This is an optimization exercise on Yosys and OpenROAD, whose aim is small area and a short achievable clock period, not a production implementation. Where RTL was checked, it was by simulation tests only, not by an equivalence proof against the original. The series may have gaps, and a smaller design here may also do less where the tests do not look. No functional check of the RTL was part of run 2. No activity file was given, so power comes from the tool's default toggle rates.

==> flow/design.v <==
module CPU(
    clk,
    rst_n,
    data_read,
    instruction,
    data_wen,
    data_addr,
    inst_addr,
    data_write
);
    input clk;
    input rst_n;
    input [31:0] instruction;
    input [31:0] data_read;
    output reg data_wen;
    output reg [31:0] data_addr;
    output reg [31:0] inst_addr;
    output reg [31:0] data_write;
    reg [31:0] pc;
    reg signed [31:0] reg_file [0:31];
    reg [31:0] cnt;
    reg [31:0] IF_ID_pc;
    reg [31:0] IF_ID_instr;
    reg [31:0] ID_EX_instr;
    reg [31:0] EX_MEM_instr;
    reg [31:0] ID_EX_pc;
    reg [31:0] ID_EX_reg_data2;
    wire [31:0] ID_EX_sign_ext_imm= {{16{ID_EX_instr[15]}}, ID_EX_instr[15:0]};
    wire [5:0] ID_EX_opcode=ID_EX_instr[31:26]; 
    wire [4:0] ID_EX_rs=ID_EX_instr[25:21];
    wire [4:0] ID_EX_rt=ID_EX_instr[20:16];
    wire [4:0] ID_EX_rd=ID_EX_instr[15:11];
    wire [5:0] ID_EX_funct=ID_EX_instr[5:0];
    wire[25:0] ID_EX_address=ID_EX_instr[25:0];
    reg [31:0] EX_MEM_alu_result;
    reg [31:0] EX_MEM_pc;
    reg [31:0] EX_MEM_reg_data2;
    wire [31:0] EX_MEM_sign_ext_imm = {{16{EX_MEM_instr[15]}}, EX_MEM_instr[15:0]};;
    wire [5:0] EX_MEM_opcode=EX_MEM_instr[31:26];
    wire [4:0] EX_MEM_rd=EX_MEM_instr[15:11];
    wire [4:0] EX_MEM_rt=EX_MEM_instr[20:16];
    reg EX_MEM_zero;
    reg forwardbeq;
    reg [4:0] forwardrs;
    integer i;
    always @(*) begin
        if(IF_ID_instr[31:26]=='b000100)begin  
            if ((ID_EX_instr[31:26]=='b000000)&&(ID_EX_instr[5:0]=='b101010)) begin  
                forwardbeq = 1; 
                forwardrs=(reg_file[ID_EX_rs] < reg_file[ID_EX_rt]) ? 1 : 0;
            end else begin 
                forwardbeq = 0; 
                forwardrs=0;
            end
        end else begin 
            forwardbeq = 0; 
            forwardrs=0;
        end
    end
    always @(posedge clk or negedge rst_n) begin
        if(!rst_n)
            pc<=0;
        else begin
            if(instruction[31:26]==6'b000010)
                pc <= {2'b00, pc[31:28],instruction[25:0]};
            else if(IF_ID_instr[31:26]==6'b00100)begin 
                if(forwardbeq==1)
                    pc <= (((forwardrs - reg_file[IF_ID_instr[20:16]]) == 0) ? pc + 1 -1 + {{16{IF_ID_instr[15]}},IF_ID_instr[15:0]} : pc + 1);
                else 
                    pc<=pc+1;
            end else begin
                if(cnt>='d1)begin 
                    pc <= pc + 1;
                end else begin
                    pc<=pc;
                end
            end
        end
    end
    always @(posedge clk or negedge rst_n) begin
        if(!rst_n)
            cnt<=0;
        else begin 
            cnt<=cnt+1;
        end
    end
    always @(*) begin
        inst_addr = pc;
    end
    always @(posedge clk or negedge rst_n) begin
        if (!rst_n) begin
            IF_ID_pc <= 0;
            IF_ID_instr<=0;
        end else begin
            IF_ID_instr <= instruction;
            IF_ID_pc <= pc;
        end
    end
    always @(posedge clk or negedge rst_n) begin
        if (!rst_n) begin
            ID_EX_pc <= 0;
            ID_EX_reg_data2 <= 0;
            ID_EX_instr<=0;
        end else begin
            ID_EX_pc <= IF_ID_pc;
            ID_EX_reg_data2 <= reg_file[IF_ID_instr[20:16]]; 
            ID_EX_instr<=IF_ID_instr;
        end
    end
    always@(posedge clk or negedge rst_n)begin
        if (!rst_n) begin
            EX_MEM_instr<=0;
        end else begin
            EX_MEM_instr<=ID_EX_instr;
        end
    end
    always@(*)begin
        EX_MEM_zero = ((reg_file[ID_EX_rs] - reg_file[ID_EX_rt]) == 0);
    end
    always@(posedge clk or negedge rst_n)begin
        if(!rst_n)begin
            EX_MEM_alu_result<=0;
        end else begin
            case(ID_EX_opcode)
                6'b000000: begin  
                    case (ID_EX_funct)
                        6'b100000: EX_MEM_alu_result <= reg_file[ID_EX_rs] + reg_file[ID_EX_rt];  
                        6'b101010: EX_MEM_alu_result <= (reg_file[ID_EX_rs] < reg_file[ID_EX_rt]) ? 1 : 0;  
                        default: EX_MEM_alu_result <= EX_MEM_alu_result;
                    endcase
                end
                6'b001000: EX_MEM_alu_result <= reg_file[ID_EX_rs] + ID_EX_sign_ext_imm;  
                6'b100011: EX_MEM_alu_result <= reg_file[ID_EX_rs] + ID_EX_sign_ext_imm;  
                6'b101011: EX_MEM_alu_result <= reg_file[ID_EX_rs] + ID_EX_sign_ext_imm;  
                6'b000100: EX_MEM_alu_result <= reg_file[ID_EX_rs] - reg_file[ID_EX_rt];  
                6'b000010: EX_MEM_alu_result <= {2'b00, pc[31:28], ID_EX_address};  
                default: EX_MEM_alu_result <= EX_MEM_alu_result;
            endcase
        end
    end
    always@(*)begin
        data_addr = EX_MEM_alu_result;  
        case (EX_MEM_opcode)
            6'b101011: data_wen = 1;  
            default: data_wen = 0;
        endcase
    end
    always @(posedge clk or negedge rst_n)begin
        if(!rst_n)begin
            data_write <= 0;
        end else begin
            data_write <= ID_EX_reg_data2;  
        end
    end
    always @(posedge clk or negedge rst_n) begin
        if (!rst_n) begin
            for (i = 0; i < 32; i = i + 1) begin
                reg_file[i] <= 0;
            end
        end else begin
            if(EX_MEM_instr!='d0)begin
                case (EX_MEM_opcode)
                    6'b000000: reg_file[EX_MEM_rd] <= EX_MEM_alu_result;  
                    6'b001000: reg_file[EX_MEM_rt] <= EX_MEM_alu_result;  
                    6'b100011: reg_file[EX_MEM_rt] <= data_read;  
                    default:begin
                        for (i = 0; i < 32; i = i + 1) begin
                            reg_file[i] <= reg_file[i] ;
                        end
                    end
                endcase
            end else begin
                for (i = 0; i < 32; i = i + 1) begin
                    reg_file[i] <= reg_file[i] ;
                end
            end
        end
    end
endmodule
==> flow/run.sh <==
#!/bin/bash
# synth_recipe.tcl (not shown) runs the flow's synth.tcl, then flattens the netlist and writes it again
# the make line also repeats each setting of config.mk as NAME=value (left out here)
make -C /OpenROAD-flow-scripts/flow DESIGN_CONFIG=/design/flow/config.mk WORK_HOME=/design/flow/orfs CLKGATE_MAP_FILE= SYNTH_SCRIPT=/design/flow/synth_recipe.tcl finish
==> flow/config.mk <==
export PLATFORM = sky130hd
export DESIGN_NAME = CPU
export DESIGN_NICKNAME = CPU
export VERILOG_FILES = /design/flow/design.v
export SDC_FILE = /design/flow/constraint.sdc
export NUM_CORES = 8
export LEC_CHECK = 0
export CAP_MARGIN = 20
export CORE_MARGIN = 2
export CORE_UTILIZATION = 30
export PLACE_DENSITY = 0.5
export SLEW_MARGIN = 20
==> flow/constraint.sdc <==
create_clock -name core_clock -period 12.0 [get_ports {clk}]
set_input_delay 2.4000 -clock core_clock [delete_from_list [all_inputs] [get_ports {clk}]]
set_output_delay 2.4000 -clock core_clock [all_outputs]
set_load 0.01 [all_outputs]
Run 1, sequential cells colored by netlist name:
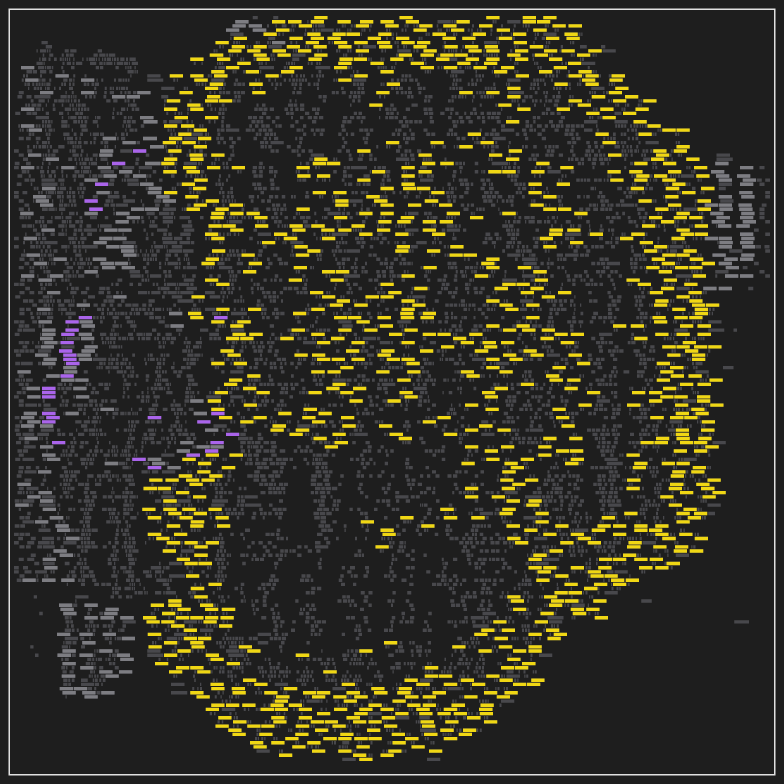
reg_file -> yellow  # placed flops 1024, where widely spread
ID_EX_instr -> purple  # placed flops 32, where left middle
not colored = 224

Run 1, metal layers overlaid:
Bar = 100 um.
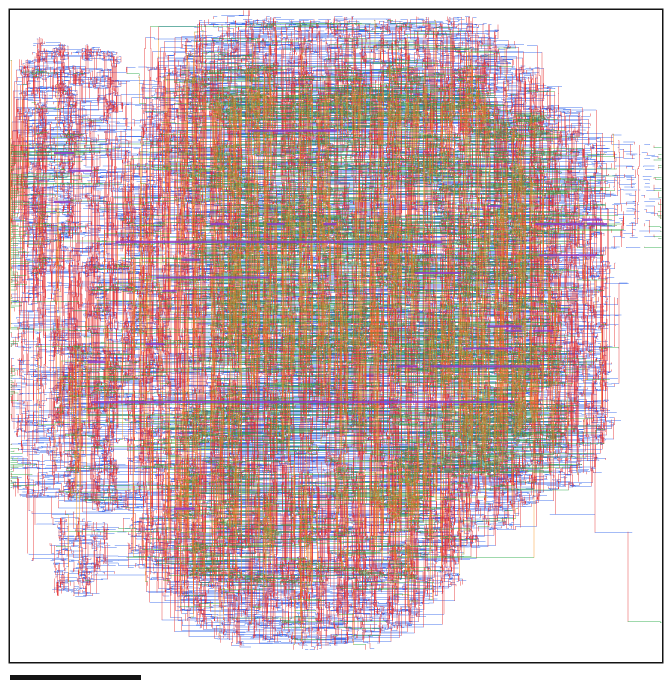
met1 -> blue  # wire length 186 mm
met2 -> red  # wire length 195 mm
met3 -> green  # wire length 76.5 mm
met5 -> purple  # wire length 1190 um
met4 -> orange  # wire length 42.9 mm

==> results.cfg, run 1 <==
[clock_tree]
post_cts_buffers = 0
cts_resized = 0

[global_route]
grt.busiest_layer = met2
grt_pass1_wl_um = 669000
antenna_found_initial = 64
globalRouteTotalUtil_pct = 38.8

[synth]
synth_seq_cells = 1280
yosys.area_share.adder_pct = 2.84
synth_enable_flop_cells = 0
syn_area_per_cell_um2 = 8.68
syn_inst = 8455
synthTopCellsByArea = dfrtp_1 44%, a21oi_1 7.0%, nor2_1 5.5%
synth_area_leader_cell = dfrtp_1
synth_compound_area_share_pct = 26.3

[critical_path]
crit_family = compound AO/OA/AOI/OAI gates
cp-startpoint = ID_EX_instr[16]$_DFF_PN0_

[routing]
viasPerCell = 7.09
ant_nets = 0
highest_layer = met5
wl_per_cell_um = 42.8

[pwr]
combPwrFrac_pct = 28.1
ir_drop_v = 0.000207
total_power_w = 0.0162

[hold_path]
whs_path_depth = 0

[finish]
multi_input_area_um2 = 39000
seq_cells = 1280
buffers = 484

[run_status]
status = complete, no violations

[run]
max_cap_viol_count = 0

[floorplanning]
core_area_um2 = 243000
Run 1, zoomed window:
Bar = 10 um. Window x 234 to 264, y 135 to 165 um. Cells in gray, sequential cells in the stronger gray; small squares are vias.
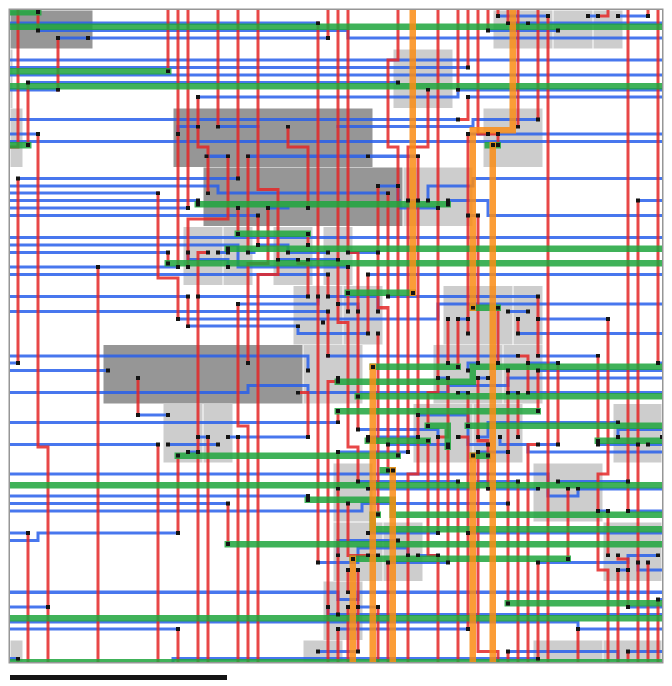
met3 -> green
met1 -> blue
met2 -> red
met4 -> orange
sequential cells in the window = 3
netlist names of flops here include = reg_file (3)
most frequent = nor2_1 (4), a21oi_1 (4), buf_4 (4)
cells with their middle in the window = 31

==> run 1 -> run 2 <==
==> flow/design.v (replaced) <==
module CPU(
    clk,
    rst_n,
    data_read,
    instruction,
    data_wen,
    data_addr,
    inst_addr,
    data_write
);
    input clk;
    input rst_n;
    input [31:0] instruction;
    input [31:0] data_read;
    output data_wen;
    output [31:0] data_addr;
    output [31:0] inst_addr;
    output reg [31:0] data_write;
    localparam OP_R    = 6'b000000;
    localparam OP_J    = 6'b000010;
    localparam OP_BEQ  = 6'b000100;
    localparam OP_ADDI = 6'b001000;
    localparam OP_LW   = 6'b100011;
    localparam OP_SW   = 6'b101011;
    localparam FN_ADD  = 6'b100000;
    localparam FN_SLT  = 6'b101010;
    reg [31:0] pc;
    reg        started;    
    reg [31:0] d_ins;      
    reg [31:0] e_a;        
    reg [31:0] e_b;        
    reg [25:0] e_addr;     
    reg        e_add, e_slt, e_imm, e_beq, e_j;
    reg [4:0]  e_dst;
    reg        e_wa, e_lw, e_sw;
    reg [31:0] alu;        
    reg [4:0]  m_dst;
    reg        m_wa, m_lw, m_sw;
    reg [31:0] rf [0:31];
    reg [31:0] rf_ok;
    wire        m_we = m_wa | m_lw;
    wire [31:0] wd   = m_lw ? data_read : alu;
    integer k;
    always @(posedge clk) begin
        for (k = 0; k < 32; k = k + 1)
            if (m_we && m_dst == k) rf[k] <= wd;
    end
    always @(posedge clk or negedge rst_n) begin
        if (!rst_n) rf_ok <= 32'd0;
        else if (m_we) rf_ok[m_dst] <= 1'b1;
    end
    wire [5:0]  d_op = d_ins[31:26];
    wire [5:0]  d_fn = d_ins[5:0];
    wire [4:0]  d_rs = d_ins[25:21];
    wire [4:0]  d_rt = d_ins[20:16];
    wire [4:0]  d_rd = d_ins[15:11];
    wire [31:0] rs_v = rf_ok[d_rs] ? rf[d_rs] : 32'd0;
    wire [31:0] rt_v = rf_ok[d_rt] ? rf[d_rt] : 32'd0;
    wire d_isr   = d_op == OP_R;
    wire d_isbeq = d_op == OP_BEQ;
    wire d_issw  = d_op == OP_SW;
    wire d_nz    = |d_ins;
    always @(posedge clk or negedge rst_n) begin
        if (!rst_n) begin
            e_add <= 1'b0; e_slt <= 1'b0; e_imm <= 1'b0; e_beq <= 1'b0; e_j <= 1'b0;
            e_wa <= 1'b0; e_lw <= 1'b0; e_sw <= 1'b0; e_dst <= 5'd0;
        end else begin
            e_add <= d_isr && d_fn == FN_ADD;
            e_slt <= d_isr && d_fn == FN_SLT;
            e_imm <= d_op == OP_ADDI || d_op == OP_LW || d_issw;
            e_beq <= d_isbeq;
            e_j   <= d_op == OP_J;
            e_wa  <= (d_isr && d_nz) || d_op == OP_ADDI;
            e_lw  <= d_op == OP_LW;
            e_sw  <= d_issw;
            e_dst <= d_isr ? d_rd : d_rt;
        end
    end
    always @(posedge clk) begin
        e_a    <= (m_we && m_dst == d_rs) ? wd : rs_v;
        e_b    <= (m_we && m_dst == d_rt && !d_issw) ? wd : rt_v;
        e_addr <= d_ins[25:0];
    end
    wire [31:0] imm32 = {{16{e_addr[15]}}, e_addr[15:0]};
    wire        e_sub = e_beq | e_slt;
    wire [31:0] opb   = e_imm ? imm32 : (e_sub ? ~e_b : e_b);
    wire [31:0] sum   = e_a + opb + {31'd0, e_sub};
    wire        lt    = $signed(e_a) < $signed(e_b);
    always @(posedge clk or negedge rst_n) begin
        if (!rst_n) begin
            alu <= 32'd0;
            m_dst <= 5'd0; m_wa <= 1'b0; m_lw <= 1'b0; m_sw <= 1'b0;
        end else begin
            if (e_add | e_imm | e_beq) alu <= sum;
            else if (e_slt)            alu <= {31'd0, lt};
            else if (e_j)              alu <= {2'b00, pc[31:28], e_addr};
            m_dst <= e_dst; m_wa <= e_wa; m_lw <= e_lw; m_sw <= e_sw;
        end
    end
    always @(posedge clk) data_write <= e_b;
    assign data_addr = alu;
    assign data_wen  = m_sw;
    assign inst_addr = pc;
    wire take = d_isbeq && e_slt && (rt_v == {31'd0, lt});
    always @(posedge clk or negedge rst_n) begin
        if (!rst_n) begin
            pc <= 32'd0;
            started <= 1'b0;
            d_ins <= 32'd0;
        end else begin
            started <= 1'b1;
            d_ins <= instruction;
            if (instruction[31:26] == OP_J)
                pc <= {2'b00, pc[31:28], instruction[25:0]};
            else if (take)
                pc <= pc + {{16{d_ins[15]}}, d_ins[15:0]};
            else if (started)
                pc <= pc + 32'd1;
        end
    end
endmodule
Run 2, final layout:
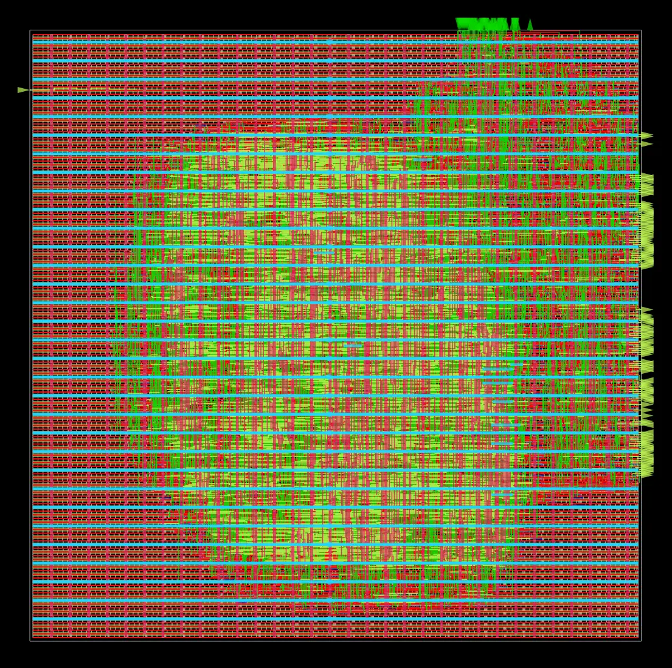
Core Util, Final: 35.5%
Die H: 447 um
fin area: 69200 um^2

==> results.cfg, run 2 <==
[routing]
highest_layer = met5
viasPerCell = 6.75
ant_nets = 0

[synth]
syn_area_per_cell_um2 = 12.8
synth_compound_area_share_pct = 17.0
synth_enable_flop_cells = 1024
synthTopCellsByArea = edfxtp_1 52%, dfrtp_1 6.4%, dfxtp_1 4.2%
syn_inst = 4603
synth_area_leader_cell = edfxtp_1

[finish]
mostFrequentLayoutCell = edfxtp_1
seq_cells = 1296
buffers = 340

[global_route]
antenna_found_initial = 21
grt_pass1_wl_um = 410000
grt.busiest_layer = met2

[critical_path]
crit_family = compound AO/OA/AOI/OAI gates
cp-startpoint = d_ins[16]$_DFF_PN0_

[floorplanning]
core_area_um2 = 195000

[pwr]
combPwrFrac_pct = 14.0
ir_drop_v = 0.000130
total_power_w = 0.0116

[run]
max_cap_viol_count = 0

[run_status]
status = complete, no violations

[clock_tree]
post_cts_buffers = 0

[hold_path]
whs_path_depth = 0
Run 2, metal layers overlaid:
Bar = 100 um.
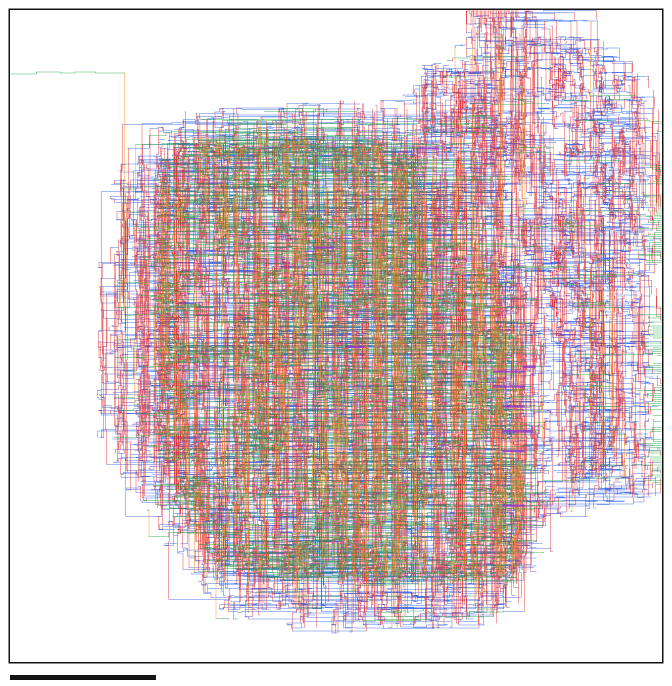
met5 -> purple  # wire length 144 um
met1 -> blue  # wire length 109 mm
met2 -> red  # wire length 126 mm
met3 -> green  # wire length 51.7 mm
met4 -> orange  # wire length 23.3 mm

--- run 3 (changed files replaced; the others as in run 2) ---
removed: flow/run.sh
==> flow/design.v <==
module CPU(
    clk,
    rst_n,
    data_read,
    instruction,
    data_wen,
    data_addr,
    inst_addr,
    data_write
);
    input clk;
    input rst_n;
    input [31:0] instruction;
    input [31:0] data_read;
    output data_wen;
    output [31:0] data_addr;
    output [31:0] inst_addr;
    output reg [31:0] data_write;
    localparam OP_R    = 6'b000000;
    localparam OP_J    = 6'b000010;
    localparam OP_BEQ  = 6'b000100;
    localparam OP_ADDI = 6'b001000;
    localparam OP_LW   = 6'b100011;
    localparam OP_SW   = 6'b101011;
    localparam FN_ADD  = 6'b100000;
    localparam FN_SLT  = 6'b101010;
    reg [31:0] pc;
    reg        started;    
    reg [31:0] d_ins;      
    reg        d_nz;       
    reg        d_is0;      
    reg        d_is1;      
    reg [31:0] e_a;        
    reg [31:0] e_y;        
    reg [31:0] e_sd;       
    reg        e_sum, e_slt, e_sub, e_j;
    reg [4:0]  e_dst;
    reg        e_wa, e_lw, e_sw;
    reg [31:0] alu;        
    reg [4:0]  m_dst;
    reg        m_wa, m_lw, m_sw;
    reg [31:0] rf [0:31];
    reg [31:0] rf_ok;
    reg [31:0] rf_hz;      
    wire        m_we   = m_wa | m_lw;
    wire [31:0] wd     = m_lw ? data_read : alu;
    wire        wd_hz  = wd[31:1] == 31'd0;
    wire [31:0] row_we = {31'd0, m_we} << m_dst;
    integer k;
    always @(posedge clk) begin
        for (k = 0; k < 32; k = k + 1)
            if (row_we[k]) begin
                rf[k]    <= wd;
                rf_hz[k] <= wd_hz;
            end
    end
    always @(posedge clk or negedge rst_n) begin
        if (!rst_n) rf_ok <= 32'd0;
        else rf_ok <= rf_ok | row_we;
    end
    wire [4:0] i_rt  = instruction[20:16];
    wire       i_fwd = m_we && m_dst == i_rt;
    wire       i_ok  = rf_ok[i_rt];
    wire       i_hz  = i_fwd ? wd_hz : (~i_ok | rf_hz[i_rt]);
    wire       i_b0  = i_fwd ? wd[0] : (i_ok & rf[i_rt][0]);
    wire [5:0]  d_op = d_ins[31:26];
    wire [5:0]  d_fn = d_ins[5:0];
    wire [4:0]  d_rs = d_ins[25:21];
    wire [4:0]  d_rt = d_ins[20:16];
    wire [4:0]  d_rd = d_ins[15:11];
    wire [31:0] rs_v = rf_ok[d_rs] ? rf[d_rs] : 32'd0;
    wire [31:0] rt_v = rf_ok[d_rt] ? rf[d_rt] : 32'd0;
    wire [31:0] rs_f = (m_we && m_dst == d_rs) ? wd : rs_v;
    wire [31:0] rt_f = (m_we && m_dst == d_rt) ? wd : rt_v;
    wire d_isr   = d_op == OP_R;
    wire d_isadd = d_isr && d_fn == FN_ADD;
    wire d_isslt = d_isr && d_fn == FN_SLT;
    wire d_isbeq = d_op == OP_BEQ;
    wire d_isimm = d_op == OP_ADDI || d_op == OP_LW || d_op == OP_SW;
    wire d_isj   = d_op == OP_J;
    always @(posedge clk or negedge rst_n) begin
        if (!rst_n) begin
            e_sum <= 1'b0; e_slt <= 1'b0; e_sub <= 1'b0; e_j <= 1'b0;
            e_wa <= 1'b0; e_lw <= 1'b0; e_sw <= 1'b0; e_dst <= 5'd0;
        end else begin
            e_sum <= d_isadd | d_isimm | d_isbeq;
            e_slt <= d_isslt;
            e_sub <= d_isslt | d_isbeq;
            e_j   <= d_isj;
            e_wa  <= (d_isr && d_nz) || d_op == OP_ADDI;
            e_lw  <= d_op == OP_LW;
            e_sw  <= d_op == OP_SW;
            e_dst <= d_isr ? d_rd : d_rt;
        end
    end
    always @(posedge clk) begin
        e_a    <= rs_f;
        e_y    <= d_isimm ? {{16{d_ins[15]}}, d_ins[15:0]}
                : d_isj   ? {6'd0, d_ins[25:0]}
                          : ((d_isslt | d_isbeq) ? ~rt_f : rt_f);
        e_sd   <= rt_v;
    end
    wire [32:0] sum33 = {e_a[31], e_a} + {e_y[31], e_y} + {32'd0, e_sub};
    wire        lt    = sum33[32];
    always @(posedge clk or negedge rst_n) begin
        if (!rst_n) begin
            alu <= 32'd0;
            m_dst <= 5'd0; m_wa <= 1'b0; m_lw <= 1'b0; m_sw <= 1'b0;
        end else begin
            if (e_sum)      alu <= sum33[31:0];
            else if (e_slt) alu <= {31'd0, lt};
            else if (e_j)   alu <= {2'b00, pc[31:28], e_y[25:0]};
            m_dst <= e_dst; m_wa <= e_wa; m_lw <= e_lw; m_sw <= e_sw;
        end
    end
    always @(posedge clk) data_write <= e_sd;
    assign data_addr = alu;
    assign data_wen  = m_sw;
    assign inst_addr = pc;
    wire take = d_isbeq & e_slt & (lt ? d_is1 : d_is0);
    reg  [31:0] pc_c;
    integer b, s;
    always @(*) begin
        pc_c = pc;
        for (s = 1; s < 32; s = s * 2)
            for (b = 31; b >= s; b = b - 1)
                pc_c[b] = pc_c[b] & pc_c[b-s];
    end
    wire [31:0] pc_inc = pc ^ {pc_c[30:0], 1'b1};
    wire [31:0] pc_br  = pc + {{16{d_ins[15]}}, d_ins[15:0]};
    always @(posedge clk or negedge rst_n) begin
        if (!rst_n) begin
            pc <= 32'd0;
            started <= 1'b0;
            d_ins <= 32'd0;
            d_nz  <= 1'b0;
            d_is0 <= 1'b0;
            d_is1 <= 1'b0;
        end else begin
            started <= 1'b1;
            d_ins <= instruction;
            d_nz  <= |instruction;
            d_is0 <= i_hz & ~i_b0;
            d_is1 <= i_hz & i_b0;
            if (instruction[31:26] == OP_J)
                pc <= {2'b00, pc[31:28], instruction[25:0]};
            else if (take)
                pc <= pc_br;
            else if (started)
                pc <= pc_inc;
        end
    end
endmodule
==> flow/flow/run.sh <==
#!/bin/bash
set -euo pipefail
bash standard.sh SETUP_SLACK_MARGIN=8.3 finish > standard_flow.log 2>&1
==> flow/standard.sh <==
#!/bin/bash
# synth_recipe.tcl (not shown) runs the flow's synth.tcl, then flattens the netlist and writes it again
# the make line also repeats each setting of config.mk as NAME=value (left out here)
make -C /OpenROAD-flow-scripts/flow DESIGN_CONFIG=/design/flow/config.mk WORK_HOME=/design/flow/orfs CLKGATE_MAP_FILE= SYNTH_SCRIPT=/design/flow/synth_recipe.tcl "${@:-finish}"
==> flow/config.mk <==
export PLATFORM = sky130hd
export DESIGN_NAME = CPU
export DESIGN_NICKNAME = CPU
export VERILOG_FILES = /design/flow/design.v
export SDC_FILE = /design/flow/constraint.sdc
export NUM_CORES = 8
export LEC_CHECK = 0
export CAP_MARGIN = 20
export CORE_MARGIN = 2
export CORE_UTILIZATION = 55
export CTS_CLUSTER_DIAMETER = 80
export CTS_CLUSTER_SIZE = 30
export PLACE_DENSITY = 0.65
export SLEW_MARGIN = 20
Run 3, sequential cells colored by netlist name:
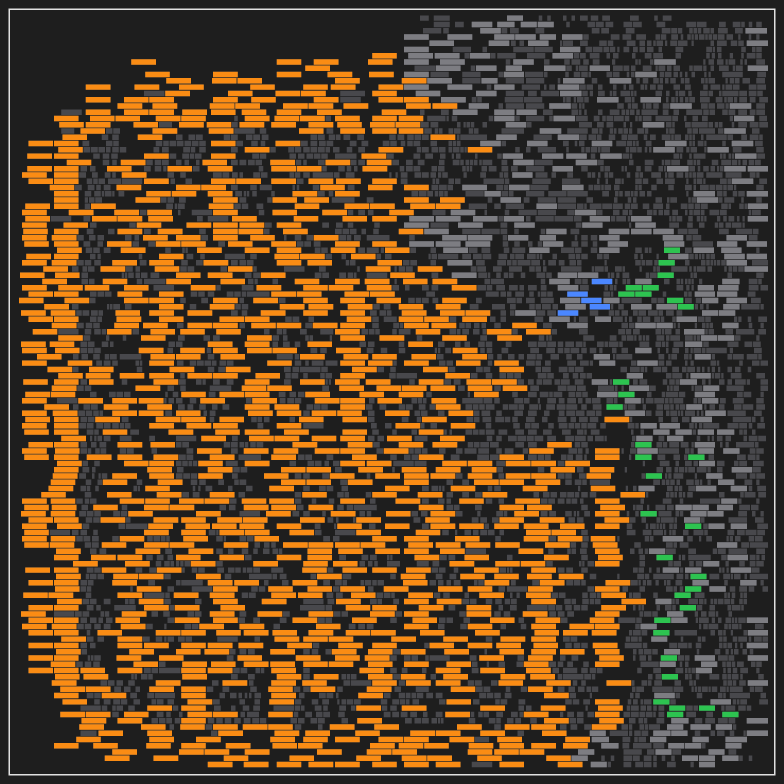
rf -> orange  # placed flops 1024
e_y -> green  # placed flops 32
m_dst -> blue  # placed flops 5

==> results.cfg, run 3 <==
[floorplanning]
die_w_um = 331
core_area_um2 = 107000
fp.dieH_um = 331

[finish]
final_util_pct = 62.7
multi_input_cells = 2617
final_area_um2 = 66800
seq_cells = 1336
mostFrequentLayoutCell = edfxtp_1
multi_input_area_um2 = 21000
buffers = 448

[global_route]
grt_use_met1_pct = 59.9
antenna_found_initial = 19
grt_overflow = 0
grt.busiest_layer = met2
grt_pass1_wl_um = 367000
globalRouteTotalUtil_pct = 48.3

[hold_path]
whs_path_depth = 0
hp-class = reg2reg

[clock_tree]
cts_resized = 548
post_cts_buffers = 106
cts_tree = built

[sta]
hold_viol_final = 0
fin_ws_ns = 8.05

[pwr]
swShare_pct = 27.8
total_power_w = 0.00935
clock_power_share_pct = 26.8
seqPwrFrac_pct = 56.9
ir_drop_v = 0.000123
combPwrFrac_pct = 16.3

[synth]
synth_seq_cells = 1336
netlist.area_leader.share_pct = 53.8
synthMuxAreaShare_pct = 3.42
synth_enable_flop_cells = 1056
synth_area_leader_cell = edfxtp_1
syn_area_per_cell_um2 = 13.7
yosys.area_share.adder_pct = 1.44
synth_compound_area_share_pct = 19.1
syn_inst = 4311
synthTopCellsByArea = edfxtp_1 54%, dfrtp_1 6.5%, a221oi_1 6.2%

[routing]
num_vias = 49800
ant_nets = 0
wl_per_cell_um = 45.8
viasPerCell = 8.34
highest_layer = met5
first_iter_violations = 12800

[critical_path]
regToRegSetupSlack_ns = 8.05
cp-startpoint = d_ins[25]$_DFF_PN0_
crit_family = simple AND/OR/NAND/NOR gates
reg2regPathDepth = 8

[run_status]
status = complete, no violations

[run]
max_cap_viol_count = 0
Run 3, zoomed window:
Bar = 10 um. Window x 151 to 181, y 84 to 114 um. Cells in gray, sequential cells in the stronger gray; small squares are vias.
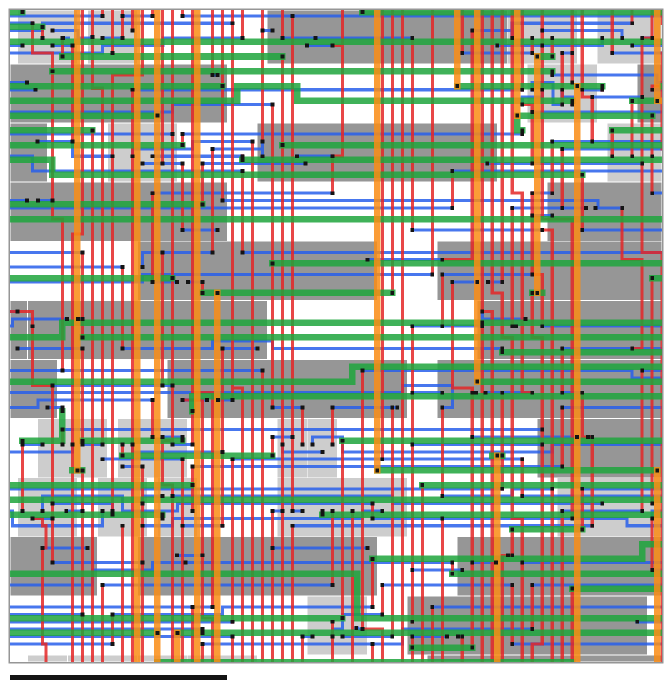
met3 -> green
met4 -> orange
met1 -> blue
met2 -> red
netlist names of flops here include = rf (14)
sequential cells in the window = 14
most frequent = edfxtp_1 (14), a22o_1 (5), a22oi_1 (3)
cells with their middle in the window = 31

==> run 3 -> run 4 <==
--- a/flow/design.v
+++ b/flow/design.v
@@ -27,8 +27,11 @@
     reg [31:0] pc;
     reg        started;    
-    reg [31:0] d_ins;      
+    reg [5:0]  d_opf;      
+    reg [5:0]  d_fnf;      
+    reg [25:6] d_mid;      
+    wire [31:0] d_ins = {d_opf, d_mid, d_fnf};
     reg        d_nz;       
-    reg        d_is0;      
-    reg        d_is1;      
+    reg [3:0]  d_rs_lo, d_rt_lo;
+    reg [7:0]  d_rs_hi, d_rt_hi;
     reg [31:0] e_a;        
     reg [31:0] e_y;        
@@ -59,9 +62,4 @@
         else rf_ok <= rf_ok | row_we;
     end
-    wire [4:0] i_rt  = instruction[20:16];
-    wire       i_fwd = m_we && m_dst == i_rt;
-    wire       i_ok  = rf_ok[i_rt];
-    wire       i_hz  = i_fwd ? wd_hz : (~i_ok | rf_hz[i_rt]);
-    wire       i_b0  = i_fwd ? wd[0] : (i_ok & rf[i_rt][0]);
     wire [5:0]  d_op = d_ins[31:26];
     wire [5:0]  d_fn = d_ins[5:0];
@@ -69,6 +67,17 @@
     wire [4:0]  d_rt = d_ins[20:16];
     wire [4:0]  d_rd = d_ins[15:11];
-    wire [31:0] rs_v = rf_ok[d_rs] ? rf[d_rs] : 32'd0;
-    wire [31:0] rt_v = rf_ok[d_rt] ? rf[d_rt] : 32'd0;
+    reg  [31:0] rs_v, rt_v;
+    reg         rt_nhz;    
+    integer r;
+    always @(*) begin
+        rs_v = 32'd0;
+        rt_v = 32'd0;
+        rt_nhz = 1'b0;
+        for (r = 0; r < 32; r = r + 1) begin
+            rs_v = rs_v | (rf[r] & {32{d_rs_lo[r % 4] & d_rs_hi[r / 4] & rf_ok[r]}});
+            rt_v = rt_v | (rf[r] & {32{d_rt_lo[r % 4] & d_rt_hi[r / 4] & rf_ok[r]}});
+            rt_nhz = rt_nhz | (~rf_hz[r] & d_rt_lo[r % 4] & d_rt_hi[r / 4] & rf_ok[r]);
+        end
+    end
     wire [31:0] rs_f = (m_we && m_dst == d_rs) ? wd : rs_v;
     wire [31:0] rt_f = (m_we && m_dst == d_rt) ? wd : rt_v;
@@ -118,5 +127,12 @@
     assign data_wen  = m_sw;
     assign inst_addr = pc;
-    wire take = d_isbeq & e_slt & (lt ? d_is1 : d_is0);
+    wire take = d_isbeq & e_slt & ~rt_nhz & (rt_v[0] == lt);
+    always @(posedge clk) begin
+        d_mid <= instruction[25:6];
+        d_rs_lo <= 4'd1 << instruction[22:21];
+        d_rs_hi <= 8'd1 << instruction[25:23];
+        d_rt_lo <= 4'd1 << instruction[17:16];
+        d_rt_hi <= 8'd1 << instruction[20:18];
+    end
     reg  [31:0] pc_c;
     integer b, s;
@@ -133,14 +149,12 @@
             pc <= 32'd0;
             started <= 1'b0;
-            d_ins <= 32'd0;
+            d_opf <= 6'd0;
+            d_fnf <= 6'd0;
             d_nz  <= 1'b0;
-            d_is0 <= 1'b0;
-            d_is1 <= 1'b0;
         end else begin
             started <= 1'b1;
-            d_ins <= instruction;
+            d_opf <= instruction[31:26];
+            d_fnf <= instruction[5:0];
             d_nz  <= |instruction;
-            d_is0 <= i_hz & ~i_b0;
-            d_is1 <= i_hz & i_b0;
             if (instruction[31:26] == OP_J)
                 pc <= {2'b00, pc[31:28], instruction[25:0]};
==> flow/flow/run.sh (replaced) <==
#!/bin/bash
set -euo pipefail
bash standard.sh SETUP_SLACK_MARGIN=8.3 \
  "CTS_ARGS=-sink_clustering_enable -repair_clock_nets -sink_clustering_size 25 -sink_clustering_max_diameter 60 -dont_use_dummy_load" \
  finish > standard_flow.log 2>&1
--- a/flow/config.mk
+++ b/flow/config.mk
@@ -8,7 +8,7 @@
 export CAP_MARGIN = 20
 export CORE_MARGIN = 2
-export CORE_UTILIZATION = 55
-export CTS_CLUSTER_DIAMETER = 80
-export CTS_CLUSTER_SIZE = 30
-export PLACE_DENSITY = 0.65
+export CORE_UTILIZATION = 65
+export CTS_CLUSTER_DIAMETER = 60
+export CTS_CLUSTER_SIZE = 25
+export PLACE_DENSITY = 0.75
 export SLEW_MARGIN = 20
Run 4, sequential cells colored by netlist name:
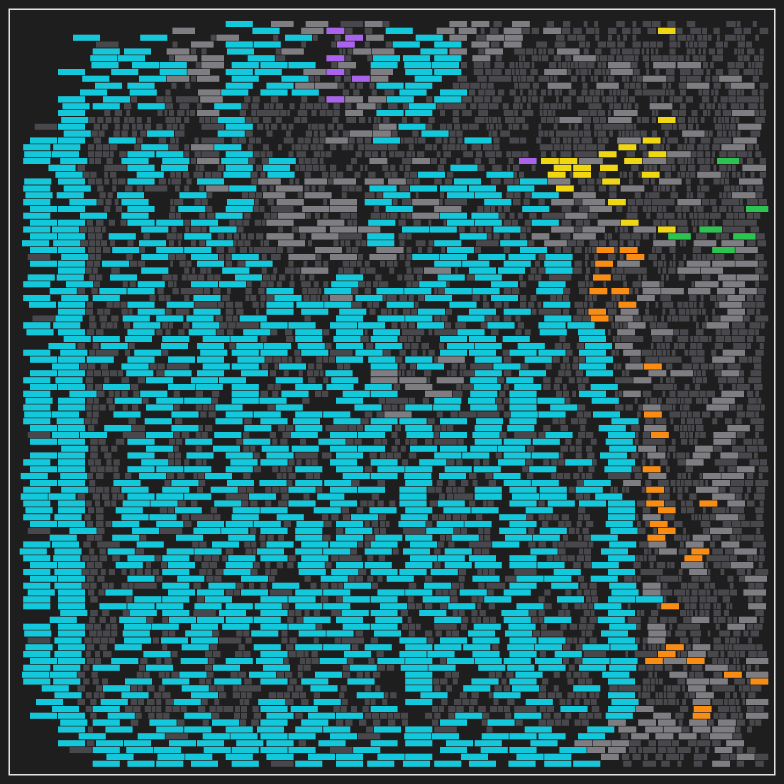
d_fnf -> green  # placed flops 6
rf -> cyan  # placed flops 1024, where widely spread
d_rs_hi -> purple  # placed flops 8, where top middle
d_mid -> yellow  # placed flops 20, where top right
e_y -> orange  # placed flops 32

==> results.cfg, run 4 <==
[clock_tree]
post_cts_buffers = 70
cts_resized = 332
cts_tree = built

[synth]
synth_enable_flop_cells = 1056
netlist.area_leader.share_pct = 54.4
synth_compound_area_share_pct = 17.6
synth_seq_cells = 1358

[pwr]
combPwrFrac_pct = 13.8
clock_power_share_pct = 29.2
ir_drop_v = 0.000155

[routing]
num_vias = 50500
viasPerCell = 8.92
first_iter_violations = 14100
ant_nets = 0
highest_layer = met5
wl_per_cell_um = 46.8

[finish]
buffers = 371
multi_input_area_um2 = 19000
seq_cells = 1358

[hold_path]
hp-class = reg2reg
whs_path_depth = 0

[sta]
hold_viol_final = 0

[global_route]
grt_overflow = 0
grt_pass1_wl_um = 350000

[run]
max_cap_viol_count = 0

[floorplanning]
fp.dieH_um = 303

[run_status]
status = complete, no violations

[critical_path]
reg2regPathDepth = 7
regToRegSetupSlack_ns = 8.09
Run 4, zoomed window:
Bar = 10 um. Window x 137 to 167, y 76 to 106 um. Cells in gray, sequential cells in the stronger gray; small squares are vias.
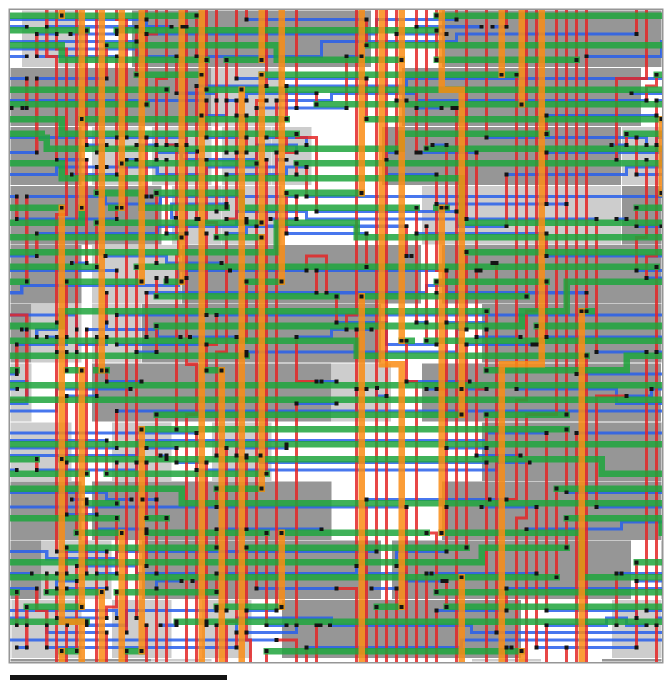
met3 -> green
met2 -> red
met4 -> orange
met1 -> blue
netlist names of flops here include = rf (18)
sequential cells in the window = 18
most frequent = edfxtp_1 (18), a22oi_1 (8), nand4_1 (5)
cells with their middle in the window = 39

==> run 4 -> run 5 <==
==> flow/flow/run.sh (replaced) <==
#!/bin/bash
set -euo pipefail
bash standard.sh SETUP_SLACK_MARGIN=8.7 \
  "CTS_ARGS=-sink_clustering_enable -repair_clock_nets -sink_clustering_size 25 -sink_clustering_max_diameter 60 -dont_use_dummy_load" \
  finish > standard_flow.log 2>&1
--- a/flow/config.mk
+++ b/flow/config.mk
@@ -8,7 +8,7 @@
 export CAP_MARGIN = 20
 export CORE_MARGIN = 2
-export CORE_UTILIZATION = 65
+export CORE_UTILIZATION = 50
 export CTS_CLUSTER_DIAMETER = 60
 export CTS_CLUSTER_SIZE = 25
-export PLACE_DENSITY = 0.75
+export PLACE_DENSITY = 0.6
 export SLEW_MARGIN = 20
Run 5, final layout:
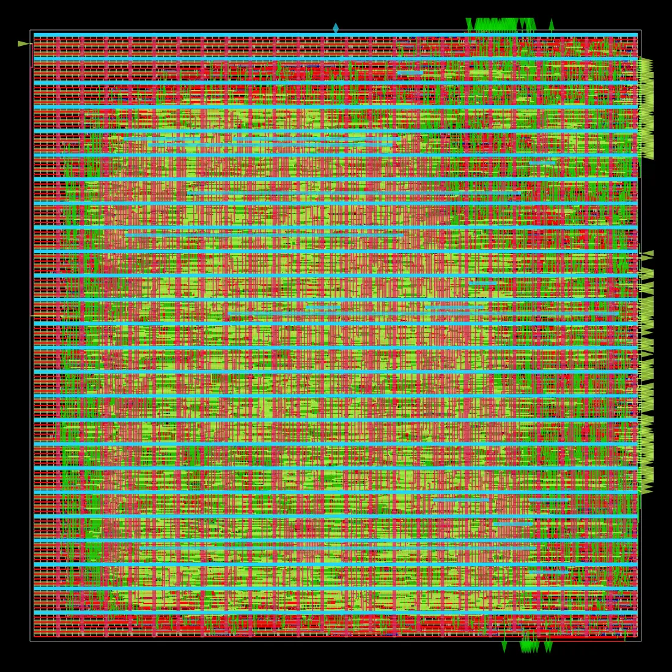
io pins: 163
Routed WL: 299000 um

==> results.cfg, run 5 <==
[global_route]
globalRouteTotalUtil_pct = 46.9
grt_use_met1_pct = 57.3
antenna_found_initial = 29
grt.busiest_layer = met2
grt_overflow = 0
grt_pass1_wl_um = 383000

[routing]
wl_per_cell_um = 48.4
ant_nets = 0
viasPerCell = 8.31
first_iter_violations = 12200
num_vias = 51400

[floorplanning]
core_area_um2 = 116000
fp.dieH_um = 345

[pwr]
ir_drop_v = 0.000118
power_leader = registers
swShare_pct = 26.9
clock_power_share_pct = 30.9
combPwrFrac_pct = 15.5

[finish]
multi_input_cells = 2608
mostFrequentLayoutCell = edfxtp_1
multi_input_area_um2 = 20100
final_area_um2 = 67700
buffers = 469
seq_cells = 1358

[sta]
hold_viol_final = 0
fin_ws_ns = 8.26

[critical_path]
reg2regPathDepth = 11
cp-startpoint = pc[31]$_DFFE_PN0P_
crit_family = flip-flops
regToRegSetupSlack_ns = 8.35

[clock_tree]
cts_resized = 662
post_cts_buffers = 122
cts_tree = built
postCtsHoldBufs = 0

[run_status]
status = complete, no violations

[synth]
syn_area_per_cell_um2 = 13.5
synthMuxAreaShare_pct = 1.96
synth_area_leader_cell = edfxtp_1
yosys.area_share.adder_pct = 1.46
synth_enable_flop_cells = 1056

[hold_path]
hp-class = reg2reg
whs_path_depth = 0

[run]
max_cap_viol_count = 0
Run 5, signal wires on met1:
Supply wires on this layer in gray. Cells faint in the background.
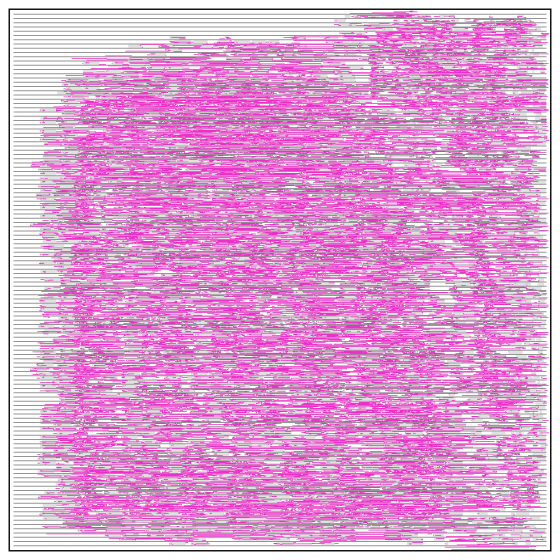
wire length on this layer = 96.5 mm
longest straight run = 138 um

==> run 5 -> run 6 <==
--- a/flow/design.v
+++ b/flow/design.v
@@ -48,5 +48,5 @@
     wire        m_we   = m_wa | m_lw;
     wire [31:0] wd     = m_lw ? data_read : alu;
-    wire        wd_hz  = wd[31:1] == 31'd0;
+    wire        wd_hz  = m_lw ? (data_read[31:1] == 31'd0) : (alu[31:1] == 31'd0);
     wire [31:0] row_we = {31'd0, m_we} << m_dst;
     integer k;
@@ -110,6 +110,7 @@
         e_sd   <= rt_v;
     end
-    wire [32:0] sum33 = {e_a[31], e_a} + {e_y[31], e_y} + {32'd0, e_sub};
-    wire        lt    = sum33[32];
+    wire [31:0] sum = e_a + e_y + {31'd0, e_sub};
+    wire [31:0] e_b = ~e_y;
+    wire        lt  = (e_a[31] ^ e_b[31]) ? e_a[31] : (e_a[30:0] < e_b[30:0]);
     always @(posedge clk or negedge rst_n) begin
         if (!rst_n) begin
@@ -117,5 +118,5 @@
             m_dst <= 5'd0; m_wa <= 1'b0; m_lw <= 1'b0; m_sw <= 1'b0;
         end else begin
-            if (e_sum)      alu <= sum33[31:0];
+            if (e_sum)      alu <= sum;
             else if (e_slt) alu <= {31'd0, lt};
             else if (e_j)   alu <= {2'b00, pc[31:28], e_y[25:0]};
==> flow/flow/run.sh (replaced) <==
#!/bin/bash
set -euo pipefail
bash standard.sh SETUP_SLACK_MARGIN=8.5 \
  "CTS_ARGS=-sink_clustering_enable -repair_clock_nets -sink_clustering_size 25 -sink_clustering_max_diameter 60 -dont_use_dummy_load" \
  finish > standard_flow.log 2>&1
Run 6, zoomed window:
Bar = 10 um. Window x 158 to 188, y 89 to 119 um. Cells in gray, sequential cells in the stronger gray; small squares are vias.
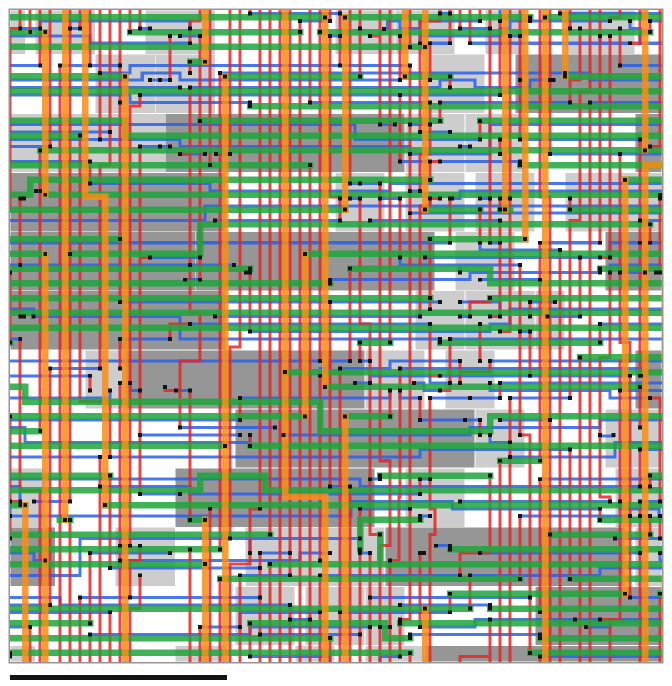
met3 -> green
met4 -> orange
met2 -> red
met1 -> blue
cells with their middle in the window = 44
sequential cells in the window = 11
most frequent = edfxtp_1 (10), and3_2 (7), buf_4 (7)
netlist names of flops here include = rf (10), rf_ok (1)

==> results.cfg, run 6 <==
[run_status]
status = complete, but fails checks
so_faults = max-capacitance violations, max-slew violations

[hold_path]
holdPathEnd = data_write[13]$_DFF_P_
whs_path_depth = 0
hp-class = reg2reg

[synth]
synth_seq_cells = 1358
synth_area_leader_cell = edfxtp_1
synthTopCellsByArea = edfxtp_1 54%, a22oi_1 7.4%, dfxtp_1 5.9%
synth_compound_area_share_pct = 17.4
synth_enable_flop_cells = 1056
syn_inst = 4334
synth-simple-area-share_pct = 8.92
netlist.area_leader.share_pct = 54.2
synthMuxAreaShare_pct = 2.10
netlist_area_um2 = 58500

[sta]
fin_ws_ns = 8.26
hold_viol_final = 0
final-max-slew-violation-count = 3

[finish]
mostFrequentLayoutCell = edfxtp_1
buffers = 367
seq_cells = 1358
multi_input_area_um2 = 19300
multi_input_cells = 2607
largest_class = flip-flops and latches
final_util_pct = 56.8

[floorplanning]
die_w_um = 346
core_area_um2 = 116000
io_pins = 163

[routing]
dr.pass1.iters = 13
num_vias = 49300
viasPerCell = 8.16
finalWirelength_um = 281000
drcViolationCount = 0
wl_per_cell_um = 46.5
highest_layer = met5
ant_nets = 0
first_iter_violations = 11900

[pwr]
clock_power_share_pct = 32.5
power_leader = registers
swShare_pct = 25.9
seqPwrFrac_pct = 54.0
combPwrFrac_pct = 13.6
ir_drop_v = 0.000135
total_power_w = 0.0101

[clock_tree]
postCtsHoldBufs = 0
cts_resized = 545
cts_tree = built
post_cts_buffers = 80

[critical_path]
cp-startpoint = rf_ok[6]$_DFF_PN0_
crit_family = simple AND/OR/NAND/NOR gates
regToRegSetupSlack_ns = 8.26
reg2regPathDepth = 10

[global_route]
antenna_found_initial = 23
globalRouteTotalUtil_pct = 45.5
grt_use_met1_pct = 56.2
grt.busiest_layer = met2
grt_overflow = 0
grt_pass1_wl_um = 374000

[run]
max_cap_viol_count = 1
Run 6, final layout:
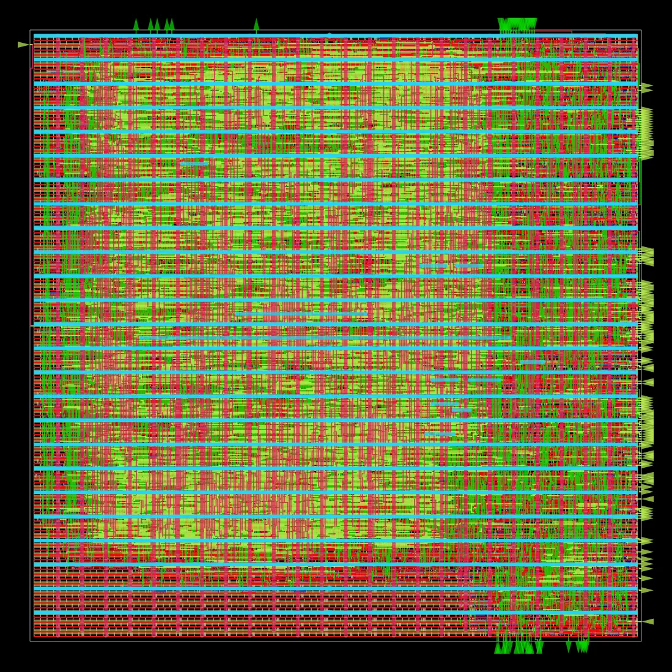
Non-Filler Instances: 6040
Die H: 346 um
fin area: 65900 um^2

==> run 6 -> run 7 <==
--- a/flow/config.mk
+++ b/flow/config.mk
@@ -6,5 +6,5 @@
 export NUM_CORES = 8
 export LEC_CHECK = 0
-export CAP_MARGIN = 20
+export CAP_MARGIN = 30
 export CORE_MARGIN = 2
 export CORE_UTILIZATION = 50
@@ -12,3 +12,3 @@
 export CTS_CLUSTER_SIZE = 25
 export PLACE_DENSITY = 0.6
-export SLEW_MARGIN = 20
+export SLEW_MARGIN = 30
Run 7, final layout:
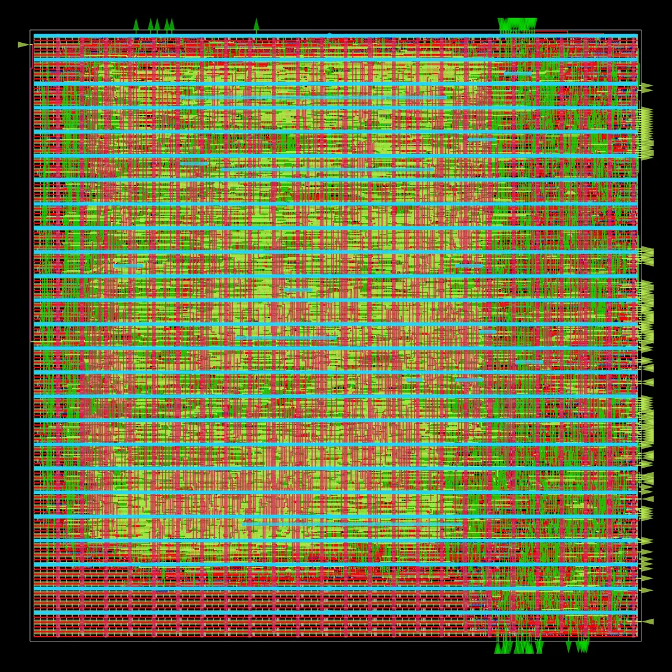
row count: 125
Routed WL: 283000 um
fin area: 66000 um^2
die area: 120000 um^2

==> results.cfg, run 7 <==
[run_status]
status = complete, no violations

[synth]
synth_area_leader_cell = edfxtp_1
synthMuxAreaShare_pct = 2.10
synth-simple-area-share_pct = 8.92
synthTopCellsByArea = edfxtp_1 54%, a22oi_1 7.4%, dfxtp_1 5.9%
netlist.area_leader.share_pct = 54.2
synth_seq_cells = 1358
netlist_area_um2 = 58500
synth_compound_area_share_pct = 17.4

[floorplanning]
die_w_um = 346
io_pins = 163
core_area_um2 = 116000

[critical_path]
crit_family = flip-flops
regToRegSetupSlack_ns = 8.31
reg2regPathDepth = 7

[finish]
multi_input_cells = 2607
final_cell_count_no_fill = 6045
largest_class = flip-flops and latches
mostFrequentLayoutCell = edfxtp_1

[clock_tree]
cts_resized = 551

[hold_path]
hp-class = reg2reg
holdPathEnd = data_write[6]$_DFF_P_

[global_route]
globalRouteTotalUtil_pct = 45.5
grt_pass1_wl_um = 374000

[sta]
hold_viol_final = 0

[routing]
num_vias = 49600
highest_layer = met5

[run]
max_cap_viol_count = 0
Run 7, signal wires on met1:
Supply wires on this layer in gray. Cells faint in the background.
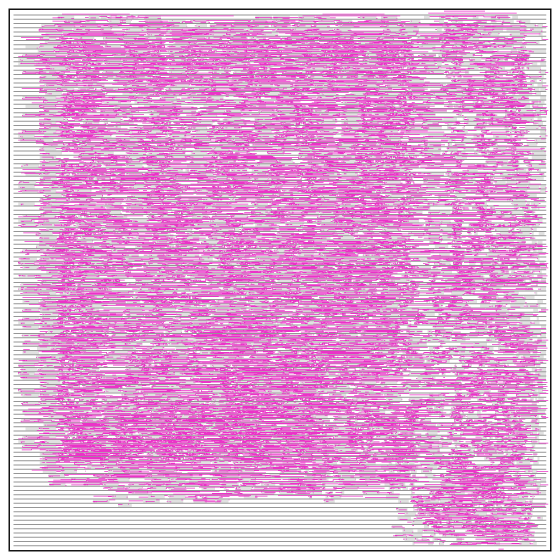
nets with wire on the layer = 4391
longest straight run = 81.9 um

==> run 7 -> run 8 <==
--- a/flow/config.mk
+++ b/flow/config.mk
@@ -8,7 +8,7 @@
 export CAP_MARGIN = 30
 export CORE_MARGIN = 2
-export CORE_UTILIZATION = 50
+export CORE_UTILIZATION = 55
 export CTS_CLUSTER_DIAMETER = 60
 export CTS_CLUSTER_SIZE = 25
-export PLACE_DENSITY = 0.6
+export PLACE_DENSITY = 0.65
 export SLEW_MARGIN = 30
Run 8, zoomed window:
Bar = 10 um. Window x 150 to 180, y 84 to 114 um. Cells in gray, sequential cells in the stronger gray; small squares are vias.
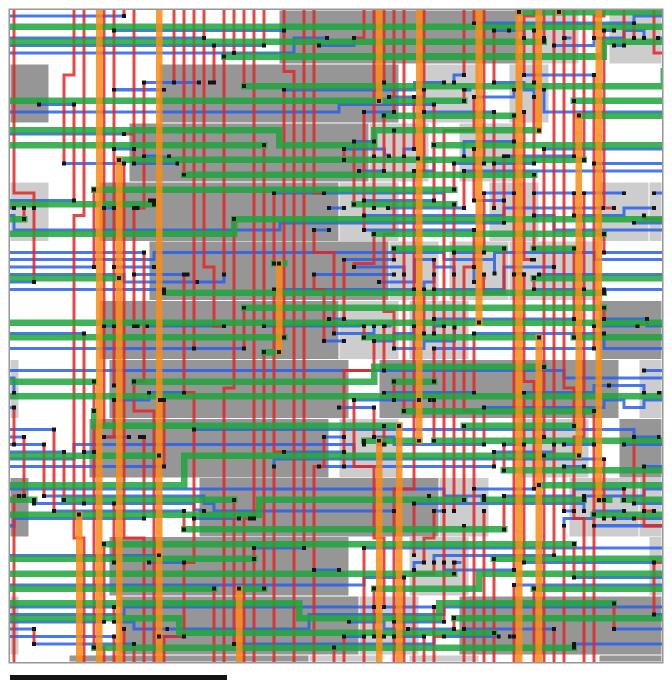
met2 -> red
met1 -> blue
met4 -> orange
met3 -> green
most frequent = edfxtp_1 (13), a22oi_1 (12), nand4_1 (4)
netlist names of flops here include = rf (13)
sequential cells in the window = 13
cells with their middle in the window = 34

==> results.cfg, run 8 <==
[run_status]
status = complete, no violations

[routing]
viasPerCell = 8.39
wl_per_cell_um = 47.7
highest_layer = met5

[critical_path]
regToRegSetupSlack_ns = 8.43
cp-startpoint = alu[13]$_DFFE_PN0P_
crit_family = flip-flops
reg2regPathDepth = 10

[synth]
syn_inst = 4334
synthMuxAreaShare_pct = 2.10
synth-simple-area-share_pct = 8.92
synthTopCellsByArea = edfxtp_1 54%, a22oi_1 7.4%, dfxtp_1 5.9%
netlist.area_leader.share_pct = 54.2
synth_seq_cells = 1358
synth_enable_flop_cells = 1056

[pwr]
total_power_w = 0.00993
seqPwrFrac_pct = 55.1
clock_power_share_pct = 30.9
swShare_pct = 26.2
ir_drop_v = 0.000149
power_leader = registers

[hold_path]
whs_path_depth = 0
holdPathEnd = data_write[2]$_DFF_P_

[finish]
final_util_pct = 62.2
buffers = 365
mostFrequentLayoutCell = edfxtp_1
final_area_um2 = 65600
multi_input_area_um2 = 19400

[global_route]
grt_pass1_wl_um = 369000
grt_overflow = 0
globalRouteTotalUtil_pct = 50.0

[floorplanning]
io_pins = 163
die_w_um = 330
core_area_um2 = 105000
fp.dieH_um = 330

[sta]
final-max-slew-violation-count = 0
hold_viol_final = 0

[clock_tree]
cts_resized = 550
cts_tree = built
Run 8, signal wires on met1:
Supply wires on this layer in gray. Cells faint in the background.
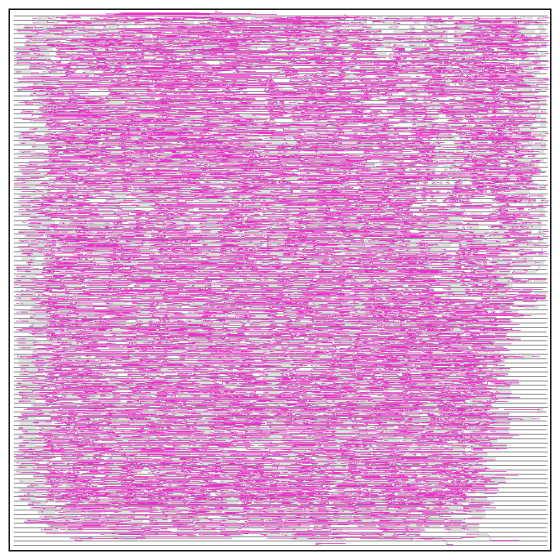
Routed WL: 281000 um
routing usage on met1: 64.1%
vias after detailed routing: 49500

==> run 8 -> run 9 <==
==> flow/flow/run.sh (replaced) <==
#!/bin/bash
set -euo pipefail
bash standard.sh SETUP_SLACK_MARGIN=8.5 \
  "CTS_ARGS=-sink_clustering_enable -repair_clock_nets -sink_clustering_size 25 -sink_clustering_max_diameter 60 -dont_use_dummy_load" \
  "BUFFER_PORTS_ARGS=-buffer_cell sky130_fd_sc_hd__buf_2" \
  finish > standard_flow.log 2>&1
Run 9, metal layers overlaid:
Bar = 100 um.
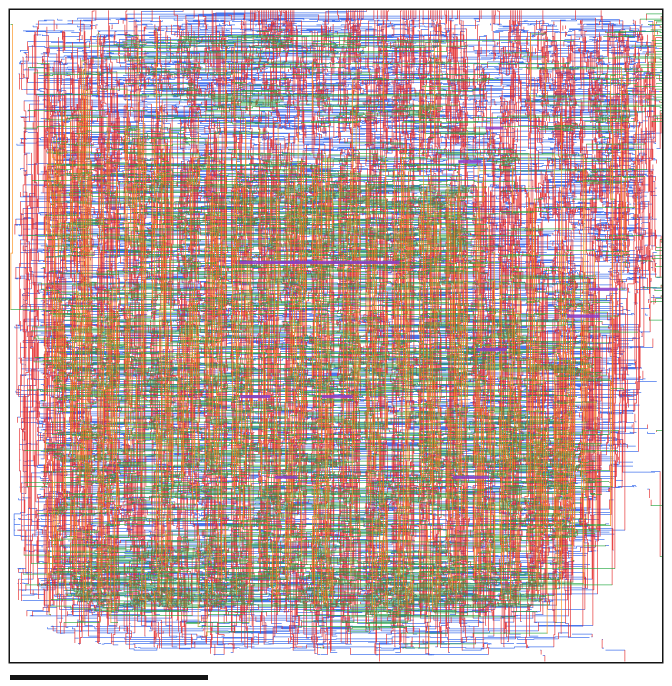
met3 -> green  # wire length 48.2 mm
met4 -> orange  # wire length 25.8 mm
met5 -> purple  # wire length 192 um
met1 -> blue  # wire length 91.2 mm
met2 -> red  # wire length 108 mm

==> results.cfg, run 9 <==
[run_status]
status = complete, no violations

[synth]
syn_area_per_cell_um2 = 13.5
netlist.area_leader.share_pct = 54.2
synth_seq_cells = 1358
syn_inst = 4334
synthMuxAreaShare_pct = 2.10
netlist_area_um2 = 58500
yosys.area_share.adder_pct = 1.45
synth_enable_flop_cells = 1056
synthTopCellsByArea = edfxtp_1 54%, a22oi_1 7.4%, dfxtp_1 5.9%

[floorplanning]
fp.dieH_um = 330
io_pins = 163
core_area_um2 = 105000

[global_route]
grt_use_met1_pct = 63.1
grt_overflow = 0
globalRouteTotalUtil_pct = 49.3
grt_pass1_wl_um = 364000
grt.busiest_layer = met2
antenna_found_initial = 14

[hold_path]
whs_path_depth = 0
hp-class = reg2reg

[finish]
seq_cells = 1358
largest_class = flip-flops and latches
multi_input_cells = 2603
multi_input_area_um2 = 19100
mostFrequentLayoutCell = edfxtp_1

[pwr]
power_leader = registers
total_power_w = 0.00976
ir_drop_v = 0.000132
clock_power_share_pct = 30.7

[routing]
wl_per_cell_um = 46.6
dr.pass1.iters = 29
drcViolationCount = 0
first_iter_violations = 11800
highest_layer = met5
viasPerCell = 8.30

[critical_path]
cp-startpoint = data_read[14]
crit_family = compound AO/OA/AOI/OAI gates

[sta]
final-max-slew-violation-count = 0
hold_viol_final = 0

[clock_tree]
postCtsHoldBufs = 0
cts_tree = built
cts_resized = 118
Run 9, final layout:
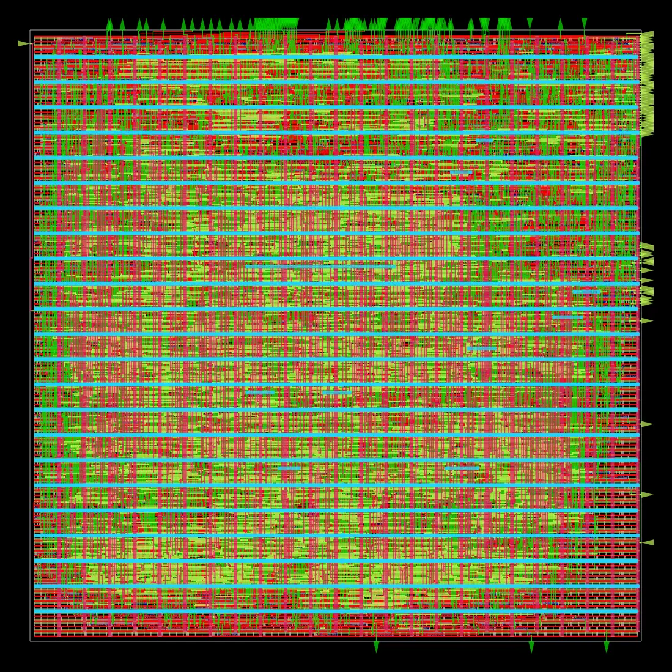
die area: 109000 um^2
Routed WL: 274000 um

==> run 9 -> run 10 <==
--- a/flow/config.mk
+++ b/flow/config.mk
@@ -8,7 +8,7 @@
 export CAP_MARGIN = 30
 export CORE_MARGIN = 2
-export CORE_UTILIZATION = 55
+export CORE_UTILIZATION = 60
 export CTS_CLUSTER_DIAMETER = 60
 export CTS_CLUSTER_SIZE = 25
-export PLACE_DENSITY = 0.65
+export PLACE_DENSITY = 0.7
 export SLEW_MARGIN = 30
Run 10, final layout:
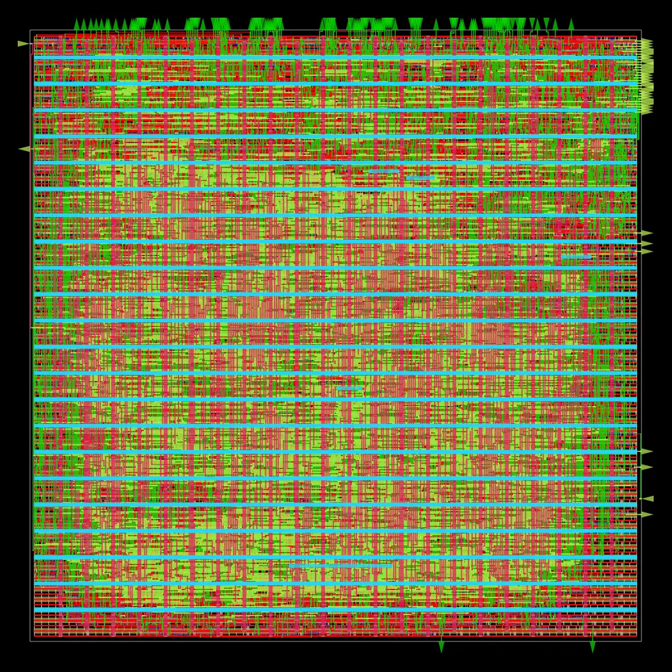
Die H: 316 um
row count: 114
Routed WL: 269000 um
die area: 100000 um^2
fin area: 64500 um^2

==> results.cfg, run 10 <==
[sta]
final-max-slew-violation-count = 0

[pwr]
clock_power_share_pct = 30.3
total_power_w = 0.00972
combPwrFrac_pct = 13.6

[routing]
drcViolationCount = 0
viasPerCell = 8.58
ant_nets = 0
num_vias = 49400
wl_per_cell_um = 46.7

[run_status]
status = complete, no violations

[synth]
synth-simple-area-share_pct = 8.92
synth_enable_flop_cells = 1056
syn_inst = 4334
synthTopCellsByArea = edfxtp_1 54%, a22oi_1 7.4%, dfxtp_1 5.9%
synth_seq_cells = 1358
netlist.area_leader.share_pct = 54.2
netlist_area_um2 = 58500
syn_area_per_cell_um2 = 13.5
synth_compound_area_share_pct = 17.4

[finish]
multi_input_area_um2 = 19200
largest_class = flip-flops and latches
multi_input_cells = 2607
buffers = 362

[critical_path]
cp-startpoint = alu[2]$_DFFE_PN0P_
crit_family = flip-flops

[clock_tree]
postCtsHoldBufs = 0
post_cts_buffers = 68

[global_route]
grt_pass1_wl_um = 357000
grt_overflow = 0
grt_use_met1_pct = 66.3
grt.busiest_layer = met2
globalRouteTotalUtil_pct = 52.7

[floorplanning]
die_w_um = 316

[run]
max_cap_viol_count = 0

[hold_path]
holdPathEnd = data_write[20]$_DFF_P_
whs_path_depth = 0
Run 10, zoomed window:
Bar = 10 um. Window x 143 to 173, y 80 to 110 um. Cells in gray, sequential cells in the stronger gray; small squares are vias.
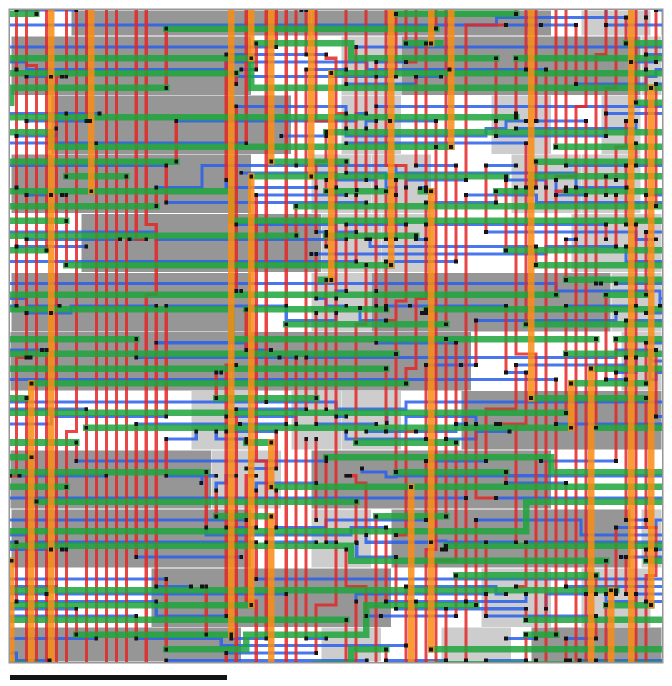

==> run 10 -> run 11 <==
--- a/flow/config.mk
+++ b/flow/config.mk
@@ -8,7 +8,7 @@
 export CAP_MARGIN = 30
 export CORE_MARGIN = 2
-export CORE_UTILIZATION = 60
+export CORE_UTILIZATION = 65
 export CTS_CLUSTER_DIAMETER = 60
 export CTS_CLUSTER_SIZE = 25
-export PLACE_DENSITY = 0.7
+export PLACE_DENSITY = 0.75
 export SLEW_MARGIN = 30
Run 11, signal wires on met1:
Supply wires on this layer in gray. Cells faint in the background.
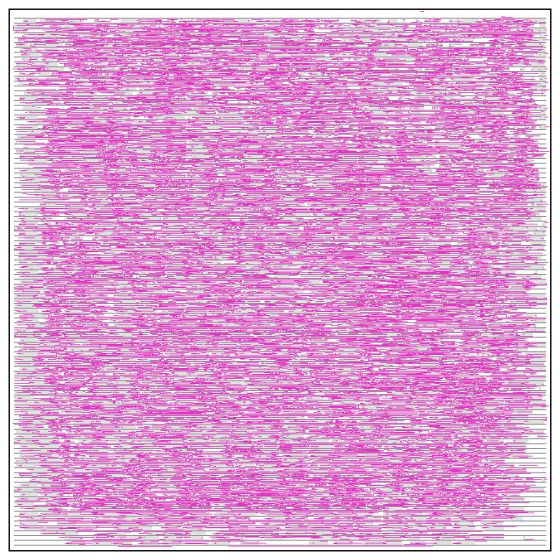
Routed WL: 266000 um
routing usage on met1: 68.5%
vias after detailed routing: 50100

==> results.cfg, run 11 <==
[synth]
syn_area_per_cell_um2 = 13.5
synth_compound_area_share_pct = 17.4
netlist_area_um2 = 58500
synth-simple-area-share_pct = 8.92
synthMuxAreaShare_pct = 2.10
synth_area_leader_cell = edfxtp_1
synth_seq_cells = 1358
synthTopCellsByArea = edfxtp_1 54%, a22oi_1 7.4%, dfxtp_1 5.9%

[finish]
largest_class = flip-flops and latches
final_area_um2 = 64400
mostFrequentLayoutCell = edfxtp_1
final_cell_count_no_fill = 5652
multi_input_area_um2 = 19100
seq_cells = 1358
fill_cells = 5794
buffers = 358

[sta]
fin_ws_ns = 8.31
final-max-slew-violation-count = 0
hold_viol_final = 0

[run]
max_cap_viol_count = 0

[floorplanning]
io_pins = 163
rows = 109
fp.dieH_um = 304

[clock_tree]
post_cts_buffers = 68
cts_tree = built
postCtsHoldBufs = 0
cts_resized = 91

[global_route]
globalRouteTotalUtil_pct = 56.2
grt_pass1_wl_um = 357000
grt_overflow = 0
grt.busiest_layer = met2

[pwr]
clock_power_share_pct = 30.1
ir_drop_v = 0.000160
combPwrFrac_pct = 13.5
power_leader = registers
total_power_w = 0.00969

[critical_path]
crit_fanout = 4
cp-startpoint = alu[19]$_DFFE_PN0P_
regToRegSetupSlack_ns = 8.31
crit_type = reg2out
crit_family = flip-flops

[routing]
first_iter_violations = 13900
wl_per_cell_um = 47.0
dr.pass1.iters = 16
viasPerCell = 8.87
highest_layer = met5

[hold_path]
whs_path_depth = 0
holdPathEnd = m_dst[4]$_DFF_PN0_
hp-class = reg2reg

[run_status]
status = complete, no violations
Run 11, sequential cells colored by netlist name:
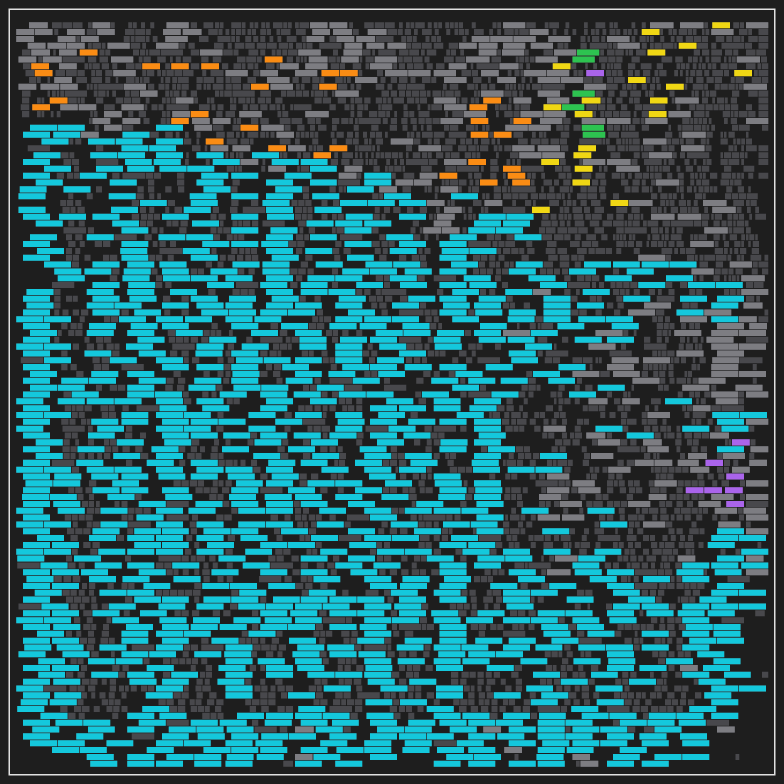
Core Util, Final: 72.5%
sequential cell area share: 59.8%
seq pwr: 0.00546 W
sequential cell area: 38500 um^2

==> run 11 -> run 12 <==
==> flow/flow/run.sh (replaced) <==
#!/bin/bash
set -euo pipefail
bash standard.sh SETUP_SLACK_MARGIN=8.6 \
  "CTS_ARGS=-sink_clustering_enable -repair_clock_nets -sink_clustering_size 25 -sink_clustering_max_diameter 60 -dont_use_dummy_load" \
  "BUFFER_PORTS_ARGS=-buffer_cell sky130_fd_sc_hd__buf_2" \
  finish > standard_flow.log 2>&1
--- a/flow/config.mk
+++ b/flow/config.mk
@@ -8,7 +8,7 @@
 export CAP_MARGIN = 30
 export CORE_MARGIN = 2
-export CORE_UTILIZATION = 65
+export CORE_UTILIZATION = 60
 export CTS_CLUSTER_DIAMETER = 60
 export CTS_CLUSTER_SIZE = 25
-export PLACE_DENSITY = 0.75
+export PLACE_DENSITY = 0.7
 export SLEW_MARGIN = 30
Run 12, signal wires on met1:
Supply wires on this layer in gray. Cells faint in the background.
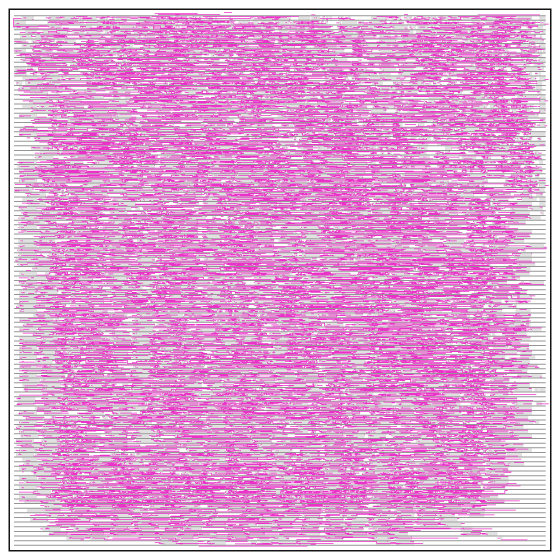
nets with wire on the layer = 4408
longest straight run = 87.9 um
main direction = horizontal

==> results.cfg, run 12 <==
[run_status]
status = complete, no violations

[global_route]
grt_overflow = 0
grt_use_met1_pct = 66.5
grt.busiest_layer = met2
antenna_found_initial = 12

[finish]
multi_input_cells = 2608
buffers = 364
regArea_um2 = 38500
multi_input_area_um2 = 19300
seq_cells = 1358

[sta]
final-max-slew-violation-count = 0

[routing]
ant_nets = 0
highest_layer = met5
num_vias = 49900
drcViolationCount = 0

[synth]
synthTopCellsByArea = edfxtp_1 54%, a22oi_1 7.4%, dfxtp_1 5.9%
synth_compound_area_share_pct = 17.4
syn_inst = 4334
netlist.area_leader.share_pct = 54.2
synth_seq_cells = 1358
synth-simple-area-share_pct = 8.92
yosys.area_share.adder_pct = 1.45
synth_enable_flop_cells = 1056
synthMuxAreaShare_pct = 2.10

[critical_path]
crit_type = reg2out
crit_fanout = 2

[pwr]
combPwrFrac_pct = 13.6
clock_power_share_pct = 31.0

[floorplanning]
core_area_um2 = 96600
fp.dieH_um = 316

[clock_tree]
cts_resized = 107

[run]
max_cap_viol_count = 0
Run 12, final layout:
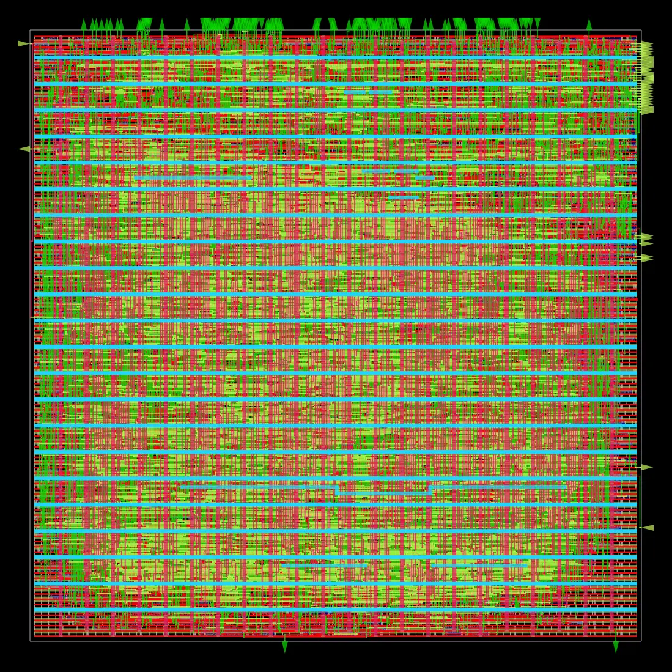
fin area: 64900 um^2
Routed WL: 273000 um
Non-Filler Instances: 5775
Core Util, Final: 67.2%

==> run 12 -> run 13 <==
--- a/flow/design.v
+++ b/flow/design.v
@@ -32,6 +32,5 @@
     wire [31:0] d_ins = {d_opf, d_mid, d_fnf};
     reg        d_nz;       
-    reg [3:0]  d_rs_lo, d_rt_lo;
-    reg [7:0]  d_rs_hi, d_rt_hi;
+    reg [31:0] d_rs_sel, d_rt_sel;
     reg [31:0] e_a;        
     reg [31:0] e_y;        
@@ -41,4 +40,5 @@
     reg        e_wa, e_lw, e_sw;
     reg [31:0] alu;        
+    reg        alu_hz;     
     reg [4:0]  m_dst;
     reg        m_wa, m_lw, m_sw;
@@ -48,5 +48,5 @@
     wire        m_we   = m_wa | m_lw;
     wire [31:0] wd     = m_lw ? data_read : alu;
-    wire        wd_hz  = m_lw ? (data_read[31:1] == 31'd0) : (alu[31:1] == 31'd0);
+    wire        wd_hz  = m_lw ? (data_read[31:1] == 31'd0) : alu_hz;
     wire [31:0] row_we = {31'd0, m_we} << m_dst;
     integer k;
@@ -75,7 +75,7 @@
         rt_nhz = 1'b0;
         for (r = 0; r < 32; r = r + 1) begin
-            rs_v = rs_v | (rf[r] & {32{d_rs_lo[r % 4] & d_rs_hi[r / 4] & rf_ok[r]}});
-            rt_v = rt_v | (rf[r] & {32{d_rt_lo[r % 4] & d_rt_hi[r / 4] & rf_ok[r]}});
-            rt_nhz = rt_nhz | (~rf_hz[r] & d_rt_lo[r % 4] & d_rt_hi[r / 4] & rf_ok[r]);
+            rs_v = rs_v | (rf[r] & {32{d_rs_sel[r]}});
+            rt_v = rt_v | (rf[r] & {32{d_rt_sel[r]}});
+            rt_nhz = rt_nhz | (~rf_hz[r] & d_rt_sel[r]);
         end
     end
@@ -116,9 +116,17 @@
         if (!rst_n) begin
             alu <= 32'd0;
+            alu_hz <= 1'b1;
             m_dst <= 5'd0; m_wa <= 1'b0; m_lw <= 1'b0; m_sw <= 1'b0;
         end else begin
-            if (e_sum)      alu <= sum;
-            else if (e_slt) alu <= {31'd0, lt};
-            else if (e_j)   alu <= {2'b00, pc[31:28], e_y[25:0]};
+            if (e_sum) begin
+                alu    <= sum;
+                alu_hz <= sum[31:1] == 31'd0;
+            end else if (e_slt) begin
+                alu    <= {31'd0, lt};
+                alu_hz <= 1'b1;
+            end else if (e_j) begin
+                alu    <= {2'b00, pc[31:28], e_y[25:0]};
+                alu_hz <= {pc[31:28], e_y[25:1]} == 29'd0;
+            end
             m_dst <= e_dst; m_wa <= e_wa; m_lw <= e_lw; m_sw <= e_sw;
         end
@@ -131,8 +139,6 @@
     always @(posedge clk) begin
         d_mid <= instruction[25:6];
-        d_rs_lo <= 4'd1 << instruction[22:21];
-        d_rs_hi <= 8'd1 << instruction[25:23];
-        d_rt_lo <= 4'd1 << instruction[17:16];
-        d_rt_hi <= 8'd1 << instruction[20:18];
+        d_rs_sel <= (32'd1 << instruction[25:21]) & (rf_ok | row_we);
+        d_rt_sel <= (32'd1 << instruction[20:16]) & (rf_ok | row_we);
     end
     reg  [31:0] pc_c;
==> flow/flow/run.sh (replaced) <==
#!/bin/bash
set -euo pipefail
bash standard.sh SETUP_SLACK_MARGIN=8.5 \
  "CTS_ARGS=-sink_clustering_enable -repair_clock_nets -sink_clustering_size 25 -sink_clustering_max_diameter 60 -dont_use_dummy_load" \
  finish > standard_flow.log 2>&1
==> flow/config.mk (replaced) <==
export PLATFORM = sky130hd
export DESIGN_NAME = CPU
export DESIGN_NICKNAME = CPU
export VERILOG_FILES = /design/flow/design.v
export SDC_FILE = /design/flow/constraint.sdc
export NUM_CORES = 8
export LEC_CHECK = 0
export CAP_MARGIN = 20
export CORE_MARGIN = 2
export CORE_UTILIZATION = 50
export CTS_CLUSTER_DIAMETER = 60
export CTS_CLUSTER_SIZE = 25
export PLACE_DENSITY = 0.6
export SLEW_MARGIN = 20
Run 13, metal layers overlaid:
Bar = 100 um.
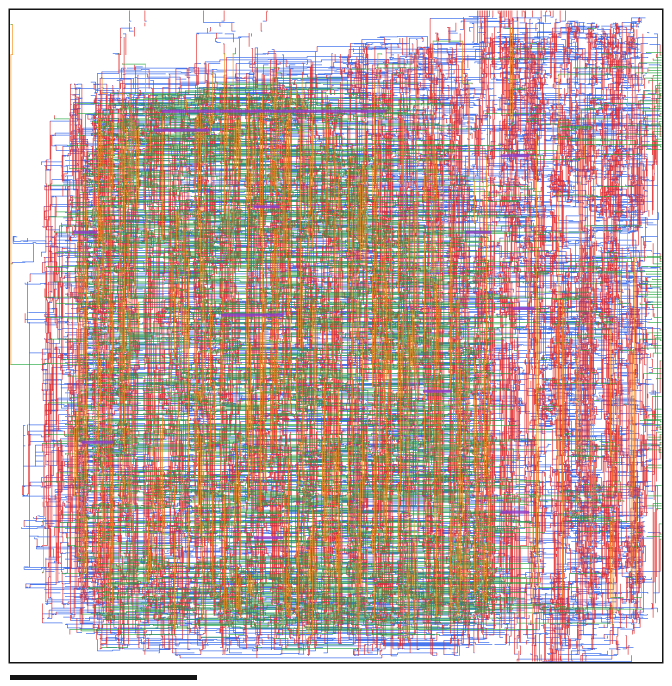
met2 -> red  # wire length 113 mm
met5 -> purple  # wire length 294 um
met4 -> orange  # wire length 24.7 mm
met1 -> blue  # wire length 91.2 mm
met3 -> green  # wire length 50.4 mm

==> results.cfg, run 13 <==
[routing]
num_vias = 49600
finalWirelength_um = 280000
viasPerCell = 7.95
highest_layer = met5
drcViolationCount = 0
wl_per_cell_um = 44.8
ant_nets = 0
first_iter_violations = 11700

[synth]
netlist.area_leader.share_pct = 53.6
syn_inst = 4459
netlist_area_um2 = 59200
yosys.area_share.adder_pct = 1.43
synth_compound_area_share_pct = 17.7
synthTopCellsByArea = edfxtp_1 54%, a22oi_1 9.8%, dfxtp_1 7.2%
synth_seq_cells = 1399
synthMuxAreaShare_pct = 1.97
synth_area_leader_cell = edfxtp_1
syn_area_per_cell_um2 = 13.3

[finish]
largest_class = flip-flops and latches
final_util_pct = 57.1
regArea_um2 = 39400
final_cell_count_no_fill = 6245
fill_cells = 9435
seq_cells = 1399
seq_share_pct = 58.5
mostFrequentLayoutCell = edfxtp_1
buffers = 400
multi_input_area_um2 = 19500

[floorplanning]
die_area_um2 = 121000
die_w_um = 348
io_pins = 163
rows = 126
core_area_um2 = 118000

[critical_path]
crit_fanout = 3
crit_type = reg2out
regToRegSetupSlack_ns = 8.33
cp-startpoint = pc[22]$_DFFE_PN0P_

[pwr]
total_power_w = 0.0101
clock_power_share_pct = 32.3
ir_drop_v = 0.000138
combPwrFrac_pct = 13.0

[sta]
final-max-slew-violation-count = 0
fin_ws_ns = 8.29

[run_status]
status = complete, no violations

[global_route]
grt_pass1_wl_um = 373000
grt_overflow = 0
grt_use_met1_pct = 55.3
grt.busiest_layer = met2

[hold_path]
holdPathEnd = data_write[9]$_DFF_P_
hp-class = reg2reg

[clock_tree]
cts_resized = 542
post_cts_buffers = 86
cts_tree = built
postCtsHoldBufs = 0

[run]
max_cap_viol_count = 0
Run 13, signal wires on met1:
Supply wires on this layer in gray. Cells faint in the background.
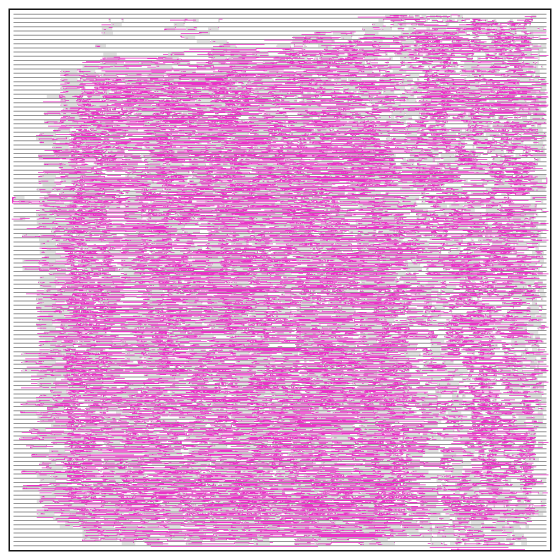
share of all routed wire = 33%
wire length on this layer = 91.2 mm
main direction = horizontal

==> run 13 -> run 14 <==
==> flow/flow/run.sh (replaced) <==
#!/bin/bash
set -euo pipefail
bash standard.sh SETUP_SLACK_MARGIN=8.7 \
  "CTS_ARGS=-sink_clustering_enable -repair_clock_nets -sink_clustering_size 25 -sink_clustering_max_diameter 60 -dont_use_dummy_load" \
  finish > standard_flow.log 2>&1
Run 14, metal layers overlaid:
Bar = 100 um.
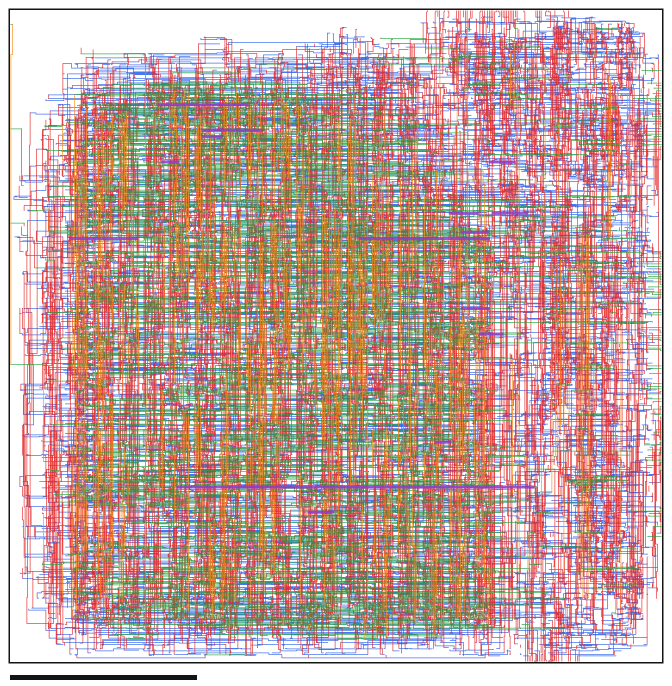
Routed WL: 288000 um
vias after detailed routing: 49900
GRT Total Usage: 46.1%

==> results.cfg, run 14 <==
[routing]
drcViolationCount = 0
highest_layer = met5
dr.pass1.iters = 8

[critical_path]
crit_fanout = 2
crit_type = reg2out
crit_family = flip-flops
reg2regPathDepth = 12

[synth]
syn_inst = 4459
synthTopCellsByArea = edfxtp_1 54%, a22oi_1 9.8%, dfxtp_1 7.2%
synth_compound_area_share_pct = 17.7
yosys.area_share.adder_pct = 1.43
synth_enable_flop_cells = 1056
netlist_area_um2 = 59200
synthMuxAreaShare_pct = 1.97
netlist.area_leader.share_pct = 53.6

[finish]
seq_share_pct = 57.9
buffers = 424
regArea_um2 = 39400
fill_cells = 9472
multi_input_cells = 2717

[clock_tree]
post_cts_buffers = 105
postCtsHoldBufs = 0
cts_tree = built

[global_route]
grt_overflow = 0
grt_use_met1_pct = 55.8
antenna_found_initial = 30

[floorplanning]
rows = 126
core_area_um2 = 118000
io_pins = 163

[sta]
final-max-slew-violation-count = 0
hold_viol_final = 0

[pwr]
power_leader = registers
swShare_pct = 25.7
clock_power_share_pct = 32.3

[hold_path]
holdPathEnd = data_write[5]$_DFF_P_

[run_status]
status = complete, no violations
Run 14, final layout:
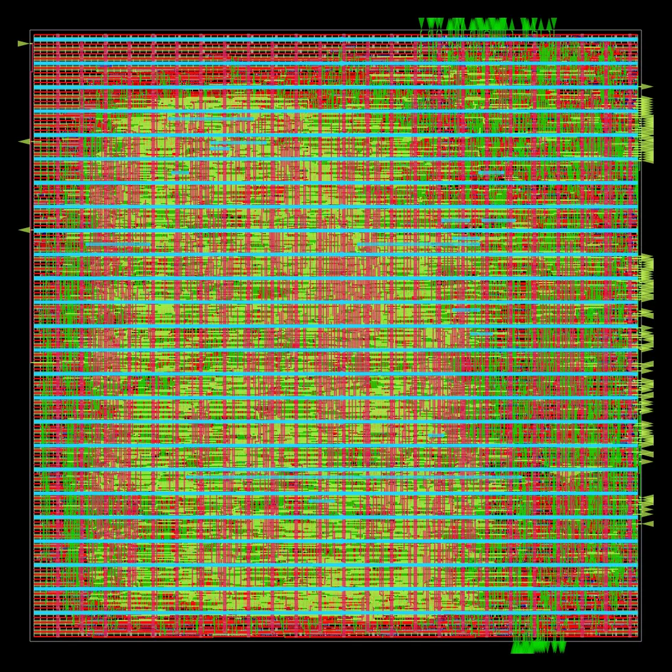
die area: 121000 um^2
die width: 348 um
Non-Filler Instances: 6282

what the ideal ports hide:
How much do the figures lean on ideal ports? The routed layouts below were timed once more, with nothing changed but the port constraints.
Step 1: set_driving_cell puts a clkbuf_16 on clk and a buf_2 on each other input, an assumption about the parent block.
Step 2 moves the port delays by t, midway between the first and last clock arrival at a register: inputs arrive t later, outputs are due t later. That takes back most of the time a late clock gives input paths.
Slacks: ideal / step 1 / step 2; pairs: ideal / step 1.
run	shift t [ns]	setup slack, ns	latest minus earliest clock arrival (ns)
run 1	0.972	0.911 / 0.911 / 0.911	0.078 / 0.078
run 2	0.907	2.798 / 2.798 / 2.798	0.061 / 0.060
run 3	0.817	8.045 / 8.045 / 7.463	0.054 / 0.053
run 4	0.764	8.088 / 8.088 / 7.535	0.077 / 0.077
run 5	0.799	8.255 / 8.180 / 7.521	0.084 / 0.084
run 6	0.800	8.261 / 8.191 / 7.750	0.113 / 0.113
run 7	0.791	8.276 / 8.202 / 7.753	0.134 / 0.134
run 8	0.770	8.286 / 8.216 / 7.764	0.081 / 0.081
run 9	0.784	8.272 / 8.219 / 7.534	0.090 / 0.090
run 10	0.773	8.320 / 8.243 / 7.889	0.092 / 0.091
run 11	0.780	8.306 / 8.231 / 7.766	0.083 / 0.083
run 12	0.771	8.277 / 8.206 / 7.868	0.097 / 0.097
run 13	0.782	8.291 / 8.216 / 7.691	0.100 / 0.100
run 14	0.790	8.252 / 8.176 / 7.746	0.083 / 0.084
For run 9, which loses most, drivers alone change the setup slack by -0.053 ns; drivers and shift together by -0.738 ns.
